Background: an optimization exercise with open tools, aiming at small area and a short achievable clock period. Do not read the settings as production practice. RTL that was checked went through simulation tests only; none was proved equivalent to the original. Some runs may be left out. An edit can pass the tests and still lose a function that they never use. Function not checked in runs 2 to 4: the RTL went through the layout flow alone.

<file path="design/flow/config.mk">
export PLATFORM = sky130hd
export DESIGN_NAME = vedicmult_16bit
export DESIGN_NICKNAME = vedicmult_16bit
export VERILOG_FILES = /design/flow/design.v
export SDC_FILE = /design/flow/constraint.sdc
export NUM_CORES = 4
export LEC_CHECK = 0
export CAP_MARGIN = 20
export CORE_MARGIN = 2
export CORE_UTILIZATION = 40
export SLEW_MARGIN = 20
</file>
<file path="design/flow/constraint.sdc">
create_clock -name core_clock -period 17.0 [get_ports {clk}]
set_input_delay 3.4000 -clock core_clock [delete_from_list [all_inputs] [get_ports {clk}]]
set_output_delay 3.4000 -clock core_clock [all_outputs]
set_load 0.01 [all_outputs]
</file>
<file path="design/flow/design.v">
module HA(input a, b,
output sum, cout);
assign sum = a^b;
assign cout = a&b;
endmodule
module vedicmult_2bit(input [1:0] a, b,
output [3:0] out);
wire[3:0] temp;
assign out[0] = a[0]&b[0];
assign temp[0] = a[1]&b[0];
assign temp[1] = a[0]&b[1];
assign temp[2] = a[1]&b[1];
HA h1(temp[0], temp[1], out[1], temp[3]);
HA h2(temp[2], temp[3], out[2], out[3]);
endmodule
module FA_lookahead_4bit(input [3:0] a, b, 
input cin,
output [3:0]sum,
output cout);
integer i;
wire [2:0] c_temp;
reg [3:0] G, P;
always @(*) begin
for(i = 0; i<4; i = i+1) begin
G[i] = a[i]&b[i];
P[i] = a[i]^b[i];
end
end
assign c_temp[0] = G[0]|(P[0]&cin);
assign c_temp[1] = G[1]|(P[1]&c_temp[0]);
assign c_temp[2] = G[2]|(P[2]&c_temp[1]);
assign cout = G[3]|(P[3]&c_temp[2]);
assign sum[0] = P[0]^cin;
assign sum[1] = P[1]^c_temp[0];
assign sum[2] = P[2]^c_temp[1];
assign sum[3] = P[3]^c_temp[2];
endmodule
module FA_lookahead_6bit(input [5:0] a, b, 
input cin,
output [5:0]sum,
output cout);
integer i;
wire [4:0] c_temp;
reg [5:0] G, P;
always @(*) begin
for(i = 0; i<6; i = i+1) begin
G[i] = a[i]&b[i];
P[i] = a[i]^b[i];
end
end
assign c_temp[0] = G[0]|(P[0]&cin);
assign c_temp[1] = G[1]|(P[1]&c_temp[0]);
assign c_temp[2] = G[2]|(P[2]&c_temp[1]);
assign c_temp[3] = G[3]|(P[3]&c_temp[2]);
assign c_temp[4] = G[4]|(P[4]&c_temp[3]);
assign cout =      G[5]|(P[5]&c_temp[4]);
assign sum[0] = P[0]^cin;
assign sum[1] = P[1]^c_temp[0];
assign sum[2] = P[2]^c_temp[1];
assign sum[3] = P[3]^c_temp[2];
assign sum[4] = P[4]^c_temp[3];
assign sum[5] = P[5]^c_temp[4];
endmodule
module FA_lookahead_8bit(input [7:0] a, b, 
input cin,
output [7:0]sum,
output cout);
integer i;
wire [6:0] c_temp;
reg [7:0] G, P;
always @(*) begin
for(i = 0; i<8; i = i+1) begin
G[i] = a[i]&b[i];
P[i] = a[i]^b[i];
end
end
assign c_temp[0] = G[0]|(P[0]&cin);
assign c_temp[1] = G[1]|(P[1]&c_temp[0]);
assign c_temp[2] = G[2]|(P[2]&c_temp[1]);
assign c_temp[3] = G[3]|(P[3]&c_temp[2]);
assign c_temp[4] = G[4]|(P[4]&c_temp[3]);
assign c_temp[5] = G[5]|(P[5]&c_temp[4]);
assign c_temp[6] = G[6]|(P[6]&c_temp[5]);
assign cout =      G[7]|(P[7]&c_temp[6]);
assign sum[0] = P[0]^cin;
assign sum[1] = P[1]^c_temp[0];
assign sum[2] = P[2]^c_temp[1];
assign sum[3] = P[3]^c_temp[2];
assign sum[4] = P[4]^c_temp[3];
assign sum[5] = P[5]^c_temp[4];
assign sum[6] = P[6]^c_temp[5];
assign sum[7] = P[7]^c_temp[6];
endmodule
module FA_lookahead_12bit(input [11:0] a, b, 
input cin,
output [11:0]sum,
output cout);
integer i;
wire [10:0] c_temp;
reg [11:0] G, P;
always @(*) begin
for(i = 0; i<12; i = i+1) begin
G[i] = a[i]&b[i];
P[i] = a[i]^b[i];
end
end
assign c_temp[0] = G[0]|(P[0]&cin);
assign c_temp[1] = G[1]|(P[1]&c_temp[0]);
assign c_temp[2] = G[2]|(P[2]&c_temp[1]);
assign c_temp[3] = G[3]|(P[3]&c_temp[2]);
assign c_temp[4] = G[4]|(P[4]&c_temp[3]);
assign c_temp[5] = G[5]|(P[5]&c_temp[4]);
assign c_temp[6] = G[6]|(P[6]&c_temp[5]);
assign c_temp[7] = G[7]|(P[7]&c_temp[6]);
assign c_temp[8] = G[8]|(P[8]&c_temp[7]);
assign c_temp[9] = G[9]|(P[9]&c_temp[8]);
assign c_temp[10] = G[10]|(P[10]&c_temp[9]);
assign cout =      G[11]|(P[11]&c_temp[10]);
assign sum[0] = P[0]^cin;
assign sum[1] = P[1]^c_temp[0];
assign sum[2] = P[2]^c_temp[1];
assign sum[3] = P[3]^c_temp[2];
assign sum[4] = P[4]^c_temp[3];
assign sum[5] = P[5]^c_temp[4];
assign sum[6] = P[6]^c_temp[5];
assign sum[7] = P[7]^c_temp[6];
assign sum[8] = P[8]^c_temp[7];
assign sum[9] = P[9]^c_temp[8];
assign sum[10] = P[10]^c_temp[9];
assign sum[11] = P[11]^c_temp[10];
endmodule
module FA_lookahead_16bit(input [15:0] a, b, 
input cin,
output [15:0]sum,
output cout);
integer i;
wire [14:0] c_temp;
reg [15:0] G, P;
always @(*) begin
for(i = 0; i<16; i = i+1) begin
G[i] = a[i]&b[i];
P[i] = a[i]^b[i];
end
end
assign c_temp[0] = G[0]|(P[0]&cin);
assign c_temp[1] = G[1]|(P[1]&c_temp[0]);
assign c_temp[2] = G[2]|(P[2]&c_temp[1]);
assign c_temp[3] = G[3]|(P[3]&c_temp[2]);
assign c_temp[4] = G[4]|(P[4]&c_temp[3]);
assign c_temp[5] = G[5]|(P[5]&c_temp[4]);
assign c_temp[6] = G[6]|(P[6]&c_temp[5]);
assign c_temp[7] = G[7]|(P[7]&c_temp[6]);
assign c_temp[8] = G[8]|(P[8]&c_temp[7]);
assign c_temp[9] = G[9]|(P[9]&c_temp[8]);
assign c_temp[10] = G[10]|(P[10]&c_temp[9]);
assign c_temp[11] = G[11]|(P[11]&c_temp[10]);
assign c_temp[12] = G[12]|(P[12]&c_temp[11]);
assign c_temp[13] = G[13]|(P[13]&c_temp[12]);
assign c_temp[14] = G[14]|(P[14]&c_temp[13]);
assign cout =      G[15]|(P[15]&c_temp[14]);
assign sum[0] = P[0]^cin;
assign sum[1] = P[1]^c_temp[0];
assign sum[2] = P[2]^c_temp[1];
assign sum[3] = P[3]^c_temp[2];
assign sum[4] = P[4]^c_temp[3];
assign sum[5] = P[5]^c_temp[4];
assign sum[6] = P[6]^c_temp[5];
assign sum[7] = P[7]^c_temp[6];
assign sum[8] = P[8]^c_temp[7];
assign sum[9] = P[9]^c_temp[8];
assign sum[10] = P[10]^c_temp[9];
assign sum[11] = P[11]^c_temp[10];
assign sum[12] = P[12]^c_temp[11];
assign sum[13] = P[13]^c_temp[12];
assign sum[14] = P[14]^c_temp[13];
assign sum[15] = P[15]^c_temp[14];
endmodule
module FA_lookahead_24bit(input [23:0] a, b, 
input cin,
output [23:0]sum,
output cout);
integer i;
wire [22:0] c_temp;
reg [23:0] G, P;
always @(*) begin
for(i = 0; i<24; i = i+1) begin
G[i] = a[i]&b[i];
P[i] = a[i]^b[i];
end
end
assign c_temp[0] = G[0]|(P[0]&cin);
assign c_temp[1] = G[1]|(P[1]&c_temp[0]);
assign c_temp[2] = G[2]|(P[2]&c_temp[1]);
assign c_temp[3] = G[3]|(P[3]&c_temp[2]);
assign c_temp[4] = G[4]|(P[4]&c_temp[3]);
assign c_temp[5] = G[5]|(P[5]&c_temp[4]);
assign c_temp[6] = G[6]|(P[6]&c_temp[5]);
assign c_temp[7] = G[7]|(P[7]&c_temp[6]);
assign c_temp[8] = G[8]|(P[8]&c_temp[7]);
assign c_temp[9] = G[9]|(P[9]&c_temp[8]);
assign c_temp[10] = G[10]|(P[10]&c_temp[9]);
assign c_temp[11] = G[11]|(P[11]&c_temp[10]);
assign c_temp[12] = G[12]|(P[12]&c_temp[11]);
assign c_temp[13] = G[13]|(P[13]&c_temp[12]);
assign c_temp[14] = G[14]|(P[14]&c_temp[13]);
assign c_temp[15] = G[15]|(P[15]&c_temp[14]);
assign c_temp[16] = G[16]|(P[16]&c_temp[15]);
assign c_temp[17] = G[17]|(P[17]&c_temp[16]);
assign c_temp[18] = G[18]|(P[18]&c_temp[17]);
assign c_temp[19] = G[19]|(P[19]&c_temp[18]);
assign c_temp[20] = G[20]|(P[20]&c_temp[19]);
assign c_temp[21] = G[21]|(P[21]&c_temp[20]);
assign c_temp[22] = G[22]|(P[22]&c_temp[21]);
assign cout =      G[23]|(P[23]&c_temp[22]);
assign sum[0] = P[0]^cin;
assign sum[1] = P[1]^c_temp[0];
assign sum[2] = P[2]^c_temp[1];
assign sum[3] = P[3]^c_temp[2];
assign sum[4] = P[4]^c_temp[3];
assign sum[5] = P[5]^c_temp[4];
assign sum[6] = P[6]^c_temp[5];
assign sum[7] = P[7]^c_temp[6];
assign sum[8] = P[8]^c_temp[7];
assign sum[9] = P[9]^c_temp[8];
assign sum[10] = P[10]^c_temp[9];
assign sum[11] = P[11]^c_temp[10];
assign sum[12] = P[12]^c_temp[11];
assign sum[13] = P[13]^c_temp[12];
assign sum[14] = P[14]^c_temp[13];
assign sum[15] = P[15]^c_temp[14];
assign sum[16] = P[16]^c_temp[15];
assign sum[17] = P[17]^c_temp[16];
assign sum[18] = P[18]^c_temp[17];
assign sum[19] = P[19]^c_temp[18];
assign sum[20] = P[20]^c_temp[19];
assign sum[21] = P[21]^c_temp[20];
assign sum[22] = P[22]^c_temp[21];
assign sum[23] = P[23]^c_temp[22];
endmodule
module vedicmult_4bit(input [3:0] a, b,
output [7:0] out);
wire [3:0]q0;	
wire [3:0]q1;	
wire [3:0]q2;
wire [3:0]q3;	
wire [3:0]temp1;
wire [5:0]temp2;
wire [5:0]temp3;
wire [5:0]temp4;
wire [5:0]temp5;
wire [3:0]q4;
wire [5:0]q5;
wire [5:0]q6;
wire cout1, cout2, cout3;
vedicmult_2bit f1(a[1:0],b[1:0],q0[3:0]);
vedicmult_2bit f2(a[3:2],b[1:0],q1[3:0]);
vedicmult_2bit f3(a[1:0],b[3:2],q2[3:0]);
vedicmult_2bit f4(a[3:2],b[3:2],q3[3:0]);
assign temp1 ={2'b0,q0[3:2]};
FA_lookahead_4bit f5(q1[3:0],temp1, 1'b0, q4, cout1);
assign temp2 ={2'b0,q2[3:0]};
assign temp3 ={q3[3:0],2'b0};
FA_lookahead_6bit f6(temp2,temp3,1'b0, q5, cout2);
assign temp4={1'b0,cout1,q4[3:0]};
FA_lookahead_6bit f7(temp4,q5,1'b0, q6, cout3);
assign out[1:0]=q0[1:0];
assign out[7:2]=q6[5:0];
endmodule
module vedicmult_8bit(input[7:0] a,b,
output [15:0] out);
wire [15:0]q0;	
wire [15:0]q1;	
wire [15:0]q2;
wire [15:0]q3;	
wire [7:0]temp1;
wire [11:0]temp2;
wire [11:0]temp3;
wire [11:0]temp4;
wire [7:0]q4;
wire [11:0]q5;
wire [11:0]q6;
wire cout1, cout2, cout3;
vedicmult_4bit f1(a[3:0],b[3:0],q0[15:0]);
vedicmult_4bit f2(a[7:4],b[3:0],q1[15:0]);
vedicmult_4bit f3(a[3:0],b[7:4],q2[15:0]);
vedicmult_4bit f4(a[7:4],b[7:4],q3[15:0]);
assign temp1 ={4'b0,q0[7:4]};
FA_lookahead_8bit f5(q1[7:0],temp1, 1'b0, q4, cout1);
assign temp2 ={4'b0,q2[7:0]};
assign temp3 ={q3[7:0],4'b0};
FA_lookahead_12bit f6(temp2,temp3, 1'b0, q5, cout2);
assign temp4={3'b0, cout1, q4[7:0]};
FA_lookahead_12bit z7(temp4,q5,1'b0, q6, cout3);
assign out[3:0]=q0[3:0];
assign out[15:4]=q6[11:0];
endmodule
module vedicmult_16bit(input[15:0] a,b,
input clk, reset,
output reg [31:0] out);
wire [31:0]q0;	
wire [31:0]q1;	
wire [31:0]q2;
wire [31:0]q3;	
wire [15:0]temp1;
wire [23:0]temp2;
wire [23:0]temp3;
wire [23:0]temp4;
wire [15:0]q4;
wire [23:0]q5;
wire [23:0]q6;
wire cout1, cout2, cout3;
vedicmult_8bit f1(a[7:0],b[7:0],q0[31:0]);
vedicmult_8bit f2(a[15:8],b[7:0],q1[31:0]);
vedicmult_8bit f3(a[7:0],b[15:8],q2[31:0]);
vedicmult_8bit f4(a[15:8],b[15:8],q3[31:0]);
assign temp1 ={8'b0,q0[15:8]};
FA_lookahead_16bit f5(q1[15:0],temp1, 1'b0, q4, cout1);
assign temp2 ={8'b0,q2[15:0]};
assign temp3 ={q3[15:0],8'b0};
FA_lookahead_24bit f6(temp2,temp3, 1'b0, q5, cout2);
assign temp4={7'b0, cout1, q4[15:0]};
FA_lookahead_24bit z7(temp4,q5,1'b0, q6, cout3);
always @(posedge clk) begin
if (reset) begin
out[7:0]<=q0[7:0];
out[31:8]<=q6[23:0];
end
else begin 
out[31:0] <= 32'd0;
end
end
endmodule
</file>
<file path="design/flow/run.sh">
#!/bin/bash
# synth_recipe.tcl (not shown) runs the flow's synth.tcl, then flattens the netlist and writes it again
# the make line also repeats each setting of config.mk as NAME=value (left out here)
make -C /OpenROAD-flow-scripts/flow DESIGN_CONFIG=/design/flow/config.mk WORK_HOME=/design/flow/orfs CLKGATE_MAP_FILE= SYNTH_SCRIPT=/design/flow/synth_recipe.tcl finish
</file>
**Run 1: drive-strength map**

Scale: 4 px per µm.
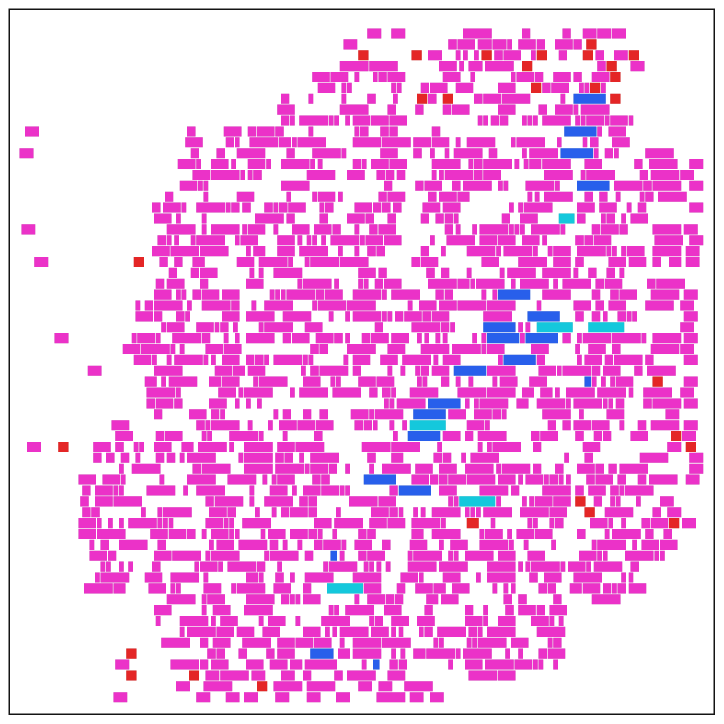
- cyan: _6 and larger (cells 6; share 0.46%)
- red: _3 and _4 cells (cells 28; share 2.1%)
- magenta: _0 and _1 cells (cells 1261; share 96%)
- blue: _2 cells (cells 20; share 1.5%)
Area growth syn-to-layout: 11.8%
cell area after layout: 13200 µm²

**Run 1: placement density heat map**

Scale: 2 px per µm. 18 x 18 tiles, from black (low) to pale yellow (high), 0 to 100% covered.
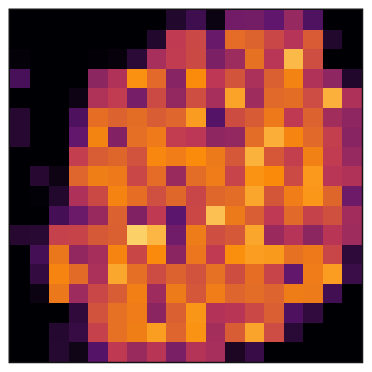
- fullest tile: 90%
- mean over tiles: 41%
- tiles over 75% full: 7.4%
- nearly empty tiles: 20%
- emptiest ninth of the die: upper left
core area: 28900 µm²
initial core utilization: 0.409
final design utilization: 0.458

**Run 1: wires at chosen ports, followed through buffers**

Scale: 2 px per µm.
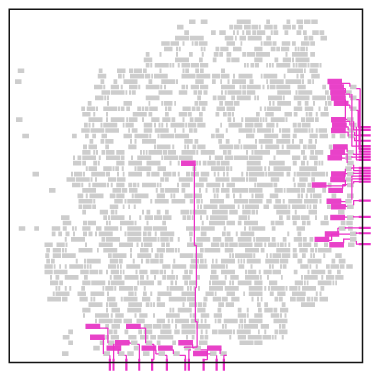
- magenta: out (bits 32; direction output; end cells 32; wire 522 µm)
# port buffers: 65
num ports: 66

==> results.tsv, run 1 <==
stage	metric	value	unit
finish	diodes	0	
sta	tightest_slew	0.720	ns
yosys	synth_cells	1249	
yosys	syn-num-nets	1761	
finish	design.seq.count	32	
setup_path	max_stage_delay	0.49	ns
placed_design	dp_hpwl	20200	µm
floorplan	die_x	176	µm
hold_path	hold_depth	2	
setup_path	end_kind	flip-flop	
finish	seq_area_frac	0.0485	
global_routing	antenna_found_initial	0	
finish	signal_buffers	93	
global_routing	grt_pass1_wl	40700	µm
routing	wl_per_cell	14.0	µm
global_routing	grt_pass1_vias	7972	
clocking	clk_pin_slew	0.06	ns
routing	drc	0	
routing	wl	23800	µm
routing	drtPass1Iterations	4	
sta	rsz0062_at_grt	no	
setup_path	arrival	16.69	ns
sta	whs	3.65	ns
outcome	outcome	complete, no violations	
clocking	cts-htree-levels	2	
hold_path	min_to	out[24]$_SDFF_PN0_	
finish	nonClkBufAreaFrac	0.0650	
floorplan	fp.dieH	176	µm
sta	finalCritPeriodShare	0.971	
sta	relSlewSlack	0.519	
hold_path	hp-start	reset	
routing	via_count	7464	
placed_design	dp_slack	-0.495	ns
clocking	cts_tree	yes	
finish	non_clock_inverter_count	392	
finish	multi_input_area	9610	µm²
routing	vias_per_cell	4.39	
finish	largest_register	out	
yosys	ys_seq_elements	32	
finish	top_regs	out: 32 flops	
finish	fin_nets	1826	
sta	setup_ws	0.495	ns
clocking	numCtsBuffers	5	
yosys	syn-cell-area	11800	µm²
flow_run	maxCapViolCount	0	
sta	max_freq	60.6	MHz
finish	multi_input_gates	790	
global_routing	grt_max_degree	33	
sta	finalMaxSlewViolations	0	
clocking	cts-root-buf	clkbuf_16	
sta	hold_viol	0	
setup_path	crit_buf_inv	7	
hold_path	hold_path.class	input port to flip-flop	
yosys	yosysWarnings	15	
floorplan	rows	62	
[run 1: placed cells by master (no fill, tap or decap), types with 2 or more instances in the layout]
cell type,instances
clkdlybuf4s50_1,63
xor2_1,10
clkinv_2,2
nand2_1,20
fa_2,16
fa_1,198
dfxtp_1,32
clkbuf_16,5
and2_1,265
ha_1,264
buf_4,27
xnor2_1,13
inv_1,392
[run 1: cell families (layout without fill, tap and decap cells)]
group                      after synthesis  in the layout  synth area share
and+or+nand+nor                        287            287             0.148
buffers and inverters                  427            493             0.136
xor gates and xnor gates                25             25            0.0203
adders and majority gates              478            478             0.642
DFF                                     32             32            0.0542
[run 1: layer usage]
| layer | global-route usage | share of wire | wire length, µm |
|---|---|---|---|
| met1 | 0.237 | 0.48 | 11500 |
| met2 | 0.289 | 0.48 | 11600 |
| met3 | 0.0162 | 0.024 | 574 |
| met4 | 0.0238 | 0.0075 | 180 |
| met5 | 0 | 0 | 0 |
[run 1: worst max path at each step]
stage | depth (start not counted) | endpoint | slack, ns | from
floorplan | 47 | out[31]$_SDFF_PN0_ | 0.39 | b[0]
global placement | 47 | out[31]$_SDFF_PN0_ | -0.36 | a[1]
detailed placement | 47 | out[31]$_SDFF_PN0_ | -0.49 | a[1]
CTS | 47 | out[31]$_SDFF_PN0_ | 0.007 | b[0]
global route | 53 | out[31]$_SDFF_PN0_ | 0.01 | b[0]
finish | 47 | out[31]$_SDFF_PN0_ | 0.49 | b[0]
[run 1: per-stage QoR]
stage	std cells	area [µm²]	utilization
floorplan	1249	11800	-
global placement	1691	13000	0.451
detailed placement	1691	13000	0.451
CTS	1699	13200	0.457
global route	1699	13200	0.458
finish	1699	13200	0.458
[run 1: cell usage after synthesis, drive strengths merged]
cell,instances,area share
clkbuf,35,0.011
inv,392,0.12
fa,214,0.36
and3,1,0.00053
nand2,20,0.0064
xnor2,14,0.011
ha,264,0.28
dfxtp,32,0.054
nor2b,1,0.00053
and2,265,0.14
xnor3,1,0.0019
xor2,10,0.0074
[run 1: timing repair]
| action | in CTS | in global routing |
|---|---|---|
| hold buffers | 0 | 0 |
| endpoints found under the setup margin | 1 | 2 |
| gates resized for setup | 5 | 13 |
| gates cloned | 0 | 0 |
--- run 2 (changed files replaced; the others as in run 1) ---
removed: design/flow/run.sh
==> design/flow/design.v <==
module vedicmult_16bit(input [15:0] a, b,
input clk, reset,
output reg [31:0] out);
wire one1;
wire two2;
wire neg3;
wire pp4;
wire pp5;
wire pp6;
wire pp7;
wire pp8;
wire pp9;
wire pp10;
wire pp11;
wire pp12;
wire pp13;
wire pp14;
wire pp15;
wire pp16;
wire pp17;
wire pp18;
wire pp19;
wire pp20;
wire pp21;
wire pp22;
wire pp23;
wire pp24;
wire one25;
wire two26;
wire neg27;
wire pp28;
wire pp29;
wire pp30;
wire pp31;
wire pp32;
wire pp33;
wire pp34;
wire pp35;
wire pp36;
wire pp37;
wire pp38;
wire pp39;
wire pp40;
wire pp41;
wire pp42;
wire pp43;
wire pp44;
wire pp45;
wire pp46;
wire one47;
wire two48;
wire neg49;
wire pp50;
wire pp51;
wire pp52;
wire pp53;
wire pp54;
wire pp55;
wire pp56;
wire pp57;
wire pp58;
wire pp59;
wire pp60;
wire pp61;
wire pp62;
wire pp63;
wire pp64;
wire pp65;
wire pp66;
wire pp67;
wire pp68;
wire one69;
wire two70;
wire neg71;
wire pp72;
wire pp73;
wire pp74;
wire pp75;
wire pp76;
wire pp77;
wire pp78;
wire pp79;
wire pp80;
wire pp81;
wire pp82;
wire pp83;
wire pp84;
wire pp85;
wire pp86;
wire pp87;
wire pp88;
wire pp89;
wire pp90;
wire one91;
wire two92;
wire neg93;
wire pp94;
wire pp95;
wire pp96;
wire pp97;
wire pp98;
wire pp99;
wire pp100;
wire pp101;
wire pp102;
wire pp103;
wire pp104;
wire pp105;
wire pp106;
wire pp107;
wire pp108;
wire pp109;
wire pp110;
wire pp111;
wire pp112;
wire one113;
wire two114;
wire neg115;
wire pp116;
wire pp117;
wire pp118;
wire pp119;
wire pp120;
wire pp121;
wire pp122;
wire pp123;
wire pp124;
wire pp125;
wire pp126;
wire pp127;
wire pp128;
wire pp129;
wire pp130;
wire pp131;
wire pp132;
wire pp133;
wire pp134;
wire one135;
wire two136;
wire neg137;
wire pp138;
wire pp139;
wire pp140;
wire pp141;
wire pp142;
wire pp143;
wire pp144;
wire pp145;
wire pp146;
wire pp147;
wire pp148;
wire pp149;
wire pp150;
wire pp151;
wire pp152;
wire pp153;
wire pp154;
wire pp155;
wire pp156;
wire one157;
wire two158;
wire neg159;
wire pp160;
wire pp161;
wire pp162;
wire pp163;
wire pp164;
wire pp165;
wire pp166;
wire pp167;
wire pp168;
wire pp169;
wire pp170;
wire pp171;
wire pp172;
wire pp173;
wire pp174;
wire pp175;
wire pp176;
wire pp177;
wire pp178;
wire pp179;
wire pp180;
wire pp181;
wire pp182;
wire pp183;
wire pp184;
wire pp185;
wire pp186;
wire pp187;
wire pp188;
wire pp189;
wire pp190;
wire pp191;
wire pp192;
wire pp193;
wire pp194;
wire pp195;
wire pp196;
wire pp197;
wire pp198;
wire pp199;
wire pp200;
wire pp201;
wire pp202;
wire pp203;
wire pp204;
wire pp205;
wire pp206;
wire s207;
wire c208;
wire s209;
wire c210;
wire s211;
wire c212;
wire s213;
wire c214;
wire s215;
wire c216;
wire s217;
wire c218;
wire s219;
wire c220;
wire s221;
wire c222;
wire s223;
wire c224;
wire s225;
wire c226;
wire s227;
wire c228;
wire s229;
wire c230;
wire s231;
wire c232;
wire s233;
wire c234;
wire s235;
wire c236;
wire s237;
wire c238;
wire s239;
wire c240;
wire s241;
wire c242;
wire s243;
wire c244;
wire s245;
wire c246;
wire s247;
wire c248;
wire s249;
wire c250;
wire s251;
wire c252;
wire s253;
wire c254;
wire s255;
wire c256;
wire s257;
wire c258;
wire s259;
wire c260;
wire s261;
wire c262;
wire s263;
wire c264;
wire s265;
wire c266;
wire s267;
wire c268;
wire s269;
wire c270;
wire s271;
wire c272;
wire s273;
wire c274;
wire s275;
wire c276;
wire s277;
wire c278;
wire s279;
wire c280;
wire s281;
wire c282;
wire s283;
wire c284;
wire s285;
wire c286;
wire s287;
wire c288;
wire s289;
wire c290;
wire s291;
wire c292;
wire s293;
wire c294;
wire s295;
wire c296;
wire s297;
wire c298;
wire s299;
wire c300;
wire s301;
wire c302;
wire s303;
wire c304;
wire s305;
wire c306;
wire s307;
wire c308;
wire s309;
wire c310;
wire s311;
wire c312;
wire s313;
wire c314;
wire s315;
wire c316;
wire s317;
wire c318;
wire s319;
wire c320;
wire s321;
wire c322;
wire s323;
wire c324;
wire s325;
wire c326;
wire s327;
wire c328;
wire s329;
wire c330;
wire s331;
wire c332;
wire s333;
wire c334;
wire s335;
wire c336;
wire s337;
wire c338;
wire s339;
wire c340;
wire s341;
wire c342;
wire s343;
wire c344;
wire s345;
wire c346;
wire s347;
wire c348;
wire s349;
wire c350;
wire s351;
wire c352;
wire s353;
wire c354;
wire s355;
wire c356;
wire s357;
wire c358;
wire s359;
wire c360;
wire s361;
wire c362;
wire s363;
wire c364;
wire s365;
wire c366;
wire s367;
wire c368;
wire s369;
wire c370;
wire s371;
wire c372;
wire s373;
wire c374;
wire s375;
wire c376;
wire s377;
wire c378;
wire s379;
wire c380;
wire s381;
wire c382;
wire s383;
wire c384;
wire s385;
wire c386;
wire s387;
wire c388;
wire s389;
wire c390;
wire s391;
wire c392;
wire s393;
wire c394;
wire s395;
wire c396;
wire s397;
wire c398;
wire s399;
wire c400;
wire s401;
wire c402;
wire s403;
wire c404;
wire s405;
wire c406;
wire s407;
wire c408;
wire s409;
wire c410;
wire s411;
wire c412;
wire s413;
wire c414;
wire s415;
wire c416;
wire s417;
wire c418;
wire s419;
wire c420;
wire s421;
wire c422;
wire s423;
wire c424;
wire s425;
wire c426;
wire s427;
wire c428;
wire s429;
wire c430;
wire s431;
wire c432;
wire s433;
wire c434;
wire s435;
wire c436;
wire s437;
wire c438;
wire s439;
wire c440;
wire s441;
wire c442;
wire s443;
wire c444;
wire s445;
wire c446;
wire s447;
wire c448;
wire s449;
wire c450;
wire s451;
wire c452;
wire s453;
wire c454;
wire s455;
wire c456;
wire s457;
wire c458;
wire s459;
wire c460;
wire s461;
wire c462;
wire s463;
wire c464;
wire s465;
wire c466;
wire s467;
wire c468;
wire s469;
wire c470;
wire s471;
wire c472;
wire s473;
wire c474;
wire s475;
wire c476;
wire ci477;
wire p478;
wire g479;
wire p480;
wire p481;
wire g482;
wire p483;
wire p484;
wire g485;
wire p486;
wire p487;
wire g488;
wire p489;
wire g490;
wire p491;
wire g492;
wire p493;
wire g494;
wire p495;
wire g496;
wire p497;
wire g498;
wire p499;
wire g500;
wire p501;
wire g502;
wire p503;
wire g504;
wire p505;
wire g506;
wire p507;
wire g508;
wire p509;
wire g510;
wire p511;
wire g512;
wire p513;
wire g514;
wire p515;
wire g516;
wire p517;
wire g518;
wire p519;
wire g520;
wire g521;
wire p522;
wire g523;
wire p524;
wire g525;
wire p526;
wire g527;
wire p528;
wire g529;
wire p530;
wire g531;
wire p532;
wire g533;
wire p534;
wire g535;
wire p536;
wire g537;
wire p538;
wire g539;
wire p540;
wire g541;
wire p542;
wire g543;
wire p544;
wire g545;
wire p546;
wire g547;
wire p548;
wire g549;
wire p550;
wire g551;
wire p552;
wire g553;
wire p554;
wire g555;
wire p556;
wire g557;
wire p558;
wire g559;
wire p560;
wire g561;
wire p562;
wire g563;
wire p564;
wire g565;
wire p566;
wire g567;
wire p568;
wire g569;
wire p570;
wire g571;
wire p572;
wire g573;
wire p574;
wire g575;
wire p576;
wire g577;
wire p578;
wire g579;
wire p580;
wire g581;
wire p582;
wire g583;
wire p584;
wire g585;
wire p586;
wire g587;
wire p588;
wire g589;
wire p590;
wire g591;
wire p592;
wire g593;
wire p594;
wire g595;
wire p596;
wire g597;
wire p598;
wire g599;
wire p600;
wire g601;
wire p602;
wire g603;
wire p604;
wire g605;
wire p606;
wire g607;
wire p608;
wire g609;
wire p610;
wire g611;
wire p612;
wire g613;
wire p614;
wire g615;
wire p616;
wire o617;
wire o618;
wire o619;
wire o620;
wire o621;
wire o622;
wire o623;
wire o624;
wire o625;
wire o626;
wire o627;
wire o628;
wire o629;
wire o630;
wire o631;
wire o632;
wire o633;
wire o634;
wire o635;
wire o636;
wire o637;
wire o638;
wire o639;
assign one1 = b[0] ^ 1'b0;
assign two2 = (b[1] & ~b[0] & ~1'b0) | (~b[1] & b[0] & 1'b0);
assign neg3 = b[1];
assign pp4 = ~(((one1 & a[0])) ^ neg3);
assign pp5 = ~(((one1 & a[1]) | (two2 & a[0])) ^ neg3);
assign pp6 = ~(((one1 & a[2]) | (two2 & a[1])) ^ neg3);
assign pp7 = ~(((one1 & a[3]) | (two2 & a[2])) ^ neg3);
assign pp8 = ~(((one1 & a[4]) | (two2 & a[3])) ^ neg3);
assign pp9 = ~(((one1 & a[5]) | (two2 & a[4])) ^ neg3);
assign pp10 = ~(((one1 & a[6]) | (two2 & a[5])) ^ neg3);
assign pp11 = ~(((one1 & a[7]) | (two2 & a[6])) ^ neg3);
assign pp12 = ~(((one1 & a[8]) | (two2 & a[7])) ^ neg3);
assign pp13 = ~(((one1 & a[9]) | (two2 & a[8])) ^ neg3);
assign pp14 = ~(((one1 & a[10]) | (two2 & a[9])) ^ neg3);
assign pp15 = ~(((one1 & a[11]) | (two2 & a[10])) ^ neg3);
assign pp16 = ~(((one1 & a[12]) | (two2 & a[11])) ^ neg3);
assign pp17 = ~(((one1 & a[13]) | (two2 & a[12])) ^ neg3);
assign pp18 = ~(((one1 & a[14]) | (two2 & a[13])) ^ neg3);
assign pp19 = ~(((one1 & a[15]) | (two2 & a[14])) ^ neg3);
assign pp20 = ~(((two2 & a[15])) ^ neg3);
assign pp21 = ~(neg3);
assign pp22 = ~(neg3);
assign pp23 = ~(neg3);
assign pp24 = ~(~neg3);
assign one25 = b[2] ^ b[1];
assign two26 = (b[3] & ~b[2] & ~b[1]) | (~b[3] & b[2] & b[1]);
assign neg27 = b[3];
assign pp28 = ~(((one25 & a[0])) ^ neg27);
assign pp29 = ~(((one25 & a[1]) | (two26 & a[0])) ^ neg27);
assign pp30 = ~(((one25 & a[2]) | (two26 & a[1])) ^ neg27);
assign pp31 = ~(((one25 & a[3]) | (two26 & a[2])) ^ neg27);
assign pp32 = ~(((one25 & a[4]) | (two26 & a[3])) ^ neg27);
assign pp33 = ~(((one25 & a[5]) | (two26 & a[4])) ^ neg27);
assign pp34 = ~(((one25 & a[6]) | (two26 & a[5])) ^ neg27);
assign pp35 = ~(((one25 & a[7]) | (two26 & a[6])) ^ neg27);
assign pp36 = ~(((one25 & a[8]) | (two26 & a[7])) ^ neg27);
assign pp37 = ~(((one25 & a[9]) | (two26 & a[8])) ^ neg27);
assign pp38 = ~(((one25 & a[10]) | (two26 & a[9])) ^ neg27);
assign pp39 = ~(((one25 & a[11]) | (two26 & a[10])) ^ neg27);
assign pp40 = ~(((one25 & a[12]) | (two26 & a[11])) ^ neg27);
assign pp41 = ~(((one25 & a[13]) | (two26 & a[12])) ^ neg27);
assign pp42 = ~(((one25 & a[14]) | (two26 & a[13])) ^ neg27);
assign pp43 = ~(((one25 & a[15]) | (two26 & a[14])) ^ neg27);
assign pp44 = ~(((two26 & a[15])) ^ neg27);
assign pp45 = ~(neg27);
assign pp46 = ~(~neg27);
assign one47 = b[4] ^ b[3];
assign two48 = (b[5] & ~b[4] & ~b[3]) | (~b[5] & b[4] & b[3]);
assign neg49 = b[5];
assign pp50 = ~(((one47 & a[0])) ^ neg49);
assign pp51 = ~(((one47 & a[1]) | (two48 & a[0])) ^ neg49);
assign pp52 = ~(((one47 & a[2]) | (two48 & a[1])) ^ neg49);
assign pp53 = ~(((one47 & a[3]) | (two48 & a[2])) ^ neg49);
assign pp54 = ~(((one47 & a[4]) | (two48 & a[3])) ^ neg49);
assign pp55 = ~(((one47 & a[5]) | (two48 & a[4])) ^ neg49);
assign pp56 = ~(((one47 & a[6]) | (two48 & a[5])) ^ neg49);
assign pp57 = ~(((one47 & a[7]) | (two48 & a[6])) ^ neg49);
assign pp58 = ~(((one47 & a[8]) | (two48 & a[7])) ^ neg49);
assign pp59 = ~(((one47 & a[9]) | (two48 & a[8])) ^ neg49);
assign pp60 = ~(((one47 & a[10]) | (two48 & a[9])) ^ neg49);
assign pp61 = ~(((one47 & a[11]) | (two48 & a[10])) ^ neg49);
assign pp62 = ~(((one47 & a[12]) | (two48 & a[11])) ^ neg49);
assign pp63 = ~(((one47 & a[13]) | (two48 & a[12])) ^ neg49);
assign pp64 = ~(((one47 & a[14]) | (two48 & a[13])) ^ neg49);
assign pp65 = ~(((one47 & a[15]) | (two48 & a[14])) ^ neg49);
assign pp66 = ~(((two48 & a[15])) ^ neg49);
assign pp67 = ~(neg49);
assign pp68 = ~(~neg49);
assign one69 = b[6] ^ b[5];
assign two70 = (b[7] & ~b[6] & ~b[5]) | (~b[7] & b[6] & b[5]);
assign neg71 = b[7];
assign pp72 = ~(((one69 & a[0])) ^ neg71);
assign pp73 = ~(((one69 & a[1]) | (two70 & a[0])) ^ neg71);
assign pp74 = ~(((one69 & a[2]) | (two70 & a[1])) ^ neg71);
assign pp75 = ~(((one69 & a[3]) | (two70 & a[2])) ^ neg71);
assign pp76 = ~(((one69 & a[4]) | (two70 & a[3])) ^ neg71);
assign pp77 = ~(((one69 & a[5]) | (two70 & a[4])) ^ neg71);
assign pp78 = ~(((one69 & a[6]) | (two70 & a[5])) ^ neg71);
assign pp79 = ~(((one69 & a[7]) | (two70 & a[6])) ^ neg71);
assign pp80 = ~(((one69 & a[8]) | (two70 & a[7])) ^ neg71);
assign pp81 = ~(((one69 & a[9]) | (two70 & a[8])) ^ neg71);
assign pp82 = ~(((one69 & a[10]) | (two70 & a[9])) ^ neg71);
assign pp83 = ~(((one69 & a[11]) | (two70 & a[10])) ^ neg71);
assign pp84 = ~(((one69 & a[12]) | (two70 & a[11])) ^ neg71);
assign pp85 = ~(((one69 & a[13]) | (two70 & a[12])) ^ neg71);
assign pp86 = ~(((one69 & a[14]) | (two70 & a[13])) ^ neg71);
assign pp87 = ~(((one69 & a[15]) | (two70 & a[14])) ^ neg71);
assign pp88 = ~(((two70 & a[15])) ^ neg71);
assign pp89 = ~(neg71);
assign pp90 = ~(~neg71);
assign one91 = b[8] ^ b[7];
assign two92 = (b[9] & ~b[8] & ~b[7]) | (~b[9] & b[8] & b[7]);
assign neg93 = b[9];
assign pp94 = ~(((one91 & a[0])) ^ neg93);
assign pp95 = ~(((one91 & a[1]) | (two92 & a[0])) ^ neg93);
assign pp96 = ~(((one91 & a[2]) | (two92 & a[1])) ^ neg93);
assign pp97 = ~(((one91 & a[3]) | (two92 & a[2])) ^ neg93);
assign pp98 = ~(((one91 & a[4]) | (two92 & a[3])) ^ neg93);
assign pp99 = ~(((one91 & a[5]) | (two92 & a[4])) ^ neg93);
assign pp100 = ~(((one91 & a[6]) | (two92 & a[5])) ^ neg93);
assign pp101 = ~(((one91 & a[7]) | (two92 & a[6])) ^ neg93);
assign pp102 = ~(((one91 & a[8]) | (two92 & a[7])) ^ neg93);
assign pp103 = ~(((one91 & a[9]) | (two92 & a[8])) ^ neg93);
assign pp104 = ~(((one91 & a[10]) | (two92 & a[9])) ^ neg93);
assign pp105 = ~(((one91 & a[11]) | (two92 & a[10])) ^ neg93);
assign pp106 = ~(((one91 & a[12]) | (two92 & a[11])) ^ neg93);
assign pp107 = ~(((one91 & a[13]) | (two92 & a[12])) ^ neg93);
assign pp108 = ~(((one91 & a[14]) | (two92 & a[13])) ^ neg93);
assign pp109 = ~(((one91 & a[15]) | (two92 & a[14])) ^ neg93);
assign pp110 = ~(((two92 & a[15])) ^ neg93);
assign pp111 = ~(neg93);
assign pp112 = ~(~neg93);
assign one113 = b[10] ^ b[9];
assign two114 = (b[11] & ~b[10] & ~b[9]) | (~b[11] & b[10] & b[9]);
assign neg115 = b[11];
assign pp116 = ~(((one113 & a[0])) ^ neg115);
assign pp117 = ~(((one113 & a[1]) | (two114 & a[0])) ^ neg115);
assign pp118 = ~(((one113 & a[2]) | (two114 & a[1])) ^ neg115);
assign pp119 = ~(((one113 & a[3]) | (two114 & a[2])) ^ neg115);
assign pp120 = ~(((one113 & a[4]) | (two114 & a[3])) ^ neg115);
assign pp121 = ~(((one113 & a[5]) | (two114 & a[4])) ^ neg115);
assign pp122 = ~(((one113 & a[6]) | (two114 & a[5])) ^ neg115);
assign pp123 = ~(((one113 & a[7]) | (two114 & a[6])) ^ neg115);
assign pp124 = ~(((one113 & a[8]) | (two114 & a[7])) ^ neg115);
assign pp125 = ~(((one113 & a[9]) | (two114 & a[8])) ^ neg115);
assign pp126 = ~(((one113 & a[10]) | (two114 & a[9])) ^ neg115);
assign pp127 = ~(((one113 & a[11]) | (two114 & a[10])) ^ neg115);
assign pp128 = ~(((one113 & a[12]) | (two114 & a[11])) ^ neg115);
assign pp129 = ~(((one113 & a[13]) | (two114 & a[12])) ^ neg115);
assign pp130 = ~(((one113 & a[14]) | (two114 & a[13])) ^ neg115);
assign pp131 = ~(((one113 & a[15]) | (two114 & a[14])) ^ neg115);
assign pp132 = ~(((two114 & a[15])) ^ neg115);
assign pp133 = ~(neg115);
assign pp134 = ~(~neg115);
assign one135 = b[12] ^ b[11];
assign two136 = (b[13] & ~b[12] & ~b[11]) | (~b[13] & b[12] & b[11]);
assign neg137 = b[13];
assign pp138 = ~(((one135 & a[0])) ^ neg137);
assign pp139 = ~(((one135 & a[1]) | (two136 & a[0])) ^ neg137);
assign pp140 = ~(((one135 & a[2]) | (two136 & a[1])) ^ neg137);
assign pp141 = ~(((one135 & a[3]) | (two136 & a[2])) ^ neg137);
assign pp142 = ~(((one135 & a[4]) | (two136 & a[3])) ^ neg137);
assign pp143 = ~(((one135 & a[5]) | (two136 & a[4])) ^ neg137);
assign pp144 = ~(((one135 & a[6]) | (two136 & a[5])) ^ neg137);
assign pp145 = ~(((one135 & a[7]) | (two136 & a[6])) ^ neg137);
assign pp146 = ~(((one135 & a[8]) | (two136 & a[7])) ^ neg137);
assign pp147 = ~(((one135 & a[9]) | (two136 & a[8])) ^ neg137);
assign pp148 = ~(((one135 & a[10]) | (two136 & a[9])) ^ neg137);
assign pp149 = ~(((one135 & a[11]) | (two136 & a[10])) ^ neg137);
assign pp150 = ~(((one135 & a[12]) | (two136 & a[11])) ^ neg137);
assign pp151 = ~(((one135 & a[13]) | (two136 & a[12])) ^ neg137);
assign pp152 = ~(((one135 & a[14]) | (two136 & a[13])) ^ neg137);
assign pp153 = ~(((one135 & a[15]) | (two136 & a[14])) ^ neg137);
assign pp154 = ~(((two136 & a[15])) ^ neg137);
assign pp155 = ~(neg137);
assign pp156 = ~(~neg137);
assign one157 = b[14] ^ b[13];
assign two158 = (b[15] & ~b[14] & ~b[13]) | (~b[15] & b[14] & b[13]);
assign neg159 = b[15];
assign pp160 = ~(((one157 & a[0])) ^ neg159);
assign pp161 = ~(((one157 & a[1]) | (two158 & a[0])) ^ neg159);
assign pp162 = ~(((one157 & a[2]) | (two158 & a[1])) ^ neg159);
assign pp163 = ~(((one157 & a[3]) | (two158 & a[2])) ^ neg159);
assign pp164 = ~(((one157 & a[4]) | (two158 & a[3])) ^ neg159);
assign pp165 = ~(((one157 & a[5]) | (two158 & a[4])) ^ neg159);
assign pp166 = ~(((one157 & a[6]) | (two158 & a[5])) ^ neg159);
assign pp167 = ~(((one157 & a[7]) | (two158 & a[6])) ^ neg159);
assign pp168 = ~(((one157 & a[8]) | (two158 & a[7])) ^ neg159);
assign pp169 = ~(((one157 & a[9]) | (two158 & a[8])) ^ neg159);
assign pp170 = ~(((one157 & a[10]) | (two158 & a[9])) ^ neg159);
assign pp171 = ~(((one157 & a[11]) | (two158 & a[10])) ^ neg159);
assign pp172 = ~(((one157 & a[12]) | (two158 & a[11])) ^ neg159);
assign pp173 = ~(((one157 & a[13]) | (two158 & a[12])) ^ neg159);
assign pp174 = ~(((one157 & a[14]) | (two158 & a[13])) ^ neg159);
assign pp175 = ~(((one157 & a[15]) | (two158 & a[14])) ^ neg159);
assign pp176 = ~(((two158 & a[15])) ^ neg159);
assign pp177 = ~(neg159);
assign pp178 = ~(~neg159);
assign pp179 = ~(a[0] & b[15]);
assign pp180 = ~(a[1] & b[15]);
assign pp181 = ~(a[2] & b[15]);
assign pp182 = ~(a[3] & b[15]);
assign pp183 = ~(a[4] & b[15]);
assign pp184 = ~(a[5] & b[15]);
assign pp185 = ~(a[6] & b[15]);
assign pp186 = ~(a[7] & b[15]);
assign pp187 = ~(a[8] & b[15]);
assign pp188 = ~(a[9] & b[15]);
assign pp189 = ~(a[10] & b[15]);
assign pp190 = ~(a[11] & b[15]);
assign pp191 = ~(a[12] & b[15]);
assign pp192 = ~(a[13] & b[15]);
assign pp193 = ~(a[14] & b[15]);
assign pp194 = ~(a[15] & b[15]);
assign pp195 = ~(~(a[4] & b[15]));
assign pp196 = ~(a[4] & b[15]);
assign pp197 = ~(~(a[6] & b[15]));
assign pp198 = ~(a[6] & b[15]);
assign pp199 = ~(~(a[8] & b[15]));
assign pp200 = ~(a[8] & b[15]);
assign pp201 = ~(~(a[10] & b[15]));
assign pp202 = ~(a[10] & b[15]);
assign pp203 = ~(~(a[12] & b[15]));
assign pp204 = ~(a[12] & b[15]);
assign pp205 = ~(~(a[14] & b[15]));
assign pp206 = ~(a[14] & b[15]);
FA u_s207 (.x(pp45), .y(pp6), .z(pp28), .s(s207), .c(c208));
FA u_s209 (.x(pp7), .y(pp29), .z(c208), .s(s209), .c(c210));
FA u_s211 (.x(pp67), .y(pp8), .z(pp30), .s(s211), .c(c212));
FA u_s213 (.x(pp50), .y(s211), .z(c210), .s(s213), .c(c214));
FA u_s215 (.x(pp9), .y(pp31), .z(pp51), .s(s215), .c(c216));
FA u_s217 (.x(c212), .y(s215), .z(c214), .s(s217), .c(c218));
FA u_s219 (.x(pp89), .y(pp10), .z(pp32), .s(s219), .c(c220));
FA u_s221 (.x(pp52), .y(pp72), .z(c216), .s(s221), .c(c222));
FA u_s223 (.x(s219), .y(s221), .z(c218), .s(s223), .c(c224));
FA u_s225 (.x(pp11), .y(pp33), .z(pp53), .s(s225), .c(c226));
FA u_s227 (.x(pp73), .y(c220), .z(s225), .s(s227), .c(c228));
XN2 u_s229 (.x(c222), .y(s227), .o(s229));
OR2 u_c230 (.x(c222), .y(s227), .o(c230));
FA u_s231 (.x(pp111), .y(pp12), .z(pp34), .s(s231), .c(c232));
FA u_s233 (.x(pp54), .y(pp74), .z(pp94), .s(s233), .c(c234));
FA u_s235 (.x(c226), .y(s231), .z(s233), .s(s235), .c(c236));
FA u_s237 (.x(c228), .y(s235), .z(c230), .s(s237), .c(c238));
FA u_s239 (.x(pp13), .y(pp35), .z(pp55), .s(s239), .c(c240));
FA u_s241 (.x(pp75), .y(pp95), .z(c232), .s(s241), .c(c242));
FA u_s243 (.x(c234), .y(s239), .z(s241), .s(s243), .c(c244));
FA u_s245 (.x(c236), .y(s243), .z(c238), .s(s245), .c(c246));
FA u_s247 (.x(pp133), .y(pp14), .z(pp36), .s(s247), .c(c248));
FA u_s249 (.x(pp56), .y(pp76), .z(pp96), .s(s249), .c(c250));
FA u_s251 (.x(pp116), .y(c240), .z(s247), .s(s251), .c(c252));
FA u_s253 (.x(s249), .y(c242), .z(s251), .s(s253), .c(c254));
XN2 u_s255 (.x(c244), .y(s253), .o(s255));
OR2 u_c256 (.x(c244), .y(s253), .o(c256));
FA u_s257 (.x(pp15), .y(pp37), .z(pp57), .s(s257), .c(c258));
FA u_s259 (.x(pp77), .y(pp97), .z(pp117), .s(s259), .c(c260));
FA u_s261 (.x(c248), .y(c250), .z(s257), .s(s261), .c(c262));
FA u_s263 (.x(s259), .y(c252), .z(s261), .s(s263), .c(c264));
FA u_s265 (.x(c254), .y(s263), .z(c256), .s(s265), .c(c266));
FA u_s267 (.x(pp155), .y(pp16), .z(pp38), .s(s267), .c(c268));
FA u_s269 (.x(pp58), .y(pp78), .z(pp98), .s(s269), .c(c270));
FA u_s271 (.x(pp118), .y(pp138), .z(c258), .s(s271), .c(c272));
FA u_s273 (.x(c260), .y(s267), .z(s269), .s(s273), .c(c274));
FA u_s275 (.x(c262), .y(s271), .z(s273), .s(s275), .c(c276));
XN2 u_s277 (.x(c264), .y(s275), .o(s277));
OR2 u_c278 (.x(c264), .y(s275), .o(c278));
FA u_s279 (.x(pp17), .y(pp39), .z(pp59), .s(s279), .c(c280));
FA u_s281 (.x(pp79), .y(pp99), .z(pp119), .s(s281), .c(c282));
FA u_s283 (.x(pp139), .y(c268), .z(c270), .s(s283), .c(c284));
FA u_s285 (.x(s279), .y(s281), .z(c272), .s(s285), .c(c286));
FA u_s287 (.x(c274), .y(s283), .z(s285), .s(s287), .c(c288));
FA u_s289 (.x(c276), .y(c278), .z(s287), .s(s289), .c(c290));
FA u_s291 (.x(pp177), .y(pp18), .z(pp40), .s(s291), .c(c292));
FA u_s293 (.x(pp60), .y(pp80), .z(pp100), .s(s293), .c(c294));
FA u_s295 (.x(pp120), .y(pp140), .z(pp160), .s(s295), .c(c296));
FA u_s297 (.x(c280), .y(c282), .z(s291), .s(s297), .c(c298));
FA u_s299 (.x(s293), .y(s295), .z(c284), .s(s299), .c(c300));
FA u_s301 (.x(s297), .y(c286), .z(s299), .s(s301), .c(c302));
XN2 u_s303 (.x(c288), .y(s301), .o(s303));
OR2 u_c304 (.x(c288), .y(s301), .o(c304));
FA u_s305 (.x(pp19), .y(pp41), .z(pp61), .s(s305), .c(c306));
FA u_s307 (.x(pp81), .y(pp101), .z(pp121), .s(s307), .c(c308));
FA u_s309 (.x(pp141), .y(pp161), .z(c292), .s(s309), .c(c310));
FA u_s311 (.x(c294), .y(c296), .z(s305), .s(s311), .c(c312));
FA u_s313 (.x(s307), .y(c298), .z(s309), .s(s313), .c(c314));
FA u_s315 (.x(s311), .y(c300), .z(s313), .s(s315), .c(c316));
FA u_s317 (.x(c302), .y(s315), .z(c304), .s(s317), .c(c318));
FA u_s319 (.x(pp179), .y(pp20), .z(pp42), .s(s319), .c(c320));
FA u_s321 (.x(pp62), .y(pp82), .z(pp102), .s(s321), .c(c322));
FA u_s323 (.x(pp122), .y(pp142), .z(pp162), .s(s323), .c(c324));
FA u_s325 (.x(c306), .y(c308), .z(s319), .s(s325), .c(c326));
FA u_s327 (.x(s321), .y(s323), .z(c310), .s(s327), .c(c328));
FA u_s329 (.x(c312), .y(s325), .z(s327), .s(s329), .c(c330));
FA u_s331 (.x(c314), .y(s329), .z(c316), .s(s331), .c(c332));
FA u_s333 (.x(pp22), .y(pp180), .z(pp43), .s(s333), .c(c334));
FA u_s335 (.x(pp63), .y(pp83), .z(pp103), .s(s335), .c(c336));
FA u_s337 (.x(pp123), .y(pp143), .z(pp163), .s(s337), .c(c338));
FA u_s339 (.x(c320), .y(c322), .z(c324), .s(s339), .c(c340));
FA u_s341 (.x(s333), .y(s335), .z(s337), .s(s341), .c(c342));
FA u_s343 (.x(c326), .y(s339), .z(s341), .s(s343), .c(c344));
FA u_s345 (.x(c328), .y(s343), .z(c330), .s(s345), .c(c346));
FA u_s347 (.x(pp23), .y(pp181), .z(pp44), .s(s347), .c(c348));
FA u_s349 (.x(pp64), .y(pp84), .z(pp104), .s(s349), .c(c350));
FA u_s351 (.x(pp124), .y(pp144), .z(pp164), .s(s351), .c(c352));
FA u_s353 (.x(c334), .y(c336), .z(c338), .s(s353), .c(c354));
FA u_s355 (.x(s347), .y(s349), .z(s351), .s(s355), .c(c356));
FA u_s357 (.x(c340), .y(c342), .z(s353), .s(s357), .c(c358));
FA u_s359 (.x(s355), .y(c344), .z(s357), .s(s359), .c(c360));
FA u_s361 (.x(pp24), .y(pp46), .z(pp182), .s(s361), .c(c362));
FA u_s363 (.x(pp65), .y(pp85), .z(pp105), .s(s363), .c(c364));
FA u_s365 (.x(pp125), .y(pp145), .z(pp165), .s(s365), .c(c366));
FA u_s367 (.x(s361), .y(c348), .z(c350), .s(s367), .c(c368));
FA u_s369 (.x(c352), .y(s363), .z(s365), .s(s369), .c(c370));
FA u_s371 (.x(c354), .y(s367), .z(c356), .s(s371), .c(c372));
FA u_s373 (.x(s369), .y(c358), .z(s371), .s(s373), .c(c374));
FA u_s375 (.x(pp195), .y(pp66), .z(pp86), .s(s375), .c(c376));
FA u_s377 (.x(pp106), .y(pp126), .z(pp146), .s(s377), .c(c378));
FA u_s379 (.x(pp166), .y(c362), .z(c364), .s(s379), .c(c380));
FA u_s381 (.x(c366), .y(s375), .z(s377), .s(s381), .c(c382));
FA u_s383 (.x(c368), .y(s379), .z(c370), .s(s383), .c(c384));
FA u_s385 (.x(s381), .y(c372), .z(s383), .s(s385), .c(c386));
FA u_s387 (.x(pp68), .y(pp184), .z(pp196), .s(s387), .c(c388));
FA u_s389 (.x(pp87), .y(pp107), .z(pp127), .s(s389), .c(c390));
FA u_s391 (.x(pp147), .y(pp167), .z(s387), .s(s391), .c(c392));
FA u_s393 (.x(c376), .y(c378), .z(s389), .s(s393), .c(c394));
FA u_s395 (.x(s391), .y(c380), .z(c382), .s(s395), .c(c396));
FA u_s397 (.x(s393), .y(c384), .z(s395), .s(s397), .c(c398));
FA u_s399 (.x(pp197), .y(pp88), .z(pp108), .s(s399), .c(c400));
FA u_s401 (.x(pp128), .y(pp148), .z(pp168), .s(s401), .c(c402));
FA u_s403 (.x(c388), .y(c390), .z(s399), .s(s403), .c(c404));
FA u_s405 (.x(s401), .y(c392), .z(c394), .s(s405), .c(c406));
FA u_s407 (.x(s403), .y(c396), .z(s405), .s(s407), .c(c408));
FA u_s409 (.x(pp90), .y(pp186), .z(pp198), .s(s409), .c(c410));
FA u_s411 (.x(pp109), .y(pp129), .z(pp149), .s(s411), .c(c412));
FA u_s413 (.x(pp169), .y(s409), .z(c400), .s(s413), .c(c414));
FA u_s415 (.x(c402), .y(s411), .z(c404), .s(s415), .c(c416));
FA u_s417 (.x(s413), .y(c406), .z(s415), .s(s417), .c(c418));
FA u_s419 (.x(pp199), .y(pp110), .z(pp130), .s(s419), .c(c420));
FA u_s421 (.x(pp150), .y(pp170), .z(c410), .s(s421), .c(c422));
FA u_s423 (.x(c412), .y(s419), .z(s421), .s(s423), .c(c424));
FA u_s425 (.x(c414), .y(s423), .z(c416), .s(s425), .c(c426));
FA u_s427 (.x(pp112), .y(pp188), .z(pp200), .s(s427), .c(c428));
FA u_s429 (.x(pp131), .y(pp151), .z(pp171), .s(s429), .c(c430));
FA u_s431 (.x(s427), .y(c420), .z(s429), .s(s431), .c(c432));
FA u_s433 (.x(c422), .y(s431), .z(c424), .s(s433), .c(c434));
FA u_s435 (.x(pp201), .y(pp132), .z(pp152), .s(s435), .c(c436));
FA u_s437 (.x(pp172), .y(c428), .z(c430), .s(s437), .c(c438));
FA u_s439 (.x(s435), .y(c432), .z(s437), .s(s439), .c(c440));
FA u_s441 (.x(pp134), .y(pp190), .z(pp202), .s(s441), .c(c442));
FA u_s443 (.x(pp153), .y(pp173), .z(s441), .s(s443), .c(c444));
FA u_s445 (.x(c436), .y(s443), .z(c438), .s(s445), .c(c446));
FA u_s447 (.x(pp203), .y(pp154), .z(pp174), .s(s447), .c(c448));
FA u_s449 (.x(c442), .y(s447), .z(c444), .s(s449), .c(c450));
FA u_s451 (.x(pp156), .y(pp192), .z(pp204), .s(s451), .c(c452));
FA u_s453 (.x(pp175), .y(s451), .z(c448), .s(s453), .c(c454));
FA u_s455 (.x(pp205), .y(pp176), .z(c452), .s(s455), .c(c456));
FA u_s457 (.x(pp178), .y(pp194), .z(pp206), .s(s457), .c(c458));
XN2 u_s459 (.x(pp4), .y(pp21), .o(s459));
OR2 u_c460 (.x(pp4), .y(pp21), .o(c460));
XN2 u_s461 (.x(pp5), .y(c460), .o(s461));
OR2 u_c462 (.x(pp5), .y(c460), .o(c462));
XN2 u_s463 (.x(s207), .y(c462), .o(s463));
OR2 u_c464 (.x(s207), .y(c462), .o(c464));
XN2 u_s465 (.x(s209), .y(c464), .o(s465));
OR2 u_c466 (.x(s209), .y(c464), .o(c466));
XN2 u_s467 (.x(s213), .y(c466), .o(s467));
OR2 u_c468 (.x(s213), .y(c466), .o(c468));
XN2 u_s469 (.x(s217), .y(c468), .o(s469));
OR2 u_c470 (.x(s217), .y(c468), .o(c470));
XN2 u_s471 (.x(s223), .y(c470), .o(s471));
OR2 u_c472 (.x(s223), .y(c470), .o(c472));
FA u_s473 (.x(c224), .y(s229), .z(c472), .s(s473), .c(c474));
XN2 u_s475 (.x(s237), .y(c474), .o(s475));
OR2 u_c476 (.x(s237), .y(c474), .o(c476));
assign ci477 = ~c476;
assign p478 = ~s245;
NR2 u_g479 (.x(c246), .y(s255), .o(g479));
X2 u_p480 (.x(c246), .y(s255), .o(p480));
assign p481 = ~s265;
NR2 u_g482 (.x(c266), .y(s277), .o(g482));
X2 u_p483 (.x(c266), .y(s277), .o(p483));
assign p484 = ~s289;
NR2 u_g485 (.x(c290), .y(s303), .o(g485));
X2 u_p486 (.x(c290), .y(s303), .o(p486));
assign p487 = ~s317;
NR2 u_g488 (.x(c318), .y(s331), .o(g488));
X2 u_p489 (.x(c318), .y(s331), .o(p489));
NR2 u_g490 (.x(c332), .y(s345), .o(g490));
X2 u_p491 (.x(c332), .y(s345), .o(p491));
NR2 u_g492 (.x(c346), .y(s359), .o(g492));
X2 u_p493 (.x(c346), .y(s359), .o(p493));
NR2 u_g494 (.x(c360), .y(s373), .o(g494));
X2 u_p495 (.x(c360), .y(s373), .o(p495));
NR2 u_g496 (.x(c374), .y(s385), .o(g496));
X2 u_p497 (.x(c374), .y(s385), .o(p497));
NR2 u_g498 (.x(c386), .y(s397), .o(g498));
X2 u_p499 (.x(c386), .y(s397), .o(p499));
NR2 u_g500 (.x(c398), .y(s407), .o(g500));
X2 u_p501 (.x(c398), .y(s407), .o(p501));
NR2 u_g502 (.x(c408), .y(s417), .o(g502));
X2 u_p503 (.x(c408), .y(s417), .o(p503));
NR2 u_g504 (.x(c418), .y(s425), .o(g504));
X2 u_p505 (.x(c418), .y(s425), .o(p505));
NR2 u_g506 (.x(c426), .y(s433), .o(g506));
X2 u_p507 (.x(c426), .y(s433), .o(p507));
NR2 u_g508 (.x(c434), .y(s439), .o(g508));
X2 u_p509 (.x(c434), .y(s439), .o(p509));
NR2 u_g510 (.x(c440), .y(s445), .o(g510));
X2 u_p511 (.x(c440), .y(s445), .o(p511));
NR2 u_g512 (.x(c446), .y(s449), .o(g512));
X2 u_p513 (.x(c446), .y(s449), .o(p513));
NR2 u_g514 (.x(c450), .y(s453), .o(g514));
X2 u_p515 (.x(c450), .y(s453), .o(p515));
NR2 u_g516 (.x(c454), .y(s455), .o(g516));
X2 u_p517 (.x(c454), .y(s455), .o(p517));
NR2 u_g518 (.x(c456), .y(s457), .o(g518));
X2 u_p519 (.x(c456), .y(s457), .o(p519));
assign g520 = 1'b0 | (p478 & ci477);
assign g521 = g479 | (p480 & g520);
assign p522 = p480 & p478;
assign g523 = g482 | (p483 & 1'b0);
assign p524 = p483 & p481;
assign g525 = g485 | (p486 & 1'b0);
assign p526 = p486 & p484;
assign g527 = g488 | (p489 & 1'b0);
assign p528 = p489 & p487;
assign g529 = g492 | (p493 & g490);
assign p530 = p493 & p491;
assign g531 = g496 | (p497 & g494);
assign p532 = p497 & p495;
assign g533 = g500 | (p501 & g498);
assign p534 = p501 & p499;
assign g535 = g504 | (p505 & g502);
assign p536 = p505 & p503;
assign g537 = g508 | (p509 & g506);
assign p538 = p509 & p507;
assign g539 = g512 | (p513 & g510);
assign p540 = p513 & p511;
assign g541 = g516 | (p517 & g514);
assign p542 = p517 & p515;
assign g543 = 1'b0 | (p481 & g521);
assign p544 = p481 & p522;
assign g545 = g523 | (p524 & g521);
assign p546 = p524 & p522;
assign g547 = 1'b0 | (p487 & g525);
assign p548 = p487 & p526;
assign g549 = g527 | (p528 & g525);
assign p550 = p528 & p526;
assign g551 = g494 | (p495 & g529);
assign p552 = p495 & p530;
assign g553 = g531 | (p532 & g529);
assign p554 = p532 & p530;
assign g555 = g502 | (p503 & g533);
assign p556 = p503 & p534;
assign g557 = g535 | (p536 & g533);
assign p558 = p536 & p534;
assign g559 = g510 | (p511 & g537);
assign p560 = p511 & p538;
assign g561 = g539 | (p540 & g537);
assign p562 = p540 & p538;
assign g563 = g518 | (p519 & g541);
assign p564 = p519 & p542;
assign g565 = 1'b0 | (p484 & g545);
assign p566 = p484 & p546;
assign g567 = g525 | (p526 & g545);
assign p568 = p526 & p546;
assign g569 = g547 | (p548 & g545);
assign p570 = p548 & p546;
assign g571 = g549 | (p550 & g545);
assign p572 = p550 & p546;
assign g573 = g498 | (p499 & g553);
assign p574 = p499 & p554;
assign g575 = g533 | (p534 & g553);
assign p576 = p534 & p554;
assign g577 = g555 | (p556 & g553);
assign p578 = p556 & p554;
assign g579 = g557 | (p558 & g553);
assign p580 = p558 & p554;
assign g581 = g514 | (p515 & g561);
assign p582 = p515 & p562;
assign g583 = g541 | (p542 & g561);
assign p584 = p542 & p562;
assign g585 = g563 | (p564 & g561);
assign p586 = p564 & p562;
assign g587 = g490 | (p491 & g571);
assign p588 = p491 & p572;
assign g589 = g529 | (p530 & g571);
assign p590 = p530 & p572;
assign g591 = g551 | (p552 & g571);
assign p592 = p552 & p572;
assign g593 = g553 | (p554 & g571);
assign p594 = p554 & p572;
assign g595 = g573 | (p574 & g571);
assign p596 = p574 & p572;
assign g597 = g575 | (p576 & g571);
assign p598 = p576 & p572;
assign g599 = g577 | (p578 & g571);
assign p600 = p578 & p572;
assign g601 = g579 | (p580 & g571);
assign p602 = p580 & p572;
assign g603 = g506 | (p507 & g601);
assign p604 = p507 & p602;
assign g605 = g537 | (p538 & g601);
assign p606 = p538 & p602;
assign g607 = g559 | (p560 & g601);
assign p608 = p560 & p602;
assign g609 = g561 | (p562 & g601);
assign p610 = p562 & p602;
assign g611 = g581 | (p582 & g601);
assign p612 = p582 & p602;
assign g613 = g583 | (p584 & g601);
assign p614 = p584 & p602;
assign g615 = g585 | (p586 & g601);
assign p616 = p586 & p602;
assign o617 = p478 ^ ci477;
assign o618 = p480 ^ g520;
assign o619 = p481 ^ g521;
assign o620 = p483 ^ g543;
assign o621 = p484 ^ g545;
assign o622 = p486 ^ g565;
assign o623 = p487 ^ g567;
assign o624 = p489 ^ g569;
assign o625 = p491 ^ g571;
assign o626 = p493 ^ g587;
assign o627 = p495 ^ g589;
assign o628 = p497 ^ g591;
assign o629 = p499 ^ g593;
assign o630 = p501 ^ g595;
assign o631 = p503 ^ g597;
assign o632 = p505 ^ g599;
assign o633 = p507 ^ g601;
assign o634 = p509 ^ g603;
assign o635 = p511 ^ g605;
assign o636 = p513 ^ g607;
assign o637 = p515 ^ g609;
assign o638 = p517 ^ g611;
assign o639 = p519 ^ g613;
wire [31:0] prod = {o639, o638, o637, o636, o635, o634, o633, o632, o631, o630, o629, o628, o627, o626, o625, o624, o623, o622, o621, o620, o619, o618, o617, ~s475, ~s473, ~s471, ~s469, ~s467, ~s465, ~s463, ~s461, ~s459};
always @(posedge clk) begin
  if (reset) out <= prod;
  else out <= 32'd0;
end
endmodule
module FA(input x, y, z, output s, c);
assign s = x ^ y ^ z;
assign c = (x & y) | (x & z) | (y & z);
endmodule
module XN2(input x, y, output o);
assign o = ~(x ^ y);
endmodule
module OR2(input x, y, output o);
assign o = x | y;
endmodule
module X2(input x, y, output o);
assign o = x ^ y;
endmodule
module NR2(input x, y, output o);
assign o = ~(x | y);
endmodule
==> design/flow/flow/run.sh <==
#!/bin/bash
# Own layout flow: the standard ORFS flow (standard.sh), with the input and
# output port buffers made of plain buf_2 cells (the default picks a delay cell).
set -euo pipefail
export BUFFER_PORTS_ARGS="-buffer_cell sky130_fd_sc_hd__buf_2"
bash standard.sh > standard.log 2>&1
==> design/flow/standard.sh <==
#!/bin/bash
# synth_recipe.tcl (not shown) runs the flow's synth.tcl, then flattens the netlist and writes it again
# the make line also repeats each setting of config.mk as NAME=value (left out here)
make -C /OpenROAD-flow-scripts/flow DESIGN_CONFIG=/design/flow/config.mk WORK_HOME=/design/flow/orfs CLKGATE_MAP_FILE= SYNTH_SCRIPT=/design/flow/synth_recipe.tcl "${@:-finish}"
==> design/flow/config.mk <==
export PLATFORM = sky130hd
export DESIGN_NAME = vedicmult_16bit
export DESIGN_NICKNAME = vedicmult_16bit
export VERILOG_FILES = /design/flow/design.v
export SDC_FILE = /design/flow/constraint.sdc
export NUM_CORES = 4
export LEC_CHECK = 0
export CAP_MARGIN = 20
export CORE_MARGIN = 2
export CORE_UTILIZATION = 40
export CTS_BUF_LIST = sky130_fd_sc_hd__clkbuf_2 sky130_fd_sc_hd__clkbuf_4
export SLEW_MARGIN = 20
export SYNTH_HIERARCHICAL = 1
export SYNTH_MINIMUM_KEEP_SIZE = 0
**Run 2: routing congestion**

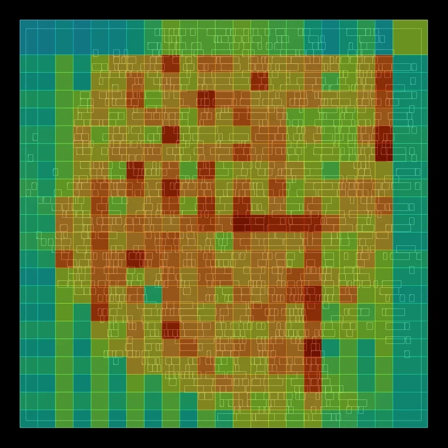
final design utilization: 0.421
GRT Total Usage: 0.235
DR WL/cell: 19.7 µm
Top Usage Layer GRT: met1

==> results.tsv, run 2 <==
stage	metric	value	unit	change
outcome	outcome	complete, no violations		
routing	vias_per_cell	6.05		+38%
hold_path	hold_depth	2		unchanged
hold_path	min_to	out[24]$_SDFF_PN0_		
routing	drt_iter0_drc	1007		
clocking	cts-root-buf	clkbuf_4		
yosys	syn_area_per_cell	7.68	µm²	
sta	finalCritPeriodShare	0.579		-0.391
sta	setup_viol	0		
clocking	postCtsSetupBuffers	0		
hold_path	hp-start	reset		
yosys	yosys-top-cells-count	186 x nand2_1, 126 x clkbuf_1, 123 x fa_1, 89 x a21oi_1, 68 x nor2b_1		
clocking	cts-htree-levels	2		unchanged
sta	fin_crit	9.85	ns	
flow_run	maxCapViolCount	0		unchanged
sta	relSlewSlack	0.310		-0.209
global_routing	grt_pass1_wl	46300	µm	+14%
sta	hold_viol	0		unchanged
finish	layout-drive-gt1-share	0.0765		
setup_path	end_kind	flip-flop		
placed_design	numPortBuffers	65		unchanged
global_routing	antenna_found_initial	2		+2
setup_path	worstPathMaxFanout	33		
floorplan	rows	56		-9.7%
clocking	numCtsBuffers	5		unchanged
finish	area_growth	3.33	%	
clocking	ctsHoldBuffers	0		unchanged
sta	finalMaxSlewViolations	0		unchanged
sta	whs	3.42	ns	-0.229 ns
yosys	synth_edf_count	0		unchanged
finish	fin_nets	1339		-27%
finish	final_common_cell	nand2_1		
yosys	synth_cells	1241		-0.64%
yosys	syn-num-nets	1404		-20%
yosys	yosysMostFrequentCell	nand2_1		
yosys	seq_area_frac_synth	0.0672		
finish	top_regs	out: 32 flops		
finish	nFillCells	2451		
clocking	ctsLongestPathBuffers	2		
floorplan	fp.dieH	158	µm	-9.9%
global_routing	grt_pass1_vias	7967		-0.063%
yosys	ys_seq_elements	32		unchanged
yosys	netlist.area_leader.share	0.258		-0.104
clocking	cts_tree	yes		
finish	largest_reg_flops	32		
finish	largest_register	out		
yosys	syn-cell-area	9540	µm²	-19%
yosys	synth-main-ff-cell	dfxtp_1		
setup_path	critPathKind	input port to flip-flop		
sta	setup_tns	0	ns	
yosys	ys_types	51		
setup_path	arrival	10.09	ns	-6.60 ns
floorplan	dieArea	25100	µm²	
routing	ant_nets	0		
sta	max_freq	102	MHz	+68%
placed_design	dp_hpwl	20500	µm	+1.3%
yosys	yosysWarnings	7		-8
routing	via_count	9060		+21%
sta	tightest_slew	1.03	ns	+0.312 ns
global_routing	grt_remaining_overflow	0		
floorplan	die_x	158	µm	-9.9%
setup_path	start_kind	input port		
clocking	clk_pin_slew	0.10	ns	+0.04 ns
sta	rsz0062_at_grt	no		
global_routing	grt_max_degree	96		+190%
routing	drtPass1Iterations	5		+1
floorplan	pin_count	66		unchanged
yosys	async_flop_share	0		unchanged
finish	layout_common_cells	186 x nand2_1, 123 x fa_1, 89 x a21oi_1		
routing	drc	0		unchanged
yosys	netlist_top_cells_area	fa_1 26%, nand2_1 7.3%, dfxtp_1 6.7%		
placed_design	gp_congestion	0.848		
clocking	cts.sink_count	32		
hold_path	hold_path.class	input port to flip-flop		
yosys	synth_area_leader_cell	fa_1		
clocking	cts_resized	0		-5
routing	wl	29600	µm	+24%
setup_path	critical_path_required	17.24	ns	
**Run 2: placement density heat map**

Scale: 2 px per µm. 16 x 16 tiles, from black (low) to pale yellow (high), 0 to 100% covered.
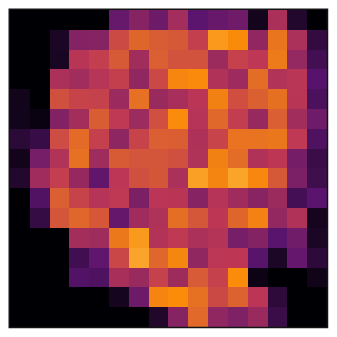
core area: 23400 µm²
initial core utilization: 0.407

[run 2: area by class of cell]
| type | count | area, µm² | area share |
|---|---|---|---|
| multi-input cells | 1035 | 8240 | 0.837 |
| clock buffers | 7 | 52.6 | 0.00533 |
| diodes | 2 | 5.00 | 0.000508 |
| inverters | 25 | 93.8 | 0.00952 |
| well taps | 319 | 399 | 0.0405 |
| repair buffers | 77 | 415 | 0.0422 |
| clock inverters | 1 | 3.75 | 0.000381 |
| flip-flops and latches | 32 | 641 | 0.0650 |
[run 2: cell families after synthesis]
kind of cell    count (synthesis)  synth area share
xor+xnor                       67            0.0615
compound gates                395             0.285
fa+ha+maj                     193             0.333
simple gates                  378             0.182
buf+inv                       174            0.0686
mux                             2           0.00210
flops                          32            0.0672
[run 2: worst max path at each step]
stage	from	endpoint	slack, ns	cells past startpoint
after floorplan	b[1]	out[24]$_SDFF_PN0_	7.84	21
after global placement	b[8]	out[24]$_SDFF_PN0_	6.92	17
after detailed placement	b[8]	out[24]$_SDFF_PN0_	6.83	17
after CTS	b[8]	out[24]$_SDFF_PN0_	7.21	17
after global routing	b[8]	out[24]$_SDFF_PN0_	6.79	17
final	b[8]	out[24]$_SDFF_PN0_	7.15	17
[run 2: critical path, stage by stage]
cell and delay, ns:
buf_2 0.51, clkinv_1 0.67, nor2_1 0.98, a211oi_1 0.18, o22ai_1 0.25, fa_1 0.49
fa_1 0.49, fa_1 0.54, or2_1 0.28, fa_1 0.47, xor2_1 0.22, nor2b_1 0.25
o22ai_2 0.15, nor4_1 0.66, o211ai_1 0.17, and3_1 0.22, o21a_1 0.16
[run 2: through the flow]
stage               std cells  utilization  area [µm²]  setup WS, ns
CTS                      1496        0.421        9850          7.21
detailed placement       1488        0.418        9790          6.83
global placement         1488        0.418        9790          6.92
finish                   1498        0.421        9850          7.15
global route             1498        0.421        9850          6.79
floorplan                1241            -        9540          7.84
[run 2: routing by layer]
metal	track usage	routed length, µm	up-vias
met2	0.340	12700	337
met1	0.367	14200	4444
met5	0	0	-
met3	0.0411	2420	18
li1	-	-	4261
met4	0.0429	319	0
## Run 3: large edit since run 2, in outline
design/flow/design.v: 1180 -> 1166 lines; modules unchanged: 2
  vedicmult_16bit: edited, 1164 -> 1152 lines
  HA: new, 4 lines
  A2: new, 3 lines
  removed: XN2, OR2, NR2
==> module HA as of run 3 <==
module HA(input x, y, output s, c);
assign s = x ^ y;
assign c = x & y;
endmodule
==> module A2 as of run 3 <==
module A2(input x, y, output o);
assign o = x & y;
endmodule
**Run 3: routing congestion**

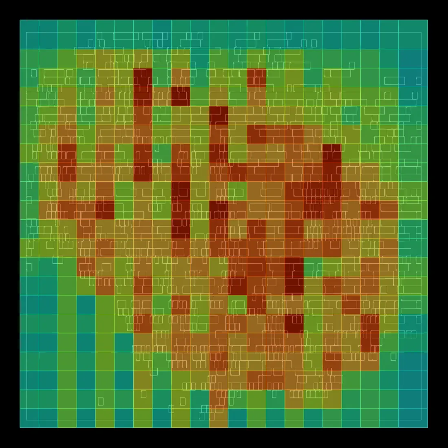
Global Route met1 Usage: 0.308
final design utilization: 0.427

==> results.tsv, run 3 <==
stage	metric	value	unit	change
yosys	synth-main-ff-cell	dfxtp_1		
finish	fin_nets	1239		-7.5%
yosys	yosys.area_share.simple	0.233		+0.0508
routing	wl	24900	µm	-16%
global_routing	antenna_found_initial	0		-2
sta	relSlewSlack	0.387		+0.0765
clocking	cts-root-buf	clkbuf_4		
setup_path	cp-endpoint	out[26]$_SDFF_PN0_		
sta	hold_viol	0		unchanged
finish	diodes	0		-2
yosys	yosysMostFrequentCell	nand2_1		
finish	layout_common_cells	243 x nand2_1, 123 x fa_1, 122 x a21oi_1		
sta	setup_viol	0		unchanged
sta	finalCritPeriodShare	0.561		-0.0188
routing	ant_nets	0		unchanged
placed_design	numPortBuffers	65		unchanged
finish	top_regs	out: 32 flops		
finish	fin_area	8700	µm²	-12%
routing	via_count	7807		-14%
yosys	synth_area_leader_cell	fa_1		
global_routing	grt.total_usage	0.231		-0.00438
floorplan	fp.dieH	149	µm	-6.2%
clocking	cts-htree-levels	2		unchanged
flow_run	maxCapViolCount	0		unchanged
finish	multi_input_area	7180	µm²	-13%
setup_path	end_kind	flip-flop		
yosys	synth_cells	1111		-10%
yosys	synth-adder-area-share	0.321		-0.0121
floorplan	dieArea	22100	µm²	-12%
routing	drc	0		unchanged
placed_design	placed_area	8610	µm²	-12%
sta	max_freq	105	MHz	+3.4%
yosys	syn-cell-area	8370	µm²	-12%
clocking	cts.sink_count	32		unchanged
clocking	postCtsSetupBuffers	0		unchanged
sta	setup_ws	7.47	ns	+0.319 ns
finish	largest_register	out		
finish	largest_reg_flops	32		unchanged
yosys	netlist.area_leader.share	0.294		+0.0360
clocking	ctsLongestPathBuffers	2		unchanged
placed_design	dp_hpwl	17800	µm	-13%
setup_path	worstPathMaxFanout	25		-24%
finish	layout-drive-gt1-share	0.0901		+0.0137
floorplan	rows	52		-7.1%
clocking	cts_tree	yes		
clocking	clk_pin_slew	0.10	ns	about the same
routing	wl_per_cell	18.6	µm	-5.6%
yosys	netlist_top_cells_area	fa_1 29%, a221oi_1 11%, nand2_1 11%		
global_routing	grt_max_degree	39		-59%
floorplan	start_util	0.411		+0.00346
outcome	outcome	complete, no violations		
yosys	async_flop_share	0		unchanged
routing	drtPass1Iterations	5		unchanged
finish	final_common_cell	nand2_1		
yosys	synth_xor_area_frac	0.0429		-0.0186
yosys	synth_top_family_by_area	adder cells		
setup_path	critPathKind	input port to flip-flop		
finish	regArea	641	µm²	unchanged
routing	drt_iter0_drc	622		-38%
yosys	synth_edf_count	0		unchanged
sta	finalMaxSlewViolations	0		unchanged
setup_path	critical_path_required	17.27	ns	+0.03 ns
sta	fin_crit	9.53	ns	-0.319 ns
yosys	synth_mux_area_frac	0.0251		+0.0230
floorplan	fp.coreArea	20400	µm²	-13%
finish	nFillCells	2089		-15%
routing	vias_per_cell	5.85		-3.3%
hold_path	hold_path.class	input port to flip-flop		
floorplan	pin_count	66		unchanged
placed_design	dp_slack	7.08	ns	+0.247 ns
floorplan	die_x	149	µm	-6.2%
yosys	syn-num-nets	1286		-8.4%
yosys	synth-compound-area-share	0.234		-0.0512
yosys	ys_seq_elements	32		unchanged
yosys	yosys-top-cells-count	243 x nand2_1, 123 x fa_1, 122 x a21oi_1, 118 x nor2_1, 109 x clkbuf_1		
clocking	numCtsBuffers	5		unchanged
sta	tightest_slew	0.917	ns	-0.114 ns
global_routing	grt_pass1_vias	7416		-6.9%
setup_path	arrival	9.80	ns	-0.29 ns
yosys	yosysWarnings	7		unchanged
yosys	syn_area_per_cell	7.53	µm²	-2.0%
setup_path	critical_path.startpoint	b[1]		
sta	setup_tns	0	ns	unchanged
placed_design	gp_congestion	0.848		about the same
clocking	ctsHoldBuffers	0		unchanged
finish	area_growth	3.99	%	
yosys	seq_area_frac_synth	0.0766		+0.00937
sta	rsz0062_at_grt	no		
yosys	ys_types	45		-12%
setup_path	start_kind	input port		
global_routing	grt_pass1_wl	40500	µm	-12%
clocking	cts_resized	0		unchanged
global_routing	grt_remaining_overflow	0		unchanged
**Run 3: wires at chosen ports, followed through buffers**

Scale: 2 px per µm.
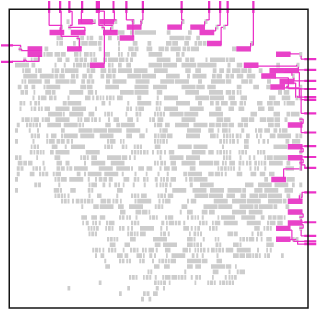
- magenta: out (bits 32; direction output; end cells 32; wire 486 µm)

-- run 3: per-layer routing --
layer / global-route usage / routed length, µm
met4: 0.0924 / 1020
met5: 0 / 0
met3: 0.0233 / 1280
met1: 0.308 / 10500
met2: 0.388 / 12100
-- run 3: stage by stage --
stage / cells / hold WS (ns)
4_1_cts: 1334 / 3.53
3_3_place_gp: 1326 / 3.80
2_1_floorplan: 1111 / 3.56
3_5_place_dp: 1326 / 3.79
5_1_grt: 1335 / 3.58
6_report: 1335 / 3.55
-- run 3: cell type report --
cell class                 instances  area share
sequential                        32      0.0736
multi-input combinational        933       0.825
timing repair buffer              74      0.0456
clock buffer                       6     0.00518
tap                              270      0.0388
clock inverter                     2     0.00403
inverter                          18     0.00776
-- run 3: logic make-up after synthesis --
logic type	after synthesis
AND/OR/NAND/NOR	456
AO/OA/AOI/OAI	274
flip-flops	32
multiplexers	21
XOR/XNOR	41
buffers and inverters	146
adder cells (fa/ha/maj)	141
-- run 3: worst max-delay path: stages --
cell	delay [ns]
buf_2	0.39
and2_1	0.50
nand2_1	0.10
a21oi_1	0.14
nor2_1	0.05
a221oi_1	0.30
fa_1	0.50
fa_1	0.47
fa_1	0.43
fa_1	0.47
ha_1	0.22
fa_1	0.39
ha_1	0.21
ha_1	0.20
ha_1	0.22
o211a_1	0.29
o41ai_4	0.29
o31ai_4	0.14
a31oi_1	0.31
inv_1	0.08
ha_1	0.19
or3_1	0.35
and3_1	0.16
-- run 3: worst min path at each step --
stage                                   from                  to  cells after the start
after floorplan                        reset  out[27]$_SDFF_PN0_                      2
after global placement     out[9]$_SDFF_PN0_              out[9]                      1
after detailed placement  out[24]$_SDFF_PN0_             out[24]                      1
after CTS                              reset  out[31]$_SDFF_PN0_                      3
after global routing                   reset  out[28]$_SDFF_PN0_                      3
final                                  reset  out[29]$_SDFF_PN0_                      3
-- run 3: modules after synthesis, one instance, submodules excluded --
module / flops+latches / times used / cells
X2: 0 / 19 / 1
vedicmult_16bit: 32 / 1 / 939
FA: 0 / 123 / 1
A2: 0 / 18 / 1
HA: 0 / 12 / 1
## Run 4: large edit since run 3, in outline
design/flow/design.v: 1166 -> 1172 lines; modules unchanged: 4
  vedicmult_16bit: edited, 1152 -> 1152 lines
  BSEL: new, 3 lines
  BSEL1: new, 3 lines
==> module BSEL1 as of run 4 <==
module BSEL1(input s, neg, x, output o);
assign o = (s & x) ^ neg;
endmodule
==> module BSEL as of run 4 <==
module BSEL(input one, two, neg, x, y, output o);
assign o = ((one & x) | (two & y)) ^ neg;
endmodule
--- a/design/flow/flow/run.sh
+++ b/design/flow/flow/run.sh
@@ -4,3 +4,4 @@
 set -euo pipefail
 export BUFFER_PORTS_ARGS="-buffer_cell sky130_fd_sc_hd__buf_2"
+export PRE_FLOORPLAN_TCL="$PWD/flow/pre_floorplan.tcl"
 bash standard.sh > standard.log 2>&1
==> design/flow/flow/pre_floorplan.tcl (new file) <==
# Synthesis (abc) maps each Booth selector to an a22oi_2; the _1 cell is the
# same function in less area and easily drives the single gate it feeds.
set swaps {sky130_fd_sc_hd__a22oi_2 sky130_fd_sc_hd__a22oi_1}
set n 0
foreach inst [[ord::get_db_block] getInsts] {
  set m [[$inst getMaster] getName]
  if { [dict exists $swaps $m] } {
    replace_cell [get_cells [$inst getName]] [dict get $swaps $m]
    incr n
  }
}
puts "pre_floorplan: resized $n cells"
**Run 4: routing congestion**

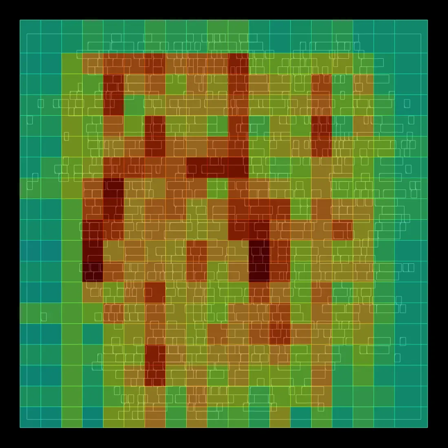
Top Usage Layer GRT: met2
Global Route met1 Usage: 0.310
final design utilization: 0.459

==> results.tsv, run 4 <==
stage	metric	value	unit	change
placed_design	numPortBuffers	65		unchanged
placed_design	gp_congestion	0.846		-0.33%
floorplan	fp.dieH	135	µm	-9.1%
clocking	cts-root-buf	clkbuf_4		
sta	setup_ws	6.71	ns	-0.754 ns
floorplan	pin_count	66		unchanged
routing	drc	0		unchanged
setup_path	start_kind	input port		
clocking	ctsHoldBuffers	0		unchanged
outcome	outcome	complete, no violations		
clocking	cts_tree	yes		
sta	setup_viol	0		unchanged
setup_path	critical_path.startpoint	b[1]		
sta	tightest_slew	1.11	ns	+0.189 ns
global_routing	grt_pass1_wl	31500	µm	-22%
sta	rsz0062_at_grt	no		
routing	drtPass1Iterations	6		+1
clocking	clk_pin_slew	0.11	ns	about the same
routing	wl	19300	µm	-22%
global_routing	antenna_found_initial	1		+1
yosys	synth_cells	659		-41%
hold_path	hp-start	reset		
yosys	yosysWarnings	7		unchanged
setup_path	critical_path_required	17.26	ns	about the same
hold_path	hold_path.class	input port to flip-flop		
sta	relSlewSlack	0.260		-0.126
floorplan	die_x	135	µm	-9.1%
clocking	cts.sink_count	32		unchanged
finish	final_cells	964		-28%
finish	regArea	641	µm²	unchanged
setup_path	critPathKind	input port to flip-flop		
routing	wl_per_cell	20.1	µm	+7.7%
placed_design	dp_hpwl	14300	µm	-20%
floorplan	dieArea	18300	µm²	-17%
routing	via_count	5558		-29%
setup_path	end_kind	flip-flop		
sta	max_freq	97.2	MHz	-7.3%
global_routing	grt_remaining_overflow	0		unchanged
finish	layout_common_cells	140 x xnor2_1, 123 x fa_1, 120 x a22oi_1		
clocking	postCtsSetupBuffers	0		unchanged
sta	finalCritPeriodShare	0.605		+0.0444
routing	drt_iter0_drc	401		-36%
global_routing	grt_max_degree	39		unchanged
clocking	cts-htree-levels	2		unchanged
yosys	syn-num-nets	834		-35%
**Run 4: placement density heat map**

Scale: 3 px per µm. 14 x 14 tiles, from black (low) to pale yellow (high), 0 to 100% covered.
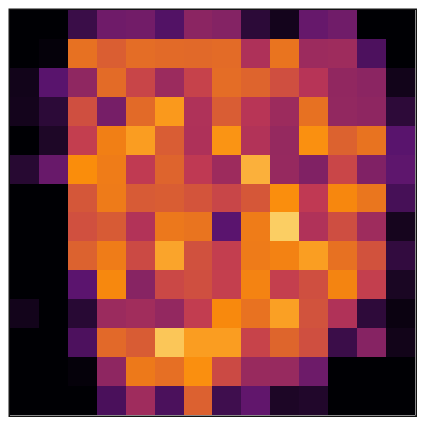
initial core utilization: 0.412
core area: 16700 µm²

run 4: cell types whose count changed in the layout (fill, tap and decap cells not counted), moves of 8 or more:
cell      previous run  this run
a22o_1              15         0
and2_1              63        49
mux2i_1             21         6
nand2_1            243        36
a221oi_1           105         0
buf_4                8        16
a22oi_1              0       120
nor2_1             114         6
xnor2_1             12       140
a21oi_1            122         9
run 4: final cells by class:
class | instances | share of cell area
Tap cell | 220 | 0.0359
Multi-Input combinational cell | 605 | 0.803
Clock inverter | 2 | 0.00457
Timing Repair Buffer | 81 | 0.0582
Sequential cell | 32 | 0.0836
Antenna cell | 1 | 0.000327
Clock buffer | 6 | 0.00588
Inverter | 17 | 0.00833
run 4: metal layers:
| layer | up-vias | track usage | wire, µm |
|---|---|---|---|
| met5 | - | 0 | 0 |
| met4 | 0 | 0.0781 | 461 |
| met3 | 44 | 0.0412 | 1500 |
| met2 | 256 | 0.346 | 8880 |
| met1 | 2787 | 0.310 | 8500 |
| li1 | 2471 | - | - |
run 4: final timing paths:
kind / to / slack, ns / cells after the start
max: out[26]$_SDFF_PN0_ / 6.71 / 23
min: out[27]$_SDFF_PN0_ / 3.55 / 3
run 4: per-stage QoR:
step	util	instance area, µm²	hold slack [ns]
6_report	0.459	7660	3.55
5_1_grt	0.459	7660	3.59
4_1_cts	0.458	7660	3.55
3_5_place_dp	0.454	7580	3.80
3_3_place_gp	0.454	7580	3.79
2_1_floorplan	-	6880	3.62
run 4: worst max-delay path: stages:
cell and delay, ns:
buf_2 0.48, inv_1 0.15, nor2_1 0.77, a22oi_1 0.20, xnor2_1 0.21, fa_1 0.48
fa_1 0.43, fa_1 0.44, fa_1 0.44, fa_1 0.47, ha_1 0.21, fa_1 0.44
ha_1 0.23, ha_1 0.19, ha_1 0.18, o211a_1 0.28, o41ai_4 0.31, o31ai_4 0.13
a31oi_1 0.31, inv_1 0.08, ha_1 0.20, or3_1 0.36, and3_1 0.16

==> layout pictures side by side <==
Drive-strength map.
picture 1
Scale: 6 px per µm.
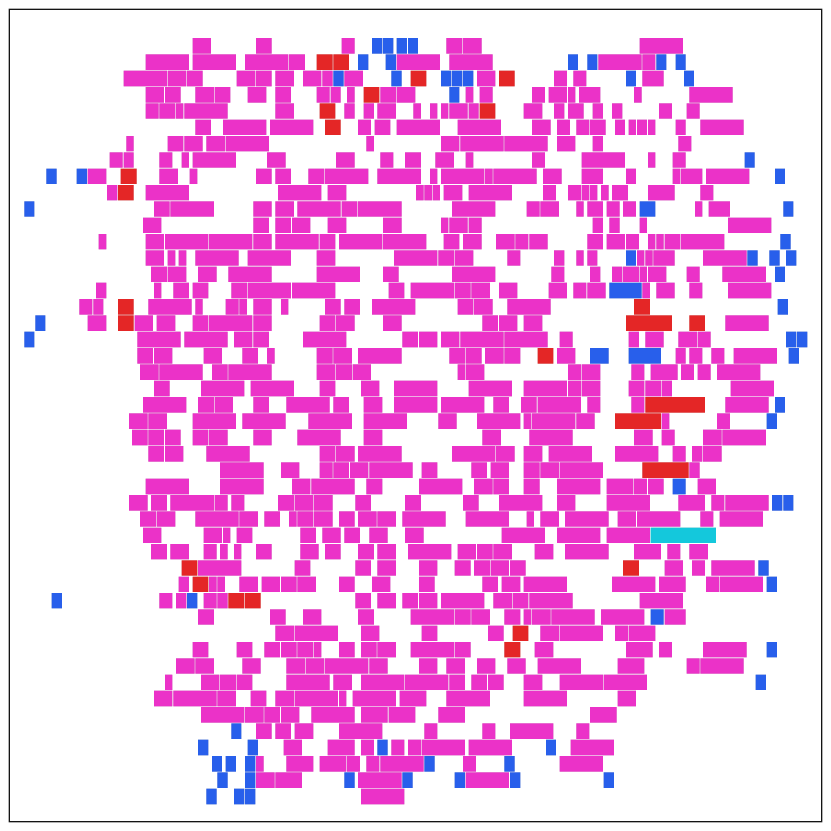
picture 2
Scale: 4 px per µm.
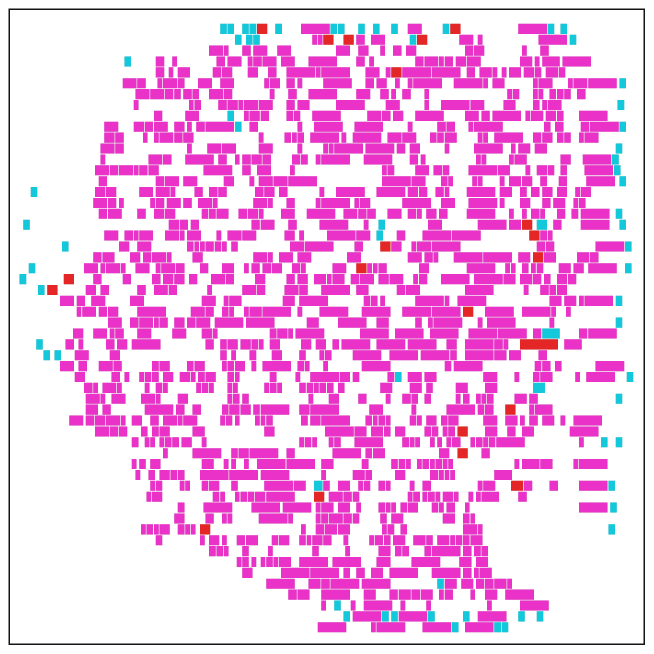
picture 3
Scale: 4 px per µm.
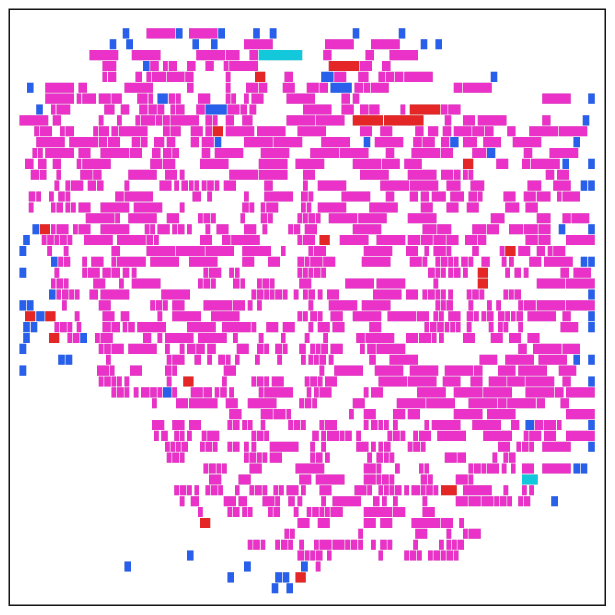
Of these, smallest die: picture 1
Of these, fewest cells: picture 1
Picture 1 is run 4.
Picture 2 is run 2.
Picture 3 is run 3.


==> notes/layouts.md <==
Pictures saved along the way, in no particular order.

The metal 3 layer.
Scale: 3 px per µm.
Plate I
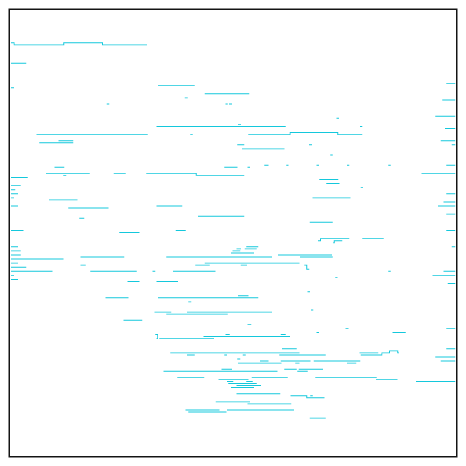
Plate II
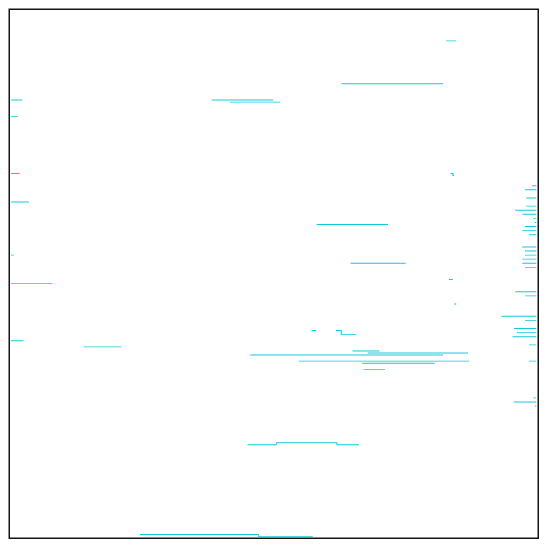
Plate III
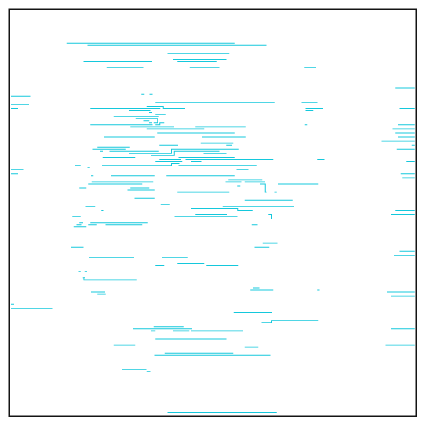
Plate IV
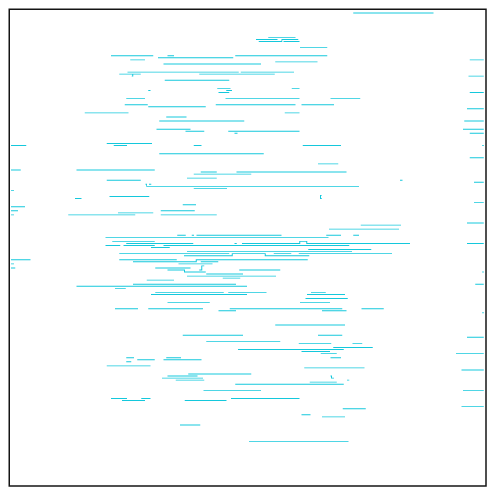
| from | picture |
|---|---|
| run 4 | Plate III |
| run 3 | Plate I |
| run 1 | Plate II |
| run 2 | Plate IV |
- smallest die: Plate III
- largest die: Plate II

Key to Plate II:
- main direction: horizontal
- nets with wire on the layer: 52

-- re-timing with driven ports --
How much do the figures lean on ideal ports? The routed layouts below were timed once more, with nothing changed but the port constraints. Step 1: set_driving_cell puts a clkbuf_16 on clk and a buf_2 on each other input, an assumption about the parent block. Step 2, shift: input delay + t, output delay - t, t = (earliest + latest rising clock arrival at the registers) / 2. This alone moves slack from input paths to output paths. Slacks: ideal / step 1 / step 2; pairs: ideal / step 1.
run | t, ns | slack for setup (ns) | latest minus earliest clock arrival (ns)
run 1 | 0.332 | 0.495 / 0.506 / 0.174 | 0.016 / 0.016
run 2 | 0.374 | 7.149 / 7.155 / 6.781 | 0.012 / 0.013
run 3 | 0.401 | 7.468 / 7.483 / 7.082 | 0.009 / 0.010
run 4 | 0.378 | 6.714 / 6.721 / 6.343 | 0.019 / 0.019
After both steps setup and hold are still met in every run listed. For run 3, which loses most, drivers alone change the setup slack by +0.015 ns; drivers and shift together by -0.386 ns.
